Context: an optimization exercise on an open-source flow, tuned for small area. The choices shown serve that exercise and are no tape-out recipe. The RTL was checked by simulation tests, not by an equivalence proof against the original design. The series may have gaps, and a smaller design here may also do less where the tests do not look.

==> design.v <==
 parameter X_MAX = 800;
parameter Y_MAX = 600;
parameter DIGIT_WIDTH = 30;
parameter DIGIT_WIDTH_HALF = DIGIT_WIDTH / 2;
parameter DIGIT_THICKNESS = 2;
parameter DIGIT_THICKNESS_HALF = DIGIT_THICKNESS / 2;
parameter SCORE_PADDING = 5;
parameter SCORE_1_X = X_MAX / 4;
parameter SCORE_2_X = (X_MAX * 3) / 4;
parameter SCORE_1A_X = SCORE_1_X + DIGIT_WIDTH_HALF + SCORE_PADDING;
parameter SCORE_1B_X = SCORE_1_X - DIGIT_WIDTH_HALF - SCORE_PADDING;
parameter SCORE_2A_X = SCORE_2_X + DIGIT_WIDTH_HALF + SCORE_PADDING;
parameter SCORE_2B_X = SCORE_2_X - DIGIT_WIDTH_HALF - SCORE_PADDING;
parameter SCORE_Y = Y_MAX / 3;
parameter BALL_WIDTH = 6;
parameter BALL_WIDTH_HALF = BALL_WIDTH / 2;
parameter PLAYER_WIDTH = 6;
parameter PLAYER_WIDTH_HALF = PLAYER_WIDTH / 2;
parameter PLAYER_HEIGHT = 40;
parameter PLAYER_HEIGHT_HALF = PLAYER_HEIGHT / 2;
parameter OBSTACLE_WIDTH = 20;
parameter OBSTACLE_WIDTH_HALF = OBSTACLE_WIDTH / 2;
parameter OBSTACLE_HEIGHT = 150;
parameter OBSTACLE_HEIGHT_HALF = OBSTACLE_HEIGHT / 2;
parameter OBSTACLE1_X = 300;
parameter OBSTACLE1_Y = OBSTACLE_HEIGHT_HALF;
parameter OBSTACLE2_X = 500;
parameter OBSTACLE2_Y = 600 - OBSTACLE_HEIGHT_HALF;
parameter BALL_INITIAL_POSITION_X = X_MAX / 2;
parameter BALL_INITIAL_POSITION_Y = Y_MAX / 2;
parameter P1_INITIAL_POSITION_X = 20;
parameter P1_INITIAL_POSITION_Y = Y_MAX / 2;
parameter P2_INITIAL_POSITION_X = X_MAX - P1_INITIAL_POSITION_X;
parameter P2_INITIAL_POSITION_Y = Y_MAX / 2;
parameter TOP_BOUNDARY = $signed(12'd0 + BALL_WIDTH_HALF);
parameter LEFT_BOUNDARY = $signed(12'd0 + BALL_WIDTH_HALF);
parameter BOTTOM_BOUNDARY = $signed(12'd600 - BALL_WIDTH_HALF);
parameter RIGHT_BOUNDARY = $signed(12'd800 - BALL_WIDTH_HALF);
parameter PLAYER_TOP_BOUNDARY = $signed(12'd0 + PLAYER_HEIGHT_HALF);
parameter PLAYER_BOTTOM_BOUNDARY = $signed(12'd600 - PLAYER_HEIGHT_HALF);
`timescale 1ns / 1ps
module score_segment_xy #(parameter WIDTH = 100, HEIGHT = 100) (
    input [11:0] x,
    input [11:0] y,
	 output [11:0] x0,
	 output [11:0] y0,
    output [11:0] x1,
    output [11:0] y1,
	 output [11:0] x2,
    output [11:0] y2,
	 output [11:0] x3,
    output [11:0] y3,
	 output [11:0] x4,
    output [11:0] y4,
	 output [11:0] x5,
    output [11:0] y5,
	 output [11:0] x6,
    output [11:0] y6
    );
	parameter WIDTH_HALF = WIDTH / 2;
	parameter HEIGHT_HALF = HEIGHT / 2;
	assign x0 = x;
	assign y0 = y - HEIGHT;	
	assign x1 = x + WIDTH_HALF;
	assign y1 = y - HEIGHT_HALF;
	assign x2 = x + WIDTH_HALF;
	assign y2 = y + HEIGHT_HALF;
	assign x3 = x;
	assign y3 = y + HEIGHT;
	assign x4 = x - WIDTH_HALF;
	assign y4 = y + HEIGHT_HALF;
	assign x5 = x - WIDTH_HALF;
	assign y5 = y - HEIGHT_HALF;
	assign x6 = x;
	assign y6 = y;
endmodule
`timescale 1ns / 1ps
module score_segment_control(
    input [3:0] score,
    output reg en0,
    output reg en1,
    output reg en2,
    output reg en3,
    output reg en4,
    output reg en5,
    output reg en6
    );
	always @*
	begin
                case (score)
                    0:
                        begin
                            en0 <= 1;
                            en1 <= 1;
                            en2 <= 1;
                            en3 <= 1;
                            en4 <= 1;
                            en5 <= 1;
                            en6 <= 0;
                        end
                    1:
                        begin
                            en0 <= 0;
                            en1 <= 1;
                            en2 <= 1;
                            en3 <= 0;
                            en4 <= 0;
                            en5 <= 0;
                            en6 <= 0;
                        end
                    2:
                        begin
                            en0 <= 1;
                            en1 <= 1;
                            en2 <= 0;
                            en3 <= 1;
                            en4 <= 1;
                            en5 <= 0;
                            en6 <= 1;
                        end
                    3:
                        begin
                            en0 <= 1;
                            en1 <= 1;
                            en2 <= 1;
                            en3 <= 1;
                            en4 <= 0;
                            en5 <= 0;
                            en6 <= 1;
                        end
                    4:
                        begin
                            en0 <= 0;
                            en1 <= 1;
                            en2 <= 1;
                            en3 <= 0;
                            en4 <= 0;
                            en5 <= 1;
                            en6 <= 1;
                        end
                    5:
                        begin
                            en0 <= 1;
                            en1 <= 0;
                            en2 <= 1;
                            en3 <= 1;
                            en4 <= 0;
                            en5 <= 1;
                            en6 <= 1;
                        end
                    6:
                        begin
                            en0 <= 1;
                            en1 <= 0;
                            en2 <= 1;
                            en3 <= 1;
                            en4 <= 1;
                            en5 <= 1;
                            en6 <= 1;
                        end
                    7:
                        begin
                            en0 <= 1;
                            en1 <= 1;
                            en2 <= 1;
                            en3 <= 0;
                            en4 <= 0;
                            en5 <= 0;
                            en6 <= 0;
                        end
                    8:
                        begin
                            en0 <= 1;
                            en1 <= 1;
                            en2 <= 1;
                            en3 <= 1;
                            en4 <= 1;
                            en5 <= 1;
                            en6 <= 1;
                        end
                    9:
                        begin
                            en0 <= 1;
                            en1 <= 1;
                            en2 <= 1;
                            en3 <= 1;
                            en4 <= 0;
                            en5 <= 1;
                            en6 <= 1;
                        end
                    default:
                        begin
                            en0 <= 0;
                            en1 <= 0;
                            en2 <= 0;
                            en3 <= 0;
                            en4 <= 0;
                            en5 <= 0;
                            en6 <= 0;
                        end
                endcase
	end
endmodule
`timescale 1ns / 1ps
module mod_N_counter #(parameter N = 10)(
    input clk,
    input rst,
    input en,
    output reg [31:0] count,
    output reg tc
    );
	always @ (posedge clk)
	begin
		if (rst)
			begin
				count <= 32'd0;
				tc <= 1'b0;
			end
		else if (en)
			begin
				if (count == N - 2)
					tc <= 1'b1;
				else
					tc <= 1'b0;
				if (count == N - 1)
					count <= 32'd0;
				else
					count <= count + 1;
			end
	end
endmodule
`timescale 1ns / 1ps
module clock_N_Hz #(parameter N=1) (
    input clk,
    input rst,
	input en,
    output reg cout
    );
	parameter mod_N = 50_000_000 / N;
	wire tc;
	mod_N_counter #(mod_N) mod_N_counter_ ( 
												  .clk(clk),
												  .rst(rst),
												  .en(en),
												  .count(),
												  .tc(tc));
	always @ (posedge clk)
	begin
		if (rst)
			cout <= 1'b0;
		else if (tc)
			cout <= ~cout;
	end
endmodule
`timescale 1ns / 1ps
module graphics(
    input clk,
    input [10:0] pixel_x,
	 input [10:0] pixel_y,
	 input [11:0] score1a_x,
    input [11:0] score1a_y,
	 input [11:0] score1b_x,
    input [11:0] score1b_y,
	 input [11:0] score2a_x,
    input [11:0] score2a_y,
	 input [11:0] score2b_x,
    input [11:0] score2b_y,
	 input [3:0] score1a,
	 input [3:0] score1b,
	 input [3:0] score2a,
	 input [3:0] score2b,
	 output reg [2:0] vgaRed,
    output reg [2:0] vgaGreen,
    output reg [1:0] vgaBlue
    );
  parameter X_MAX = 800;
parameter Y_MAX = 600;
parameter DIGIT_WIDTH = 30;
parameter DIGIT_WIDTH_HALF = DIGIT_WIDTH / 2;
parameter DIGIT_THICKNESS = 2;
parameter DIGIT_THICKNESS_HALF = DIGIT_THICKNESS / 2;
parameter SCORE_PADDING = 5;
parameter SCORE_1_X = X_MAX / 4;
parameter SCORE_2_X = (X_MAX * 3) / 4;
parameter SCORE_1A_X = SCORE_1_X + DIGIT_WIDTH_HALF + SCORE_PADDING;
parameter SCORE_1B_X = SCORE_1_X - DIGIT_WIDTH_HALF - SCORE_PADDING;
parameter SCORE_2A_X = SCORE_2_X + DIGIT_WIDTH_HALF + SCORE_PADDING;
parameter SCORE_2B_X = SCORE_2_X - DIGIT_WIDTH_HALF - SCORE_PADDING;
parameter SCORE_Y = Y_MAX / 3;
parameter BALL_WIDTH = 6;
parameter BALL_WIDTH_HALF = BALL_WIDTH / 2;
parameter PLAYER_WIDTH = 6;
parameter PLAYER_WIDTH_HALF = PLAYER_WIDTH / 2;
parameter PLAYER_HEIGHT = 40;
parameter PLAYER_HEIGHT_HALF = PLAYER_HEIGHT / 2;
parameter OBSTACLE_WIDTH = 20;
parameter OBSTACLE_WIDTH_HALF = OBSTACLE_WIDTH / 2;
parameter OBSTACLE_HEIGHT = 150;
parameter OBSTACLE_HEIGHT_HALF = OBSTACLE_HEIGHT / 2;
parameter OBSTACLE1_X = 300;
parameter OBSTACLE1_Y = OBSTACLE_HEIGHT_HALF;
parameter OBSTACLE2_X = 500;
parameter OBSTACLE2_Y = 600 - OBSTACLE_HEIGHT_HALF;
parameter BALL_INITIAL_POSITION_X = X_MAX / 2;
parameter BALL_INITIAL_POSITION_Y = Y_MAX / 2;
parameter P1_INITIAL_POSITION_X = 20;
parameter P1_INITIAL_POSITION_Y = Y_MAX / 2;
parameter P2_INITIAL_POSITION_X = X_MAX - P1_INITIAL_POSITION_X;
parameter P2_INITIAL_POSITION_Y = Y_MAX / 2;
parameter TOP_BOUNDARY = $signed(12'd0 + BALL_WIDTH_HALF);
parameter LEFT_BOUNDARY = $signed(12'd0 + BALL_WIDTH_HALF);
parameter BOTTOM_BOUNDARY = $signed(12'd600 - BALL_WIDTH_HALF);
parameter RIGHT_BOUNDARY = $signed(12'd800 - BALL_WIDTH_HALF);
parameter PLAYER_TOP_BOUNDARY = $signed(12'd0 + PLAYER_HEIGHT_HALF);
parameter PLAYER_BOTTOM_BOUNDARY = $signed(12'd600 - PLAYER_HEIGHT_HALF);
	parameter DIGIT_R = 3'b111;
	parameter DIGIT_G = 3'b111;
	parameter DIGIT_B = 2'b11;
	wire [11:0] score1a_0x;
	wire [11:0] score1a_1x;
	wire [11:0] score1a_2x;
	wire [11:0] score1a_3x;
	wire [11:0] score1a_4x;
	wire [11:0] score1a_5x;
	wire [11:0] score1a_6x;
	wire [11:0] score1b_0x;
	wire [11:0] score1b_1x;
	wire [11:0] score1b_2x;
	wire [11:0] score1b_3x;
	wire [11:0] score1b_4x;
	wire [11:0] score1b_5x;
	wire [11:0] score1b_6x;
	wire [11:0] score2a_0x;
	wire [11:0] score2a_1x;
	wire [11:0] score2a_2x;
	wire [11:0] score2a_3x;
	wire [11:0] score2a_4x;
	wire [11:0] score2a_5x;
	wire [11:0] score2a_6x;
	wire [11:0] score2b_0x;
	wire [11:0] score2b_1x;
	wire [11:0] score2b_2x;
	wire [11:0] score2b_3x;
	wire [11:0] score2b_4x;
	wire [11:0] score2b_5x;
	wire [11:0] score2b_6x;
	wire [11:0] score1a_0y;
	wire [11:0] score1a_1y;
	wire [11:0] score1a_2y;
	wire [11:0] score1a_3y;
	wire [11:0] score1a_4y;
	wire [11:0] score1a_5y;
	wire [11:0] score1a_6y;
	wire [11:0] score1b_0y;
	wire [11:0] score1b_1y;
	wire [11:0] score1b_2y;
	wire [11:0] score1b_3y;
	wire [11:0] score1b_4y;
	wire [11:0] score1b_5y;
	wire [11:0] score1b_6y;
	wire [11:0] score2a_0y;
	wire [11:0] score2a_1y;
	wire [11:0] score2a_2y;
	wire [11:0] score2a_3y;
	wire [11:0] score2a_4y;
	wire [11:0] score2a_5y;
	wire [11:0] score2a_6y;
	wire [11:0] score2b_0y;
	wire [11:0] score2b_1y;
	wire [11:0] score2b_2y;
	wire [11:0] score2b_3y;
	wire [11:0] score2b_4y;
	wire [11:0] score2b_5y;
	wire [11:0] score2b_6y;	
	wire score1a_0_en;
	wire score1a_1_en;
	wire score1a_2_en;
	wire score1a_3_en;
	wire score1a_4_en;
	wire score1a_5_en;
	wire score1a_6_en;
	wire score1b_0_en;
	wire score1b_1_en;
	wire score1b_2_en;
	wire score1b_3_en;
	wire score1b_4_en;
	wire score1b_5_en;
	wire score1b_6_en;
	wire score2a_0_en;
	wire score2a_1_en;
	wire score2a_2_en;
	wire score2a_3_en;
	wire score2a_4_en;
	wire score2a_5_en;
	wire score2a_6_en;
	wire score2b_0_en;
	wire score2b_1_en;
	wire score2b_2_en;
	wire score2b_3_en;
	wire score2b_4_en;
	wire score2b_5_en;
	wire score2b_6_en;
	score_segment_xy #(DIGIT_WIDTH, DIGIT_WIDTH) ssxy1a (.x(score1a_x),
																			.y(score1a_y),
																			.x0(score1a_0x),
																			.y0(score1a_0y),
																			.x1(score1a_1x),
																			.y1(score1a_1y),
																			.x2(score1a_2x),
																			.y2(score1a_2y),
																			.x3(score1a_3x),
																			.y3(score1a_3y),
																			.x4(score1a_4x),
																			.y4(score1a_4y),
																			.x5(score1a_5x),
																			.y5(score1a_5y),
																			.x6(score1a_6x),
																			.y6(score1a_6y));
	score_segment_xy #(DIGIT_WIDTH, DIGIT_WIDTH) ssxy1b (.x(score1b_x),
																			.y(score1b_y),
																			.x0(score1b_0x),
																			.y0(score1b_0y),
																			.x1(score1b_1x),
																			.y1(score1b_1y),
																			.x2(score1b_2x),
																			.y2(score1b_2y),
																			.x3(score1b_3x),
																			.y3(score1b_3y),
																			.x4(score1b_4x),
																			.y4(score1b_4y),
																			.x5(score1b_5x),
																			.y5(score1b_5y),
																			.x6(score1b_6x),
																			.y6(score1b_6y));
	score_segment_xy #(DIGIT_WIDTH, DIGIT_WIDTH) ssxy2a (.x(score2a_x),
																			.y(score2a_y),
																			.x0(score2a_0x),
																			.y0(score2a_0y),
																			.x1(score2a_1x),
																			.y1(score2a_1y),
																			.x2(score2a_2x),
																			.y2(score2a_2y),
																			.x3(score2a_3x),
																			.y3(score2a_3y),
																			.x4(score2a_4x),
																			.y4(score2a_4y),
																			.x5(score2a_5x),
																			.y5(score2a_5y),
																			.x6(score2a_6x),
																			.y6(score2a_6y));
	score_segment_xy #(DIGIT_WIDTH, DIGIT_WIDTH) ssxy2b (.x(score2b_x),
																			.y(score2b_y),
																			.x0(score2b_0x),
																			.y0(score2b_0y),
																			.x1(score2b_1x),
																			.y1(score2b_1y),
																			.x2(score2b_2x),
																			.y2(score2b_2y),
																			.x3(score2b_3x),
																			.y3(score2b_3y),
																			.x4(score2b_4x),
																			.y4(score2b_4y),
																			.x5(score2b_5x),
																			.y5(score2b_5y),
																			.x6(score2b_6x),
																			.y6(score2b_6y));
	score_segment_control ssc1a (.score(score1a),
										  .en0(score1a_0_en),
										  .en1(score1a_1_en),
										  .en2(score1a_2_en),
										  .en3(score1a_3_en),
										  .en4(score1a_4_en),
										  .en5(score1a_5_en),
										  .en6(score1a_6_en));
	score_segment_control ssc1b (.score(score1b),
										  .en0(score1b_0_en),
										  .en1(score1b_1_en),
										  .en2(score1b_2_en),
										  .en3(score1b_3_en),
										  .en4(score1b_4_en),
										  .en5(score1b_5_en),
										  .en6(score1b_6_en));
	score_segment_control ssc2a (.score(score2a),
										  .en0(score2a_0_en),
										  .en1(score2a_1_en),
										  .en2(score2a_2_en),
										  .en3(score2a_3_en),
										  .en4(score2a_4_en),
										  .en5(score2a_5_en),
										  .en6(score2a_6_en));										
	score_segment_control ssc2b (.score(score2b),
										  .en0(score2b_0_en),
										  .en1(score2b_1_en),
										  .en2(score2b_2_en),
										  .en3(score2b_3_en),
										  .en4(score2b_4_en),
										  .en5(score2b_5_en),
										  .en6(score2b_6_en));
	always @*
	begin
		if ((pixel_x >= (400 - 1)) && 
			 (pixel_x <= (400 + 1)) && 
			 (pixel_y >= 0) && 
			 (pixel_y <= 600))
			begin
				 vgaRed = 3'b111;
				 vgaGreen = 3'b111;
				 vgaBlue = 2'b11;
			end
		else if (score1a_0_en &&
					(pixel_x >= (score1a_0x - DIGIT_WIDTH_HALF)) &&
					(pixel_x <= (score1a_0x + DIGIT_WIDTH_HALF)) &&
					(pixel_y >= (score1a_0y - DIGIT_THICKNESS_HALF)) &&
					(pixel_y <= (score1a_0y + DIGIT_THICKNESS_HALF)))
			begin
				vgaRed = DIGIT_R;
				vgaGreen = DIGIT_G;
				vgaBlue = DIGIT_B;
			end
		else if (score1a_1_en &&
					(pixel_x >= (score1a_1x - DIGIT_THICKNESS_HALF)) &&
					(pixel_x <= (score1a_1x + DIGIT_THICKNESS_HALF)) &&
					(pixel_y >= (score1a_1y - DIGIT_WIDTH_HALF)) &&
					(pixel_y <= (score1a_1y + DIGIT_WIDTH_HALF)))
			begin
				vgaRed = DIGIT_R;
				vgaGreen = DIGIT_G;
				vgaBlue = DIGIT_B;
			end
		else if (score1a_2_en &&
					(pixel_x >= (score1a_2x - DIGIT_THICKNESS_HALF)) &&
					(pixel_x <= (score1a_2x + DIGIT_THICKNESS_HALF)) &&
					(pixel_y >= (score1a_2y - DIGIT_WIDTH_HALF)) &&
					(pixel_y <= (score1a_2y + DIGIT_WIDTH_HALF)))
			begin
				vgaRed = DIGIT_R;
				vgaGreen = DIGIT_G;
				vgaBlue = DIGIT_B;
			end
		else if (score1a_3_en &&
					(pixel_x >= (score1a_3x - DIGIT_WIDTH_HALF)) &&
					(pixel_x <= (score1a_3x + DIGIT_WIDTH_HALF)) &&
					(pixel_y >= (score1a_3y - DIGIT_THICKNESS_HALF)) &&
					(pixel_y <= (score1a_3y + DIGIT_THICKNESS_HALF)))
			begin
				vgaRed = DIGIT_R;
				vgaGreen = DIGIT_G;
				vgaBlue = DIGIT_B;
			end
		else if (score1a_4_en &&
					(pixel_x >= (score1a_4x - DIGIT_THICKNESS_HALF)) &&
					(pixel_x <= (score1a_4x + DIGIT_THICKNESS_HALF)) &&
					(pixel_y >= (score1a_4y - DIGIT_WIDTH_HALF)) &&
					(pixel_y <= (score1a_4y + DIGIT_WIDTH_HALF)))
			begin
				vgaRed = DIGIT_R;
				vgaGreen = DIGIT_G;
				vgaBlue = DIGIT_B;
			end
		else if (score1a_5_en &&
					(pixel_x >= (score1a_5x - DIGIT_THICKNESS_HALF)) &&
					(pixel_x <= (score1a_5x + DIGIT_THICKNESS_HALF)) &&
					(pixel_y >= (score1a_5y - DIGIT_WIDTH_HALF)) &&
					(pixel_y <= (score1a_5y + DIGIT_WIDTH_HALF)))
			begin
				vgaRed = DIGIT_R;
				vgaGreen = DIGIT_G;
				vgaBlue = DIGIT_B;
			end
		else if (score1a_6_en &&
					(pixel_x >= (score1a_6x - DIGIT_WIDTH_HALF)) &&
					(pixel_x <= (score1a_6x + DIGIT_WIDTH_HALF)) &&
					(pixel_y >= (score1a_6y - DIGIT_THICKNESS_HALF)) &&
					(pixel_y <= (score1a_6y + DIGIT_THICKNESS_HALF)))
			begin
				vgaRed = DIGIT_R;
				vgaGreen = DIGIT_G;
				vgaBlue = DIGIT_B;
			end
		else if (score1b_0_en &&
					(pixel_x >= (score1b_0x - DIGIT_WIDTH_HALF)) &&
					(pixel_x <= (score1b_0x + DIGIT_WIDTH_HALF)) &&
					(pixel_y >= (score1b_0y - DIGIT_THICKNESS_HALF)) &&
					(pixel_y <= (score1b_0y + DIGIT_THICKNESS_HALF)))
			begin
				vgaRed = DIGIT_R;
				vgaGreen = DIGIT_G;
				vgaBlue = DIGIT_B;
			end
		else if (score1b_1_en &&
					(pixel_x >= (score1b_1x - DIGIT_THICKNESS_HALF)) &&
					(pixel_x <= (score1b_1x + DIGIT_THICKNESS_HALF)) &&
					(pixel_y >= (score1b_1y - DIGIT_WIDTH_HALF)) &&
					(pixel_y <= (score1b_1y + DIGIT_WIDTH_HALF)))
			begin
				vgaRed = DIGIT_R;
				vgaGreen = DIGIT_G;
				vgaBlue = DIGIT_B;
			end
		else if (score1b_2_en &&
					(pixel_x >= (score1b_2x - DIGIT_THICKNESS_HALF)) &&
					(pixel_x <= (score1b_2x + DIGIT_THICKNESS_HALF)) &&
					(pixel_y >= (score1b_2y - DIGIT_WIDTH_HALF)) &&
					(pixel_y <= (score1b_2y + DIGIT_WIDTH_HALF)))
			begin
				vgaRed = DIGIT_R;
				vgaGreen = DIGIT_G;
				vgaBlue = DIGIT_B;
			end
		else if (score1b_3_en &&
					(pixel_x >= (score1b_3x - DIGIT_WIDTH_HALF)) &&
					(pixel_x <= (score1b_3x + DIGIT_WIDTH_HALF)) &&
					(pixel_y >= (score1b_3y - DIGIT_THICKNESS_HALF)) &&
					(pixel_y <= (score1b_3y + DIGIT_THICKNESS_HALF)))
			begin
				vgaRed = DIGIT_R;
				vgaGreen = DIGIT_G;
				vgaBlue = DIGIT_B;
			end
		else if (score1b_4_en &&
					(pixel_x >= (score1b_4x - DIGIT_THICKNESS_HALF)) &&
					(pixel_x <= (score1b_4x + DIGIT_THICKNESS_HALF)) &&
					(pixel_y >= (score1b_4y - DIGIT_WIDTH_HALF)) &&
					(pixel_y <= (score1b_4y + DIGIT_WIDTH_HALF)))
			begin
				vgaRed = DIGIT_R;
				vgaGreen = DIGIT_G;
				vgaBlue = DIGIT_B;
			end
		else if (score1b_5_en &&
					(pixel_x >= (score1b_5x - DIGIT_THICKNESS_HALF)) &&
					(pixel_x <= (score1b_5x + DIGIT_THICKNESS_HALF)) &&
					(pixel_y >= (score1b_5y - DIGIT_WIDTH_HALF)) &&
					(pixel_y <= (score1b_5y + DIGIT_WIDTH_HALF)))
			begin
				vgaRed = DIGIT_R;
				vgaGreen = DIGIT_G;
				vgaBlue = DIGIT_B;
			end
		else if (score1b_6_en &&
					(pixel_x >= (score1b_6x - DIGIT_WIDTH_HALF)) &&
					(pixel_x <= (score1b_6x + DIGIT_WIDTH_HALF)) &&
					(pixel_y >= (score1b_6y - DIGIT_THICKNESS_HALF)) &&
					(pixel_y <= (score1b_6y + DIGIT_THICKNESS_HALF)))
			begin
				vgaRed = DIGIT_R;
				vgaGreen = DIGIT_G;
				vgaBlue = DIGIT_B;
			end
		else if (score2a_0_en &&
					(pixel_x >= (score2a_0x - DIGIT_WIDTH_HALF)) &&
					(pixel_x <= (score2a_0x + DIGIT_WIDTH_HALF)) &&
					(pixel_y >= (score2a_0y - DIGIT_THICKNESS_HALF)) &&
					(pixel_y <= (score2a_0y + DIGIT_THICKNESS_HALF)))
			begin
				vgaRed = DIGIT_R;
				vgaGreen = DIGIT_G;
				vgaBlue = DIGIT_B;
			end
		else if (score2a_1_en &&
					(pixel_x >= (score2a_1x - DIGIT_THICKNESS_HALF)) &&
					(pixel_x <= (score2a_1x + DIGIT_THICKNESS_HALF)) &&
					(pixel_y >= (score2a_1y - DIGIT_WIDTH_HALF)) &&
					(pixel_y <= (score2a_1y + DIGIT_WIDTH_HALF)))
			begin
				vgaRed = DIGIT_R;
				vgaGreen = DIGIT_G;
				vgaBlue = DIGIT_B;
			end
		else if (score2a_2_en &&
					(pixel_x >= (score2a_2x - DIGIT_THICKNESS_HALF)) &&
					(pixel_x <= (score2a_2x + DIGIT_THICKNESS_HALF)) &&
					(pixel_y >= (score2a_2y - DIGIT_WIDTH_HALF)) &&
					(pixel_y <= (score2a_2y + DIGIT_WIDTH_HALF)))
			begin
				vgaRed = DIGIT_R;
				vgaGreen = DIGIT_G;
				vgaBlue = DIGIT_B;
			end
		else if (score2a_3_en &&
					(pixel_x >= (score2a_3x - DIGIT_WIDTH_HALF)) &&
					(pixel_x <= (score2a_3x + DIGIT_WIDTH_HALF)) &&
					(pixel_y >= (score2a_3y - DIGIT_THICKNESS_HALF)) &&
					(pixel_y <= (score2a_3y + DIGIT_THICKNESS_HALF)))
			begin
				vgaRed = DIGIT_R;
				vgaGreen = DIGIT_G;
				vgaBlue = DIGIT_B;
			end
		else if (score2a_4_en &&
					(pixel_x >= (score2a_4x - DIGIT_THICKNESS_HALF)) &&
					(pixel_x <= (score2a_4x + DIGIT_THICKNESS_HALF)) &&
					(pixel_y >= (score2a_4y - DIGIT_WIDTH_HALF)) &&
					(pixel_y <= (score2a_4y + DIGIT_WIDTH_HALF)))
			begin
				vgaRed = DIGIT_R;
				vgaGreen = DIGIT_G;
				vgaBlue = DIGIT_B;
			end
		else if (score2a_5_en &&
					(pixel_x >= (score2a_5x - DIGIT_THICKNESS_HALF)) &&
					(pixel_x <= (score2a_5x + DIGIT_THICKNESS_HALF)) &&
					(pixel_y >= (score2a_5y - DIGIT_WIDTH_HALF)) &&
					(pixel_y <= (score2a_5y + DIGIT_WIDTH_HALF)))
			begin
				vgaRed = DIGIT_R;
				vgaGreen = DIGIT_G;
				vgaBlue = DIGIT_B;
			end
		else if (score2a_6_en &&
					(pixel_x >= (score2a_6x - DIGIT_WIDTH_HALF)) &&
					(pixel_x <= (score2a_6x + DIGIT_WIDTH_HALF)) &&
					(pixel_y >= (score2a_6y - DIGIT_THICKNESS_HALF)) &&
					(pixel_y <= (score2a_6y + DIGIT_THICKNESS_HALF)))
			begin
				vgaRed = DIGIT_R;
				vgaGreen = DIGIT_G;
				vgaBlue = DIGIT_B;
			end
		else if (score2b_0_en &&
					(pixel_x >= (score2b_0x - DIGIT_WIDTH_HALF)) &&
					(pixel_x <= (score2b_0x + DIGIT_WIDTH_HALF)) &&
					(pixel_y >= (score2b_0y - DIGIT_THICKNESS_HALF)) &&
					(pixel_y <= (score2b_0y + DIGIT_THICKNESS_HALF)))
			begin
				vgaRed = DIGIT_R;
				vgaGreen = DIGIT_G;
				vgaBlue = DIGIT_B;
			end
		else if (score2b_1_en &&
					(pixel_x >= (score2b_1x - DIGIT_THICKNESS_HALF)) &&
					(pixel_x <= (score2b_1x + DIGIT_THICKNESS_HALF)) &&
					(pixel_y >= (score2b_1y - DIGIT_WIDTH_HALF)) &&
					(pixel_y <= (score2b_1y + DIGIT_WIDTH_HALF)))
			begin
				vgaRed = DIGIT_R;
				vgaGreen = DIGIT_G;
				vgaBlue = DIGIT_B;
			end
		else if (score2b_2_en &&
					(pixel_x >= (score2b_2x - DIGIT_THICKNESS_HALF)) &&
					(pixel_x <= (score2b_2x + DIGIT_THICKNESS_HALF)) &&
					(pixel_y >= (score2b_2y - DIGIT_WIDTH_HALF)) &&
					(pixel_y <= (score2b_2y + DIGIT_WIDTH_HALF)))
			begin
				vgaRed = DIGIT_R;
				vgaGreen = DIGIT_G;
				vgaBlue = DIGIT_B;
			end
		else if (score2b_3_en &&
					(pixel_x >= (score2b_3x - DIGIT_WIDTH_HALF)) &&
					(pixel_x <= (score2b_3x + DIGIT_WIDTH_HALF)) &&
					(pixel_y >= (score2b_3y - DIGIT_THICKNESS_HALF)) &&
					(pixel_y <= (score2b_3y + DIGIT_THICKNESS_HALF)))
			begin
				vgaRed = DIGIT_R;
				vgaGreen = DIGIT_G;
				vgaBlue = DIGIT_B;
			end
		else if (score2b_4_en &&
					(pixel_x >= (score2b_4x - DIGIT_THICKNESS_HALF)) &&
					(pixel_x <= (score2b_4x + DIGIT_THICKNESS_HALF)) &&
					(pixel_y >= (score2b_4y - DIGIT_WIDTH_HALF)) &&
					(pixel_y <= (score2b_4y + DIGIT_WIDTH_HALF)))
			begin
				vgaRed = DIGIT_R;
				vgaGreen = DIGIT_G;
				vgaBlue = DIGIT_B;
			end
		else if (score2b_5_en &&
					(pixel_x >= (score2b_5x - DIGIT_THICKNESS_HALF)) &&
					(pixel_x <= (score2b_5x + DIGIT_THICKNESS_HALF)) &&
					(pixel_y >= (score2b_5y - DIGIT_WIDTH_HALF)) &&
					(pixel_y <= (score2b_5y + DIGIT_WIDTH_HALF)))
			begin
				vgaRed = DIGIT_R;
				vgaGreen = DIGIT_G;
				vgaBlue = DIGIT_B;
			end
		else if (score2b_6_en &&
					(pixel_x >= (score2b_6x - DIGIT_WIDTH_HALF)) &&
					(pixel_x <= (score2b_6x + DIGIT_WIDTH_HALF)) &&
					(pixel_y >= (score2b_6y - DIGIT_THICKNESS_HALF)) &&
					(pixel_y <= (score2b_6y + DIGIT_THICKNESS_HALF)))
			begin
				vgaRed = DIGIT_R;
				vgaGreen = DIGIT_G;
				vgaBlue = DIGIT_B;
			end
		else
			begin
				vgaRed = 3'b000;
				vgaGreen = 3'b000;
				vgaBlue = 2'b00;
			end
	end
endmodule
`timescale 1ns / 1ps
module vga_controller(
    input clk,
    input clr,
    output reg hsync,
    output reg vsync,
    output reg [10:0] pixel_x,
    output reg [10:0] pixel_y,
    output reg vidon
    );
	parameter TotalHorizontalPixels = 11'd1040;
	parameter HorizontalSyncWidth = 11'd120;
	parameter VerticalSyncWidth = 11'd6;
	parameter TotalVerticalLines = 11'd666;
	parameter HorizontalBackPorchTime = 11'd184;
	parameter HorizontalFrontPorchTime = 11'd984;
	parameter VerticalBackPorchTime = 11'd43;
	parameter VerticalFrontPorchTime = 11'd643;
	reg vertical_sync_enable;
	reg [10:0] horizontal_counter;
	reg [10:0] vertical_counter;
	always @ (posedge clk)
	begin
		if (clr)
			begin
				horizontal_counter <= 11'd0;
				vertical_sync_enable <= 1'b0;
			end
		else
			begin
				if (horizontal_counter == TotalHorizontalPixels - 1)
					begin
						horizontal_counter <= 11'd0;
						vertical_sync_enable <= 1'b1;
					end
				else
					begin
						horizontal_counter <= horizontal_counter + 1;
						vertical_sync_enable <= 1'b0;
					end
			end
	end
	always @ (posedge clk)
	begin
		if (clr)
			vertical_counter <= 11'd0;
		else if (vertical_sync_enable)
			begin
				if (vertical_counter == TotalVerticalLines - 1)
					vertical_counter <= 11'd0;
				else
					vertical_counter <= vertical_counter + 1;
			end
	end
	always @* 
	begin
		if (horizontal_counter < HorizontalSyncWidth)
			hsync <= 1'b1;
		else
			hsync <= 1'b0;
	end
	always @*
	begin
		if (vertical_counter < VerticalSyncWidth)
			vsync <= 1'b1;
		else
			vsync <= 1'b0;
	end
	always @ (posedge clk)
	begin
		if (horizontal_counter > HorizontalBackPorchTime && horizontal_counter < HorizontalFrontPorchTime 
			  && vertical_counter > VerticalBackPorchTime && vertical_counter < VerticalFrontPorchTime)
			begin
				pixel_x <= horizontal_counter - HorizontalBackPorchTime;
				pixel_y <= vertical_counter - VerticalBackPorchTime;
				vidon <= 1'b1;
			end
		else
			begin
				pixel_x <= 11'd0;
				pixel_y <= 11'd0;
				vidon <= 1'b0;
			end
	end
endmodule
`timescale 1ns / 1ps
module game_logic(
    input clk,
    input clk_ball,
    input rst,
    input [10:0] pixel_x,
    input [10:0] pixel_y,
    input BtnU,
    input BtnL,
    input BtnR,
    input BtnD,
    input [7:0] sw,
    output reg [2:0] vgaRed,
    output reg [2:0] vgaGreen,
    output reg [1:0] vgaBlue
    );
  parameter X_MAX = 800;
parameter Y_MAX = 600;
parameter DIGIT_WIDTH = 30;
parameter DIGIT_WIDTH_HALF = DIGIT_WIDTH / 2;
parameter DIGIT_THICKNESS = 2;
parameter DIGIT_THICKNESS_HALF = DIGIT_THICKNESS / 2;
parameter SCORE_PADDING = 5;
parameter SCORE_1_X = X_MAX / 4;
parameter SCORE_2_X = (X_MAX * 3) / 4;
parameter SCORE_1A_X = SCORE_1_X + DIGIT_WIDTH_HALF + SCORE_PADDING;
parameter SCORE_1B_X = SCORE_1_X - DIGIT_WIDTH_HALF - SCORE_PADDING;
parameter SCORE_2A_X = SCORE_2_X + DIGIT_WIDTH_HALF + SCORE_PADDING;
parameter SCORE_2B_X = SCORE_2_X - DIGIT_WIDTH_HALF - SCORE_PADDING;
parameter SCORE_Y = Y_MAX / 3;
parameter BALL_WIDTH = 6;
parameter BALL_WIDTH_HALF = BALL_WIDTH / 2;
parameter PLAYER_WIDTH = 6;
parameter PLAYER_WIDTH_HALF = PLAYER_WIDTH / 2;
parameter PLAYER_HEIGHT = 40;
parameter PLAYER_HEIGHT_HALF = PLAYER_HEIGHT / 2;
parameter OBSTACLE_WIDTH = 20;
parameter OBSTACLE_WIDTH_HALF = OBSTACLE_WIDTH / 2;
parameter OBSTACLE_HEIGHT = 150;
parameter OBSTACLE_HEIGHT_HALF = OBSTACLE_HEIGHT / 2;
parameter OBSTACLE1_X = 300;
parameter OBSTACLE1_Y = OBSTACLE_HEIGHT_HALF;
parameter OBSTACLE2_X = 500;
parameter OBSTACLE2_Y = 600 - OBSTACLE_HEIGHT_HALF;
parameter BALL_INITIAL_POSITION_X = X_MAX / 2;
parameter BALL_INITIAL_POSITION_Y = Y_MAX / 2;
parameter P1_INITIAL_POSITION_X = 20;
parameter P1_INITIAL_POSITION_Y = Y_MAX / 2;
parameter P2_INITIAL_POSITION_X = X_MAX - P1_INITIAL_POSITION_X;
parameter P2_INITIAL_POSITION_Y = Y_MAX / 2;
parameter TOP_BOUNDARY = $signed(12'd0 + BALL_WIDTH_HALF);
parameter LEFT_BOUNDARY = $signed(12'd0 + BALL_WIDTH_HALF);
parameter BOTTOM_BOUNDARY = $signed(12'd600 - BALL_WIDTH_HALF);
parameter RIGHT_BOUNDARY = $signed(12'd800 - BALL_WIDTH_HALF);
parameter PLAYER_TOP_BOUNDARY = $signed(12'd0 + PLAYER_HEIGHT_HALF);
parameter PLAYER_BOTTOM_BOUNDARY = $signed(12'd600 - PLAYER_HEIGHT_HALF);
	reg signed [11:0] ball_current_position_x;
	reg signed [11:0] ball_current_position_y;
	reg signed [11:0] p1_current_position_x;
	reg signed [11:0] p1_current_position_y;
	reg signed [11:0] p2_current_position_x;
	reg signed [11:0] p2_current_position_y;
	reg [9:0] angle;
	reg new_game;
	reg ball_dir;
	reg ball_en;
	wire clk_1Hz;
	wire tc_player;
	reg [3:0] score1a;
	reg [3:0] score1b;
	reg [3:0] score2a;
	reg [3:0] score2b;
    reg clk_ball_q;
    wire ball_tick;
    reg [31:0] lfsr;
    assign ball_tick = clk_ball & ~clk_ball_q;
	wire graphicsRed;
	wire graphicsGreen;
	wire graphicsBlue;
	graphics graphics_ ( 
                              .clk(clk),
                              .pixel_x(pixel_x),
							  .pixel_y(pixel_y),
							  .score1a_x(SCORE_1A_X),
							  .score1a_y(SCORE_Y),
							  .score1b_x(SCORE_1B_X),
							  .score1b_y(SCORE_Y),
							  .score2a_x(SCORE_2A_X),
							  .score2a_y(SCORE_Y),
							  .score2b_x(SCORE_2B_X),
							  .score2b_y(SCORE_Y),
							  .score1a(score1a),
							  .score1b(score1b),
							  .score2a(score2a),
							  .score2b(score2b),
							  .vgaRed(graphicsRed),
							  .vgaGreen(graphicsGreen),
							  .vgaBlue(graphicsBlue));
	parameter N = 31'd140;
	mod_N_counter #(N) mnc1 ( 
							 .clk(clk),
							 .rst(rst),
							 .en(1'b1),
							 .count(),
							 .tc(tc_player));
	clock_N_Hz #(1000) clock_1Hz ( 
								.clk(clk),
								.rst(rst),
								.en(1'b1),
								.cout(clk_1Hz));
	always @ (posedge clk)
	begin : player_movement
		reg signed [11:0] p1y;
		reg signed [11:0] p2y;
		p1y = p1_current_position_y;
		p2y = p2_current_position_y;
		if (rst)
			begin
				p1_current_position_x <= P1_INITIAL_POSITION_X + PLAYER_WIDTH_HALF;
				p1y = P1_INITIAL_POSITION_Y;
				p2_current_position_x <= P2_INITIAL_POSITION_X - PLAYER_WIDTH_HALF;
				p2y = P2_INITIAL_POSITION_Y;
			end
		else if (tc_player)
			begin
				if (BtnU)
					p1y = $signed(p1y) - $signed(12'd1);
				if (BtnD)
					p2y = $signed(p2y) + $signed(12'd1);
				if (BtnL)
					p1y = $signed(p1y) + $signed(12'd1);
				if (BtnR)
					p2y = $signed(p2y) - $signed(12'd1);
				if ($signed(p1y) < PLAYER_TOP_BOUNDARY)
					p1y = PLAYER_TOP_BOUNDARY;
				if ($signed(p1y) > PLAYER_BOTTOM_BOUNDARY)
					p1y = PLAYER_BOTTOM_BOUNDARY;
				if ($signed(p2y) < PLAYER_TOP_BOUNDARY)
					p2y = PLAYER_TOP_BOUNDARY;
				if ($signed(p2y) > PLAYER_BOTTOM_BOUNDARY)
					p2y = PLAYER_BOTTOM_BOUNDARY;
			end
		p1_current_position_y <= p1y;
		p2_current_position_y <= p2y;
	end
    always @ (posedge clk)
     begin
        clk_ball_q <= clk_ball;
        if (rst)
            lfsr <= 32'h0000_0001;
        else
            lfsr <= {lfsr[30:0], lfsr[31] ^ lfsr[21] ^ lfsr[1] ^ lfsr[0]};
		if (rst)
        begin
            ball_current_position_x = BALL_INITIAL_POSITION_X + BALL_WIDTH_HALF;
			ball_current_position_y = BALL_INITIAL_POSITION_Y + BALL_WIDTH_HALF;
            score1a = 0;
            score1b = 0;
            score2a = 0;
            score2b = 0;
            angle = 0;
            new_game = 1;
			ball_en = 0;
			ball_dir = 1;
        end
		else if (ball_tick)
		begin
		if (ball_en) 
		begin
			move_xy_by_angle( 
							angle,
							ball_current_position_x,
							ball_current_position_y,
							ball_current_position_x,
							ball_current_position_y);
         detect_collision_with_p1( 
									 p1_current_position_x,
									 p1_current_position_y,
									 ball_current_position_x,
									 ball_current_position_y,
									 angle,
									 angle,
									 ball_current_position_x);
			detect_collision_with_p2( 
									 p2_current_position_x,
									 p2_current_position_y,
									 ball_current_position_x,
									 ball_current_position_y,
									 angle,
									 angle,
									 ball_current_position_x);
            detect_collision_with_o( 
                                     ball_current_position_x,
                                     ball_current_position_y,
                                     angle,
                                     OBSTACLE1_X,
                                     OBSTACLE1_Y,
                                     ball_current_position_x,
                                     ball_current_position_y,
                                     angle);
            detect_collision_with_o( 
                                     ball_current_position_x,
                                     ball_current_position_y,
                                     angle,
                                     OBSTACLE2_X,
                                     OBSTACLE2_Y,
                                     ball_current_position_x,
                                     ball_current_position_y,
                                     angle);
			if ($signed(ball_current_position_y) < TOP_BOUNDARY)
			begin
				 ball_current_position_y = TOP_BOUNDARY;
				 angle = 360 - angle;
			end
			if ($signed(ball_current_position_y) > BOTTOM_BOUNDARY)
			begin
				 ball_current_position_y = BOTTOM_BOUNDARY;
				 angle = 360 - angle;
			end
			if ($signed(ball_current_position_x) < LEFT_BOUNDARY)
			begin
				 ball_current_position_x = LEFT_BOUNDARY;
				 if (score2b == 9 && score2a == 9)
					begin
					end
				 else if (score2a == 9)
					begin
						score2a = 0;
						score2b = score2b + 1;
					end
				 else
					begin
						score2a = score2a + 1;
					end
				 ball_en = 0;
				 ball_dir = 0;
				 new_game = 1;
			end
			if ($signed(ball_current_position_x) > RIGHT_BOUNDARY)
			begin
				 ball_current_position_x = RIGHT_BOUNDARY;
				 if (score1b == 9 && score1a == 9)
					begin
					end
				 else if (score1a == 9)
					begin
						score1a = 0;
						score1b = score1b + 1;
					end
				 else
					begin
						score1a = score1a + 1;
					end
                 ball_en = 0;
				 ball_dir = 1;
				 new_game = 1;
			end
		end  
        if (clk_1Hz && new_game)
        	begin
				if (ball_dir)
					begin
						ball_current_position_x = X_MAX / 2;
						ball_current_position_y = lfsr[9:0] % 601;
						angle = lfsr[17:10] % 45;
						if (lfsr[18])
							angle = 360 - angle; 
					end
				else
					begin
						ball_current_position_x = X_MAX / 2;
						ball_current_position_y = lfsr[9:0] % 601;
						angle = 180 - (lfsr[17:10] % 45);
                            angle = angle + 49;
					end
				new_game = 0;
				ball_en = 1;
			end
		end  
    end  
	always @*
	begin
		if ((pixel_x >= p1_current_position_x - PLAYER_WIDTH_HALF) &&
			(pixel_x <= p1_current_position_x + PLAYER_WIDTH_HALF) &&
			(pixel_y >= p1_current_position_y - PLAYER_HEIGHT_HALF) &&
			(pixel_y <= p1_current_position_y + PLAYER_HEIGHT_HALF))
			begin
				vgaRed = 3'b000;
				vgaGreen = 3'b000;
				vgaBlue = 2'b11;
			end
		else if ((pixel_x >= p2_current_position_x - PLAYER_WIDTH_HALF) &&
				 (pixel_x <= p2_current_position_x + PLAYER_WIDTH_HALF) &&
				 (pixel_y >= p2_current_position_y - PLAYER_HEIGHT_HALF) &&
				 (pixel_y <= p2_current_position_y + PLAYER_HEIGHT_HALF))
			begin
				vgaRed = 3'b111;
				vgaGreen = 3'b000;
				vgaBlue = 2'b00;			
			end
		else if (ball_en &&
			(pixel_x >= ball_current_position_x - BALL_WIDTH_HALF) && 
				 (pixel_x <= ball_current_position_x + BALL_WIDTH_HALF) && 
				 (pixel_y >= ball_current_position_y - BALL_WIDTH_HALF) && 
				 (pixel_y <= ball_current_position_y + BALL_WIDTH_HALF))
			begin
				 vgaRed = 3'b000;
				 vgaGreen = 3'b111;
				 vgaBlue = 2'b00;
			end
        else if ((pixel_x >= OBSTACLE1_X - OBSTACLE_WIDTH_HALF) &&
                 (pixel_x <= OBSTACLE1_X + OBSTACLE_WIDTH_HALF) &&
                 (pixel_y >= OBSTACLE1_Y - OBSTACLE_HEIGHT_HALF) &&
                 (pixel_y <= OBSTACLE1_Y + OBSTACLE_HEIGHT_HALF))
            begin
                vgaRed = 3'b111;
                vgaGreen = 3'b111;
                vgaBlue = 2'b11;
            end
        else if ((pixel_x >= OBSTACLE2_X - OBSTACLE_WIDTH_HALF) &&
                 (pixel_x <= OBSTACLE2_X + OBSTACLE_WIDTH_HALF) &&
                 (pixel_y >= OBSTACLE2_Y - OBSTACLE_HEIGHT_HALF) &&
                 (pixel_y <= OBSTACLE2_Y + OBSTACLE_HEIGHT_HALF))
            begin
                vgaRed = 3'b111;
                vgaGreen = 3'b111;
                vgaBlue = 2'b11;
            end
		else
			begin
				vgaRed = graphicsRed;
				vgaGreen = graphicsGreen;
				vgaBlue = graphicsBlue;
			end
	end
	task move_xy_by_angle;
		input [9:0] angle;
		input [11:0] x;
		input [11:0] y;
		output [11:0] nx;
		output [11:0] ny;
		begin
			if (angle >= 0 && angle < 90)
			begin
				if (angle == 0)
				  begin
						nx = x + 4;
						ny = y;
				  end
				if (angle > 0 && angle <= 15)
				  begin
						nx = x + 7;
						ny = y - 1;                        
				  end
				if (angle > 15 && angle <= 30)
				  begin
						nx = x + 6;
						ny = y - 2;                        
				  end
				if (angle > 30 && angle < 45)
				  begin
						nx = x + 5;
						ny = y - 3;                        
				  end
				if (angle == 45)
				  begin
						nx = x + 4;
						ny = y - 4;                        
				  end
				if (angle > 45 && angle <= 60)
				  begin
						nx = x + 3;
						ny = y - 5;                        
				  end
				if (angle > 60 && angle <= 75)
				  begin
						nx = x + 2;
						ny = y - 6;                        
				  end
				if (angle > 75 && angle < 90)
				  begin
						nx = x + 1;
						ny = y - 7;                        
				  end
				end
				else if (angle >= 90 && angle < 180)
				begin
				if (angle >= 90 && angle <= 115)
				  begin
						nx = x - 1;
						ny = y - 7;                        
				  end
				if (angle > 115 && angle <= 120)
				  begin
						nx = x - 2;
						ny = y - 6;                        
				  end
				if (angle > 120 && angle < 135)
				  begin
						nx = x - 3;
						ny = y - 5;                        
				  end
				if (angle == 135)
				  begin
						nx = x - 4;
						ny = y - 4;                        
				  end
				if (angle > 135 && angle <= 150)
				  begin
						nx = x - 5;
						ny = y - 3;                        
				  end
				if (angle > 150 && angle <= 165)
				  begin
						nx = x - 6;
						ny = y - 2;                        
				  end
				if (angle > 165 && angle < 180)
				  begin
						nx = x - 7;
						ny = y - 1;                        
				  end
				end
				else if (angle >= 180 && angle < 270)
				begin
				if (angle == 180)
				  begin
					nx = x - 4;
					ny = y;
				  end
				if (angle > 180 && angle <= 195)
				  begin
						nx = x - 7;
						ny = y + 1;                        
				  end
				if (angle > 195 && angle <= 210)
				  begin
						nx = x - 6;
						ny = y + 2;                        
				  end
				if (angle > 210 && angle < 225)
				  begin
						nx = x - 5;
						ny = y + 3;                        
				  end
				if (angle == 225)
				  begin
						nx = x - 4;
						ny = y + 4;                        
				  end
				if (angle > 225 && angle <= 240)
				  begin
						nx = x - 3;
						ny = y + 5;                        
				  end
				if (angle > 240 && angle <= 255)
				  begin
						nx = x - 2;
						ny = y + 6;                        
				  end
				if (angle > 255 && angle < 270)
				  begin
						nx = x - 1;
						ny = y + 7;                        
				  end
				end
				else if (angle >= 270)
				begin
				if (angle >= 270 && angle <= 285)
				  begin
						nx = x + 1;
						ny = y + 7;                        
				  end
				if (angle > 285 && angle <= 300)
				  begin
						nx = x + 2;
						ny = y + 6;                        
				  end
				if (angle > 300 && angle < 315)
				  begin
						nx = x + 3;
						ny = y + 5;                        
				  end
				if (angle == 315)
				  begin
						nx = x + 4;
						ny = y + 4;                        
				  end
				if (angle > 315 && angle <= 330)
				  begin
						nx = x + 5;
						ny = y + 3;                        
				  end
				if (angle > 330 && angle <= 345)
				  begin
						nx = x + 6;
						ny = y + 2;                        
				  end
				if (angle > 345)
				  begin
						nx = x + 7;
						ny = y + 1;                        
				  end
			end
		end
	endtask;
	task detect_collision_with_p1;
		input [11:0] p1_x;
		input [11:0] p1_y;
		input [11:0] ball_x;
		input [11:0] ball_y;
		input [9:0] c_angle;
		output [9:0] angle;
		output [11:0] ball_x_o;
		reg [11:0] cpy;
		begin
			cpy = $signed(p1_y) - $signed(ball_y);
			if (($signed(p1_x + PLAYER_WIDTH_HALF) >= $signed(ball_x - BALL_WIDTH_HALF)) &&
				($signed(cpy) < $signed(PLAYER_HEIGHT_HALF + BALL_WIDTH_HALF + 12'd7)) &&
				($signed(cpy) > $signed(~(PLAYER_HEIGHT_HALF + BALL_WIDTH_HALF + 12'd7) + 12'd1)))
				begin
					ball_x_o = $signed(p1_x + BALL_WIDTH);
					if ($signed(cpy) == $signed(12'd0))
						angle = 0;
					else if ($signed(cpy) > $signed((PLAYER_HEIGHT_HALF * 2) / 3))
						angle = 45;
					else if ($signed(cpy) > $signed(PLAYER_HEIGHT_HALF / 3))
						angle = 30;
					else if ($signed(cpy) > $signed(12'd0))
						angle = 15;
					else if ($signed(cpy) < $signed(~((PLAYER_HEIGHT_HALF * 2) / 3) + 12'd1))
						angle = 360 - 45;
					else if ($signed(cpy) < $signed(~(PLAYER_HEIGHT_HALF / 3) + 12'd1))
						angle = 360 - 30;
					else if ($signed(cpy) < $signed(12'd0))
						angle = 360 - 15;
				end
			else
				begin
					angle = c_angle;
					ball_x_o = ball_x;
				end
		end
	endtask;
	task detect_collision_with_p2;
		input [11:0] p2_x;
		input [11:0] p2_y;
		input [11:0] ball_x;
		input [11:0] ball_y;
		input [9:0] c_angle;
		output [9:0] angle;
		output [11:0] ball_x_o;
		reg [11:0] cpy;
		begin
			cpy = $signed(p2_y) - $signed(ball_y);
			if (($signed(p2_x - PLAYER_WIDTH_HALF) <= $signed(ball_x + BALL_WIDTH_HALF)) &&
				($signed(cpy) < $signed(PLAYER_HEIGHT_HALF + BALL_WIDTH_HALF + 12'd7)) &&
				($signed(cpy) > $signed(~(PLAYER_HEIGHT_HALF + BALL_WIDTH_HALF + 12'd7) + 12'd1)))
				begin
					ball_x_o = $signed(p2_x - BALL_WIDTH); 
					if ($signed(cpy) == $signed(12'd0))
						angle = 180;
					else if ($signed(cpy) > $signed((PLAYER_HEIGHT_HALF * 2) / 3))
						angle = 180 - 45;
					else if ($signed(cpy) > $signed(PLAYER_HEIGHT_HALF / 3))
						angle = 180 - 30;
					else if ($signed(cpy) > $signed(12'd0))
						angle = 180 - 15;
					else if ($signed(cpy) < $signed(~((PLAYER_HEIGHT_HALF * 2) / 3) + 12'd1))
						angle = 180 + 45;
					else if ($signed(cpy) < $signed(~(PLAYER_HEIGHT_HALF / 3) + 12'd1))
						angle = 180 + 30;
					else if ($signed(cpy) < $signed(12'd0))
						angle = 180 + 15;
				end
			else
				begin
					angle = c_angle;
					ball_x_o = ball_x;
				end
		end
	endtask;
    task detect_collision_with_o;
        input [11:0] ball_x;
        input [11:0] ball_y;
        input [9:0] angle;
        input [11:0] obj_x;
        input [11:0] obj_y;
        output [11:0] ball_x_o;
        output [11:0] ball_y_o;
        output [9:0] angle_o;
        reg [11:0] cpy;
        begin
            ball_y_o = ball_y;
            ball_x_o = ball_x;
            angle_o = angle;
            cpy = $signed(obj_y) - $signed(ball_y_o);
            if ((ball_x >= obj_x - OBSTACLE_WIDTH_HALF) &&
                (ball_x <= obj_x + OBSTACLE_WIDTH_HALF) &&
                ($signed(cpy) < $signed(OBSTACLE_HEIGHT_HALF)) &&
                ($signed(cpy) > $signed(~(OBSTACLE_HEIGHT_HALF) + 12'd1)))
                begin
                    if ((ball_x >= obj_x - OBSTACLE_WIDTH_HALF) &&
                        (ball_x < obj_x))
                        begin
                            ball_x_o = obj_x - OBSTACLE_WIDTH_HALF - BALL_WIDTH_HALF;
                            if ($signed(cpy) == $signed(12'd0))
                                angle_o = 180;
                            else if ($signed(cpy) > $signed((OBSTACLE_HEIGHT_HALF * 2) / 3))
                                angle_o = 180 - 45;
                            else if ($signed(cpy) > $signed(OBSTACLE_HEIGHT_HALF / 3))
                                angle_o = 180 - 30;
                            else if ($signed(cpy) > $signed(12'd0))
                                angle_o = 180 - 15;
                            else if ($signed(cpy) < $signed(~((OBSTACLE_HEIGHT_HALF * 2) / 3) + 12'd1))
                                angle_o = 180 + 45;
                            else if ($signed(cpy) < $signed(~(OBSTACLE_HEIGHT_HALF / 3) + 12'd1))
                                angle_o = 180 + 30;
                            else if ($signed(cpy) < $signed(12'd0))
                                angle_o = 180 + 15;
                        end
                    else if ((ball_x <= obj_x + OBSTACLE_WIDTH_HALF) &&
                             (ball_x > obj_x))
                        begin
                            ball_x_o = obj_x + OBSTACLE_WIDTH_HALF + BALL_WIDTH_HALF;
                            if ($signed(cpy) == $signed(12'd0))
                                angle_o = 0;
                            else if ($signed(cpy) > $signed((OBSTACLE_HEIGHT_HALF * 2) / 3))
                                angle_o = 45;
                            else if ($signed(cpy) > $signed(OBSTACLE_HEIGHT_HALF / 3))
                                angle_o = 30;
                            else if ($signed(cpy) > $signed(12'd0))
                                angle_o = 15;
                            else if ($signed(cpy) < $signed(~((OBSTACLE_HEIGHT_HALF * 2) / 3) + 12'd1))
                                angle_o = 360 - 45;
                            else if ($signed(cpy) < $signed(~(OBSTACLE_HEIGHT_HALF / 3) + 12'd1))
                                angle_o = 360 - 30;
                            else if ($signed(cpy) < $signed(12'd0))
                                angle_o = 360 - 15;
                        end
                end
            else
                begin
                    ball_x_o = ball_x;
                    angle_o = angle;
                end
        end
    endtask;
endmodule
`timescale 1ns / 1ps
module ball_clock(
    input clk,
    input rst,
    input [7:0] sw,
    output reg clk_ball
    );
    parameter BCN7 = 50;
    parameter BCN6 = 100;
    parameter BCN5 = 200;
    parameter BCN4 = 300;
    parameter BCN3 = 400;
    parameter BCN2 = 500;
    parameter BCN1 = 600;
    parameter BCN0 = 800;
    parameter BCNX = 1_000;
    wire clk_ball_temp7;
    wire clk_ball_temp6;
    wire clk_ball_temp5;
    wire clk_ball_temp4;
    wire clk_ball_temp3;
    wire clk_ball_temp2;
    wire clk_ball_temp1;
    wire clk_ball_temp0;
    wire clk_ball_tempx;
	clock_N_Hz #(50_000_000 / BCN7) cb7 ( 
                                        .clk(clk),
                                        .rst(rst),
                                        .en(1'b1),
                                        .cout(clk_ball_temp7));
    clock_N_Hz #(50_000_000 / BCN6) cb6 ( 
                                        .clk(clk),
                                        .rst(rst),
                                        .en(1'b1),
                                        .cout(clk_ball_temp6));
    clock_N_Hz #(50_000_000 / BCN5) cb5 ( 
                                        .clk(clk),
                                        .rst(rst),
                                        .en(1'b1),
                                        .cout(clk_ball_temp5));                               
    clock_N_Hz #(50_000_000 / BCN4) cb4 ( 
                                        .clk(clk),
                                        .rst(rst),
                                        .en(1'b1),
                                        .cout(clk_ball_temp4));
    clock_N_Hz #(50_000_000 / BCN3) cb3 ( 
                                        .clk(clk),
                                        .rst(rst),
                                        .en(1'b1),
                                        .cout(clk_ball_temp3));
    clock_N_Hz #(50_000_000 / BCN2) cb2 ( 
                                        .clk(clk),
                                        .rst(rst),
                                        .en(1'b1),
                                        .cout(clk_ball_temp2));
    clock_N_Hz #(50_000_000 / BCN1) cb1 ( 
                                        .clk(clk),
                                        .rst(rst),
                                        .en(1'b1),
                                        .cout(clk_ball_temp1));
    clock_N_Hz #(50_000_000 / BCN0) cb0 ( 
                                        .clk(clk),
                                        .rst(rst),
                                        .en(1'b1),
                                        .cout(clk_ball_temp0));
    clock_N_Hz #(50_000_000 / BCNX) cbx ( 
                                        .clk(clk),
                                        .rst(rst),
                                        .en(1'b1),
                                        .cout(clk_ball_tempx));
    always @*
    begin
        if (sw[7])
           clk_ball <= clk_ball_temp7;
        else if (sw[6])
            clk_ball <= clk_ball_temp6;
        else if (sw[5])
            clk_ball <= clk_ball_temp5;
        else if (sw[4])
            clk_ball <= clk_ball_temp4;
        else if (sw[3])
            clk_ball <= clk_ball_temp3;
        else if (sw[2])
            clk_ball <= clk_ball_temp2;
        else if (sw[1])
            clk_ball <= clk_ball_temp1;
        else if (sw[0])
           clk_ball <= clk_ball_temp0;
        else
           clk_ball <= clk_ball_tempx;
    end
endmodule
`timescale 1ns / 1ps
module pong(
    input clk,
    input [4:0] btn,
    input [7:0] sw,
    output Hsync,
    output Vsync,
    output reg [2:0] vgaRed,
    output reg [2:0] vgaGreen,
    output reg [1:0] vgaBlue
    );
	wire rst;
	wire clk_ball;
	wire hsync_out;
	wire vsync_out;
	wire [10:0] pixel_x;
	wire [10:0] pixel_y;
	wire vidon;
	assign rst = btn[0];
	assign Hsync = ~hsync_out;
	assign Vsync = ~vsync_out;
    wire [2:0] R;
    wire [2:0] G;
    wire [1:0] B;
	always @ (posedge clk)
	begin
		if (vidon)
			begin
				vgaRed <= R;
				vgaGreen <= G;
				vgaBlue <= B;
			end
		else
			begin
				vgaRed <= 3'b000;
				vgaGreen <= 3'b000;
				vgaBlue <= 2'b00;
			end
	end
    ball_clock ball_clock_( 
                           .clk(clk),
                           .rst(rst),
                           .sw(sw),
                           .clk_ball(clk_ball));
	vga_controller vga_controller_( 
											 .clk(clk),
											 .clr(btn[0]),
											 .hsync(hsync_out),
											 .vsync(vsync_out),
											 .pixel_x(pixel_x),
											 .pixel_y(pixel_y),
											 .vidon(vidon));
	game_logic game_logic_( 
								  .clk(clk),
                                  .clk_ball(clk_ball),
								  .rst(btn[0]),
								  .pixel_x(pixel_x),
								  .pixel_y(pixel_y),
								  .BtnU(btn[1]),
								  .BtnL(btn[2]),
								  .BtnD(btn[3]),
								  .BtnR(btn[4]),
                                  .sw(sw),
								  .vgaRed(R),
								  .vgaGreen(G),
								  .vgaBlue(B));
endmodule
==> run.sh <==
#!/bin/bash
# synth_recipe.tcl (not shown) runs the flow's synth.tcl, then flattens the netlist and writes it again
# the make line also repeats each setting of config.mk as NAME=value (left out here)
make -C /OpenROAD-flow-scripts/flow DESIGN_CONFIG=/design/flow/config.mk WORK_HOME=/design/flow/orfs CLKGATE_MAP_FILE= SYNTH_SCRIPT=/design/flow/synth_recipe.tcl finish
==> config.mk <==
export PLATFORM = sky130hd
export DESIGN_NAME = pong
export DESIGN_NICKNAME = pong
export VERILOG_FILES = /design/flow/design.v
export SDC_FILE = /design/flow/constraint.sdc
export NUM_CORES = 4
export LEC_CHECK = 0
export CAP_MARGIN = 20
export CORE_MARGIN = 2
export CORE_UTILIZATION = 40
export PLACE_DENSITY = 0.6
export SLEW_MARGIN = 20
==> constraint.sdc <==
create_clock -name core_clock -period 20.0 [get_ports {clk}]
set_input_delay 4.0000 -clock core_clock [delete_from_list [all_inputs] [get_ports {clk}]]
set_output_delay 4.0000 -clock core_clock [all_outputs]
set_load 0.01 [all_outputs]
run_1/floorplan.png
Bar = 100 um. Pins as bars on the die edge. Tap cells in grey.
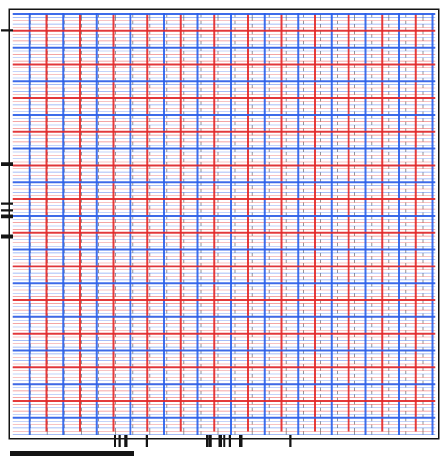
Key: blue = VSS; red = VDD
25 straps on met5. The core has 125 rows.
Chip Width: 346 um
core area: 0.116 mm2
DIE HEIGHT: 346 um

run_1/class_map.png
Fill, decap, tap and diode cells in grey.
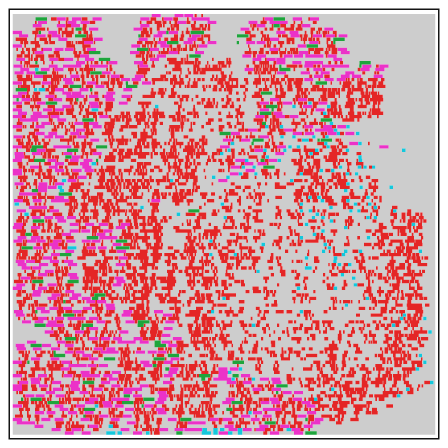
Key: red = remaining logic cells [cells 5428]; magenta = sequential cells [cells 563]; cyan = remaining buffers and delay cells [cells 167]; green = clock drivers and dummy loads [cells 114]
post-route cell area: 0.0507 mm2
Seq/total area: 22.3%
final core utilization: 43.7%
row cnt: 125

==> run notes, run 1 <==
status timing/DRC/antenna clean; register area share after synthesis 24.1%; Tcrit/Tclk final 73.7%; Unique masters post-synth 132; pre-CTS WS 5.74 ns; simple-gate share of the synthesized area 29.0%; worst r2r path cells 44; CP Launch Type register; top layer reached by signal wires met5; R2R Setup Slk 5.26 ns; remaining antenna violation count 0; 1st-pass router iterations 7; multi-input logic area 0.0334 mm2; Hold Path Sink game_logic_.lfsr[28]; Data buffer area share 2.60%; cell depth of the worst setup path 44; final worst-path setup slack 5.26 ns; count leader, synth nor2_1; Slew @ Worst Pin 1.24 ns; Area after DPL 0.0485 mm2; vias in the first global route 45000; Reg2Reg Launch Point game_logic_.angle[6]; initial antenna violation count 7; # IOs 24; most frequent cells after synthesis 866 x nor2_1, 563 x dfxtp_1, 551 x nand2_1, 388 x a21oi_1, 374 x xnor2_1; CP Buf/Inv Count 5; Min-Delay Path Depth 1; area leader, netlist dfxtp_1; most frequent cells in the layout 865 x nor2_1, 558 x dfxtp_1, 545 x nand2_1; Synth Cell Area 0.0468 mm2; die area 0.120 mm2; CTS tree yes
run_1/clock_wires.png
Bar = 100 um.
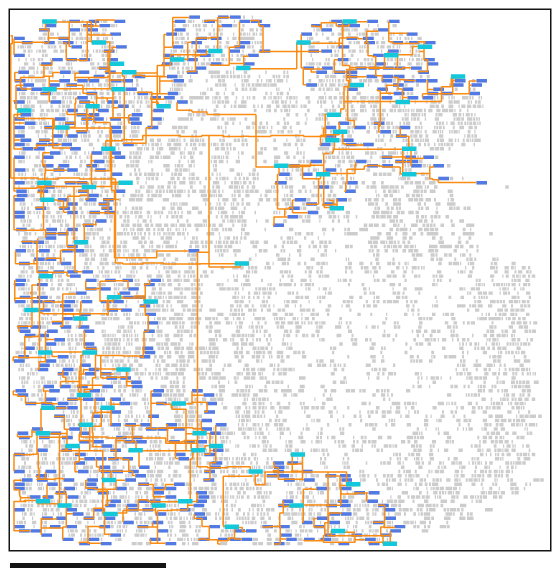
Key: blue = flip-flops [count 563]; orange = clock wires [length 8140 um]; cyan = clock-net drivers [count 67]
There are 68 routed clock nets.
Clock Latency Late Sink: 0.63 ns
skew final: 0.0339 ns

## Run 2: files that changed since run 1, shown whole
==> design.v <==
module pong(
    input clk,
    input [4:0] btn,
    input [7:0] sw,
    output Hsync,
    output Vsync,
    output [2:0] vgaRed,
    output [2:0] vgaGreen,
    output [1:0] vgaBlue
    );
    wire rst = btn[0];
    reg [10:0] hp;
    reg [9:0]  vp;
    reg        rq;
    reg        vq;
    wire        hwrap = (hp == 11'd1039);
    wire [10:0] h     = (rq | hwrap) ? 11'd0 : hp + 11'd1;
    wire        vse   = ~rq & hwrap;
    wire [9:0]  v     = rq ? 10'd0 : (vq ? ((vp == 10'd665) ? 10'd0 : vp + 10'd1) : vp);
    always @(posedge clk) begin
        hp <= h;
        vp <= v;
        rq <= rst;
        vq <= vse;
    end
    assign Hsync = ~(h < 11'd120);
    assign Vsync = ~(v < 10'd6);
    wire vis = (hp > 11'd184) && (hp < 11'd984) && (vp > 10'd43) && (vp < 10'd643);
    wire [10:0] px = hp - 11'd184;
    wire [9:0]  py = vp - 10'd43;
    reg [5:0] c50;      
    reg [4:0] ka;       
    reg [1:0] m3;       
    reg [1:0] kb;       
    reg [2:0] m5;       
    reg [1:0] kd;       
    reg [4:0] m25;      
    reg       ks;       
    reg [2:0] m7;       
    wire e50  = (c50 == 6'd49);
    wire e100 = e50 & ka[0];
    wire e500 = e100 & (m5 == 3'd4);
    wire e2k  = e500 & (kd == 2'd3);
    always @(posedge clk) begin
        if (rst) begin
            c50 <= 0; ka <= 0; m3 <= 0; kb <= 0; m5 <= 0; kd <= 0; m25 <= 0; ks <= 0; m7 <= 0;
        end else begin
            c50 <= e50 ? 6'd0 : c50 + 6'd1;
            m7  <= (m7 == 3'd6) ? 3'd0 : m7 + 3'd1;
            if (e50) ka <= ka + 5'd1;
            if (e100) begin
                m3 <= (m3 == 2'd2) ? 2'd0 : m3 + 2'd1;
                if (m3 == 2'd2) kb <= kb + 2'd1;
                m5 <= (m5 == 3'd4) ? 3'd0 : m5 + 3'd1;
            end
            if (e500) kd <= kd + 2'd1;
            if (e2k) begin
                m25 <= (m25 == 5'd24) ? 5'd0 : m25 + 5'd1;
                if (m25 == 5'd24) ks <= ~ks;
            end
        end
    end
    wire t20 = ka[0] ? (c50 == 6'd9 || c50 == 6'd29 || c50 == 6'd49)
                     : (c50 == 6'd19 || c50 == 6'd39);
    wire tc_player = t20 && (m7 == 3'd6);
    reg clk_ball;
    always @* begin
        if (sw[7])      clk_ball = ka[0];
        else if (sw[6]) clk_ball = ka[1];
        else if (sw[5]) clk_ball = ka[2];
        else if (sw[4]) clk_ball = kb[0];
        else if (sw[3]) clk_ball = ka[3];
        else if (sw[2]) clk_ball = kd[0];
        else if (sw[1]) clk_ball = kb[1];
        else if (sw[0]) clk_ball = ka[4];
        else            clk_ball = kd[1];
    end
    reg clk_ball_q;
    always @(posedge clk) clk_ball_q <= clk_ball;
    wire ball_tick = clk_ball & ~clk_ball_q;
    reg [31:0] lfsr;
    always @(posedge clk)
        if (rst) lfsr <= 32'h0000_0001;
        else     lfsr <= {lfsr[30:0], lfsr[31] ^ lfsr[21] ^ lfsr[1] ^ lfsr[0]};
    reg [9:0] p1y, p2y;
    always @(posedge clk) begin
        if (rst) begin
            p1y <= 10'd300;
            p2y <= 10'd300;
        end else if (tc_player) begin
            if (btn[1] & ~btn[2] & (p1y != 10'd20))  p1y <= p1y - 10'd1;
            if (btn[2] & ~btn[1] & (p1y != 10'd580)) p1y <= p1y + 10'd1;
            if (btn[4] & ~btn[3] & (p2y != 10'd20))  p2y <= p2y - 10'd1;
            if (btn[3] & ~btn[4] & (p2y != 10'd580)) p2y <= p2y + 10'd1;
        end
    end
    reg [9:0] bx, by;
    reg [4:0] ang;
    reg       ben;
    reg       bdir;
    reg [3:0] s1a, s1b, s2a, s2b;
    reg signed [3:0] mdx, mdy;
    always @* begin
        case (ang)
            5'b0_0000: begin mdx =  4; mdy =  0; end
            5'b1_0000: begin mdx =  7; mdy =  1; end
            5'b0_0001: begin mdx =  7; mdy = -1; end
            5'b1_0001: begin mdx =  7; mdy =  1; end
            5'b0_0010: begin mdx =  7; mdy = -1; end
            5'b1_0010: begin mdx =  6; mdy =  2; end
            5'b0_0011: begin mdx =  6; mdy = -2; end
            5'b1_0011: begin mdx =  6; mdy =  2; end
            5'b0_0100: begin mdx =  6; mdy = -2; end
            5'b1_0100: begin mdx =  5; mdy =  3; end
            5'b0_0101: begin mdx =  5; mdy = -3; end
            5'b1_0101: begin mdx =  5; mdy =  3; end
            5'b0_0110: begin mdx =  4; mdy = -4; end
            5'b1_0110: begin mdx =  4; mdy =  4; end
            5'b0_1000: begin mdx = -3; mdy = -5; end
            5'b1_1000: begin mdx = -3; mdy =  5; end
            5'b0_1001: begin mdx = -4; mdy = -4; end
            5'b1_1001: begin mdx = -4; mdy =  4; end
            5'b0_1010: begin mdx = -5; mdy = -3; end
            5'b1_1010: begin mdx = -5; mdy =  3; end
            5'b0_1011: begin mdx = -5; mdy = -3; end
            5'b1_1011: begin mdx = -6; mdy =  2; end
            5'b0_1100: begin mdx = -6; mdy = -2; end
            5'b1_1100: begin mdx = -6; mdy =  2; end
            5'b0_1101: begin mdx = -6; mdy = -2; end
            5'b1_1101: begin mdx = -7; mdy =  1; end
            5'b0_1110: begin mdx = -7; mdy = -1; end
            5'b1_1110: begin mdx = -7; mdy =  1; end
            5'b0_1111: begin mdx = -4; mdy =  0; end
            5'b1_1111: begin mdx = -4; mdy =  0; end
            default:   begin mdx =  4; mdy =  0; end
        endcase
    end
    function [4:0] cls_r;
        input signed [11:0] c;
        input signed [11:0] th2;
        input signed [11:0] th1;
        begin
            if (c == 0)          cls_r = 5'b0_0000;
            else if (c > th2)    cls_r = 5'b0_0110;
            else if (c > th1)    cls_r = 5'b0_0100;
            else if (c > 0)      cls_r = 5'b0_0010;
            else if (c < -th2)   cls_r = 5'b1_0110;
            else if (c < -th1)   cls_r = 5'b1_0100;
            else                 cls_r = 5'b1_0010;
        end
    endfunction
    function [4:0] cls_l;
        input signed [11:0] c;
        input signed [11:0] th2;
        input signed [11:0] th1;
        begin
            if (c == 0)          cls_l = 5'b0_1111;
            else if (c > th2)    cls_l = 5'b0_1001;
            else if (c > th1)    cls_l = 5'b0_1011;
            else if (c > 0)      cls_l = 5'b0_1101;
            else if (c < -th2)   cls_l = 5'b1_1001;
            else if (c < -th1)   cls_l = 5'b1_1011;
            else                 cls_l = 5'b1_1101;
        end
    endfunction
    reg signed [11:0] nx, ny, c1, c2, co;
    reg [4:0] na;
    reg       ben_n, bdir_n;
    reg [3:0] n1a, n1b, n2a, n2b;
    wire [7:0] sv = lfsr[17:10];
    wire [7:0] sv1 = (sv  >= 8'd180) ? sv  - 8'd180 : sv;
    wire [7:0] sv2 = (sv1 >= 8'd90)  ? sv1 - 8'd90  : sv1;
    wire [7:0] sa  = (sv2 >= 8'd45)  ? sv2 - 8'd45  : sv2;
    reg [4:0] serve_cls;
    always @* begin
        if (bdir_n) begin
            if (sa == 0)       serve_cls = {lfsr[18], 4'd0};
            else if (sa < 15)  serve_cls = {lfsr[18], 4'd1};
            else if (sa == 15) serve_cls = {lfsr[18], 4'd2};
            else if (sa < 30)  serve_cls = {lfsr[18], 4'd3};
            else if (sa == 30) serve_cls = {lfsr[18], 4'd4};
            else               serve_cls = {lfsr[18], 4'd5};
        end else begin
            if (sa < 4)        serve_cls = 5'b1_1000;
            else if (sa == 4)  serve_cls = 5'b1_1001;
            else if (sa < 19)  serve_cls = 5'b1_1010;
            else if (sa == 19) serve_cls = 5'b1_1011;
            else if (sa < 34)  serve_cls = 5'b1_1100;
            else if (sa == 34) serve_cls = 5'b1_1101;
            else               serve_cls = 5'b1_1110;
        end
    end
    wire [9:0] su = lfsr[9:0];
    wire [9:0] serve_y = (su >= 10'd601) ? su - 10'd601 : su;
    always @* begin
        nx = $signed({2'b00, bx}) + mdx;
        ny = $signed({2'b00, by}) + mdy;
        na = ang;
        ben_n = ben;
        bdir_n = bdir;
        n1a = s1a; n1b = s1b; n2a = s2a; n2b = s2b;
        if (ben) begin
            c1 = $signed({2'b00, p1y}) - ny;
            if ({nx} <= 12'd29 && c1 < 30 && c1 > -30) begin
                nx = 12'd29;
                na = cls_r(c1, 12'sd13, 12'sd6);
            end
            c2 = $signed({2'b00, p2y}) - ny;
            if ({nx} >= 12'd771 && c2 < 30 && c2 > -30) begin
                nx = 12'd771;
                na = cls_l(c2, 12'sd13, 12'sd6);
            end
            co = 12'sd75 - ny;
            if ({nx} >= 12'd290 && {nx} <= 12'd310 && co < 75 && co > -75) begin
                if ({nx} < 12'd300) begin
                    nx = 12'd287;
                    na = cls_l(co, 12'sd50, 12'sd25);
                end else if ({nx} > 12'd300) begin
                    nx = 12'd313;
                    na = cls_r(co, 12'sd50, 12'sd25);
                end
            end
            co = 12'sd525 - ny;
            if ({nx} >= 12'd490 && {nx} <= 12'd510 && co < 75 && co > -75) begin
                if ({nx} < 12'd500) begin
                    nx = 12'd487;
                    na = cls_l(co, 12'sd50, 12'sd25);
                end else if ({nx} > 12'd500) begin
                    nx = 12'd513;
                    na = cls_r(co, 12'sd50, 12'sd25);
                end
            end
            if (ny < 3) begin
                ny = 12'sd3;
                na = na ^ 5'b1_0000;
            end
            if (ny > 597) begin
                ny = 12'sd597;
                na = na ^ 5'b1_0000;
            end
            if (nx < 3) begin
                nx = 12'sd3;
                if (!(s2b == 9 && s2a == 9)) begin
                    if (s2a == 9) begin n2a = 0; n2b = s2b + 4'd1; end
                    else n2a = s2a + 4'd1;
                end
                ben_n = 1'b0;
                bdir_n = 1'b0;
            end
            if (nx > 797) begin
                nx = 12'sd797;
                if (!(s1b == 9 && s1a == 9)) begin
                    if (s1a == 9) begin n1a = 0; n1b = s1b + 4'd1; end
                    else n1a = s1a + 4'd1;
                end
                ben_n = 1'b0;
                bdir_n = 1'b1;
            end
        end else begin
            nx = $signed({2'b00, bx});
            ny = $signed({2'b00, by});
            c1 = 0; c2 = 0; co = 0;
        end
    end
    always @(posedge clk) begin
        if (rst) begin
            bx <= 10'd403;
            by <= 10'd303;
            ang <= 5'd0;
            ben <= 1'b0;
            bdir <= 1'b1;
            s1a <= 0; s1b <= 0; s2a <= 0; s2b <= 0;
        end else if (ball_tick) begin
            s1a <= n1a; s1b <= n1b; s2a <= n2a; s2b <= n2b;
            bdir <= bdir_n;
            if (ks && !ben_n) begin
                bx <= 10'd400;
                by <= serve_y;
                ang <= serve_cls;
                ben <= 1'b1;
            end else begin
                bx <= nx[9:0];
                by <= ny[9:0];
                ang <= na;
                ben <= ben_n;
            end
        end
    end
    function [6:0] seg7;    
        input [3:0] d;
        case (d)
            4'd0: seg7 = 7'b0111111;
            4'd1: seg7 = 7'b0000110;
            4'd2: seg7 = 7'b1011011;
            4'd3: seg7 = 7'b1001111;
            4'd4: seg7 = 7'b1100110;
            4'd5: seg7 = 7'b1101101;
            4'd6: seg7 = 7'b1111101;
            4'd7: seg7 = 7'b0000111;
            4'd8: seg7 = 7'b1111111;
            4'd9: seg7 = 7'b1101111;
            default: seg7 = 7'b0000000;
        endcase
    endfunction
    function digit_on;
        input [10:0] x;
        input [9:0]  y;
        input [10:0] cx;
        input [3:0]  d;
        reg [6:0] e;
        reg xm, xr, xl, y0, y3, y6, yu, yd;
        begin
            e  = seg7(d);
            xm = (x >= cx - 11'd15) && (x <= cx + 11'd15);
            xr = (x >= cx + 11'd14) && (x <= cx + 11'd16);
            xl = (x >= cx - 11'd16) && (x <= cx - 11'd14);
            y0 = (y >= 10'd169) && (y <= 10'd171);
            y6 = (y >= 10'd199) && (y <= 10'd201);
            y3 = (y >= 10'd229) && (y <= 10'd231);
            yu = (y >= 10'd170) && (y <= 10'd200);
            yd = (y >= 10'd200) && (y <= 10'd230);
            digit_on = (e[0] & xm & y0) | (e[1] & xr & yu) | (e[2] & xr & yd) |
                       (e[3] & xm & y3) | (e[4] & xl & yd) | (e[5] & xl & yu) |
                       (e[6] & xm & y6);
        end
    endfunction
    wire in_p1 = (px >= 11'd20) && (px <= 11'd26) &&
                 ({1'b0, py} + 11'd20 >= {1'b0, p1y}) && ({1'b0, py} <= {1'b0, p1y} + 11'd20);
    wire in_p2 = (px >= 11'd774) && (px <= 11'd780) &&
                 ({1'b0, py} + 11'd20 >= {1'b0, p2y}) && ({1'b0, py} <= {1'b0, p2y} + 11'd20);
    wire in_ball = ben && (by >= 10'd3) && (bx >= 10'd3) &&
                 (px + 11'd3 >= {1'b0, bx}) && (px <= {1'b0, bx} + 11'd3) &&
                 ({1'b0, py} + 11'd3 >= {1'b0, by}) && ({1'b0, py} <= {1'b0, by} + 11'd3);
    wire in_obs = ((px >= 11'd290) && (px <= 11'd310) && (py <= 10'd150)) ||
                  ((px >= 11'd490) && (px <= 11'd510) && (py >= 10'd450) && (py <= 10'd600));
    wire in_gfx = ((px >= 11'd399) && (px <= 11'd401)) ||
                  digit_on(px, py, 11'd220, s1a) || digit_on(px, py, 11'd180, s1b) ||
                  digit_on(px, py, 11'd620, s2a) || digit_on(px, py, 11'd580, s2b);
    reg rh, rl, gh, gl, bh, bl;
    always @(posedge clk) begin
        if (!vis) begin
            {rh, rl, gh, gl, bh, bl} <= 6'b000000;
        end else if (in_p1) begin
            {rh, rl, gh, gl, bh, bl} <= 6'b000011;
        end else if (in_p2) begin
            {rh, rl, gh, gl, bh, bl} <= 6'b110000;
        end else if (in_ball) begin
            {rh, rl, gh, gl, bh, bl} <= 6'b001100;
        end else if (in_obs) begin
            {rh, rl, gh, gl, bh, bl} <= 6'b111111;
        end else if (in_gfx) begin
            {rh, rl, gh, gl, bh, bl} <= 6'b010101;
        end else begin
            {rh, rl, gh, gl, bh, bl} <= 6'b000000;
        end
    end
    assign vgaRed   = {rh, rh, rl};
    assign vgaGreen = {gh, gh, gl};
    assign vgaBlue  = {bh, bl};
endmodule
==> run notes, run 2 <==
status timing/DRC/antenna clean; cell depth of the worst setup path 36 (-18%); DIE HEIGHT 226 um (-35%); die area 0.0510 mm2 (-57%); Area after DPL 0.0204 mm2 (-58%); # IOs 24 (unchanged); Tcrit/Tclk final 55.0% (-19 points); R2R Setup Slk 9.00 ns (+3.74 ns); Unique masters post-synth 118 (-11%); CP Buf/Inv Count 4 (-1); Chip Width 226 um (-35%); worst r2r path cells 36 (-18%); Reg2Reg Launch Point by[0]; Multi-In Gates 2141; pre-CTS WS 9.21 ns (+3.47 ns); multi-input logic area 0.0149 mm2 (-55%); final worst-path setup slack 9.00 ns (+3.74 ns); Max Cap Viol 0; initial antenna violation count 0 (-7); register area share after synthesis 19.2% (-4.9 points); area leader, netlist dfxtp_1; core area 0.0487 mm2 (-58%); Crit Path Max Fanout 24; Hold Path Sink lfsr[20]; row cnt 81 (-35%); top layer reached by signal wires met4; largest family of logic cells by synthesized area compound AO/OA/AOI/OAI gates; most frequent cells in the layout 255 x nor2_1, 214 x nand2_1, 211 x ha_1; CTS tree yes; most frequent cells after synthesis 255 x nor2_1, 214 x nand2_1, 211 x ha_1, 189 x dfxtp_1, 160 x a21oi_1; count leader, synth nor2_1; unrepaired setup endpoints after global routing false; remaining antenna violation count 0 (unchanged); Synth Cell Area 0.0197 mm2 (-58%); Seq/total area 18.0% (-4.3 points); vias in the first global route 17900 (-60%); post-route cell area 0.0211 mm2 (-58%); Slew @ Worst Pin 1.23 ns (-0.0125 ns); Min-Delay Path Depth 1 (unchanged); Clock Latency Late Sink 0.49 ns (-0.14 ns)
run_2/clock_wires.png
Bar = 50 um.
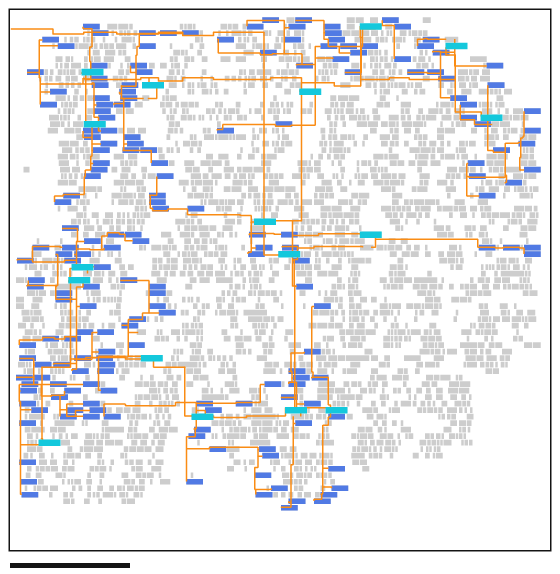
Key: cyan = clock-net drivers [count 17]; blue = flip-flops [count 189]; orange = clock wires [length 2900 um]
There are 18 routed clock nets. Position of the flops: all over the die.
skew final: 0.0163 ns

run_2/critical_path.png
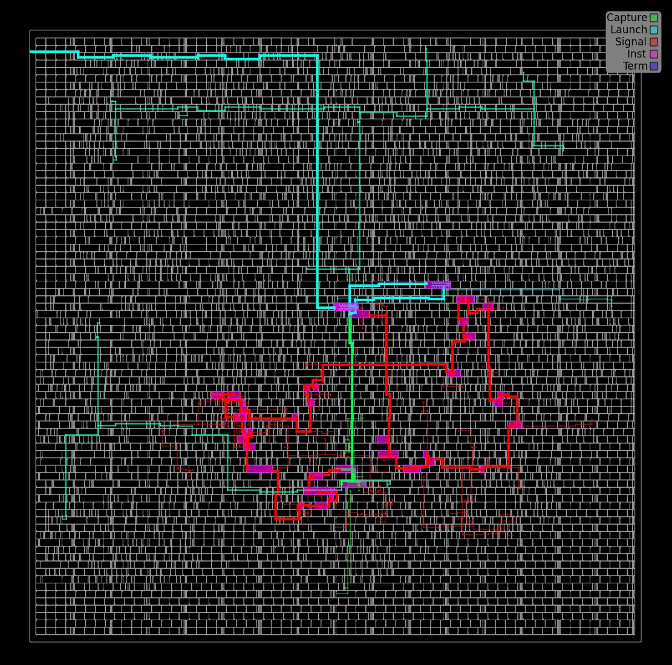
Finished Layout Cells: 3212
final core utilization: 43.2%
TNS Setup: 0 ns
min cycle time layout: 11.00 ns

==> port drivers added, routing unchanged <==
How much do the figures lean on ideal ports? The routed layouts below were timed once more, with nothing changed but the port constraints. Step 1, drivers: a clkbuf_16 drives clk and a buf_2 each remaining input, both assumed. Step 2 adds t to the input delays and takes it off the output delays; t is the mean of the earliest and latest rising clock arrival at the registers after step 1. Input paths then give back, and output paths get back, about the clock's delay inside the block. a / b / c = no drivers / after step 1 / after step 2; a / b = the first two.
run	t, ns	slack for setup (ns)	hold WS [ns]
run 1	0.682	5.258 / 5.258 / 5.258	0.436 / 0.436 / 0.436
run 2	0.544	8.996 / 8.996 / 8.996	0.442 / 0.442 / 0.442
After both steps every run listed still meets setup and hold.
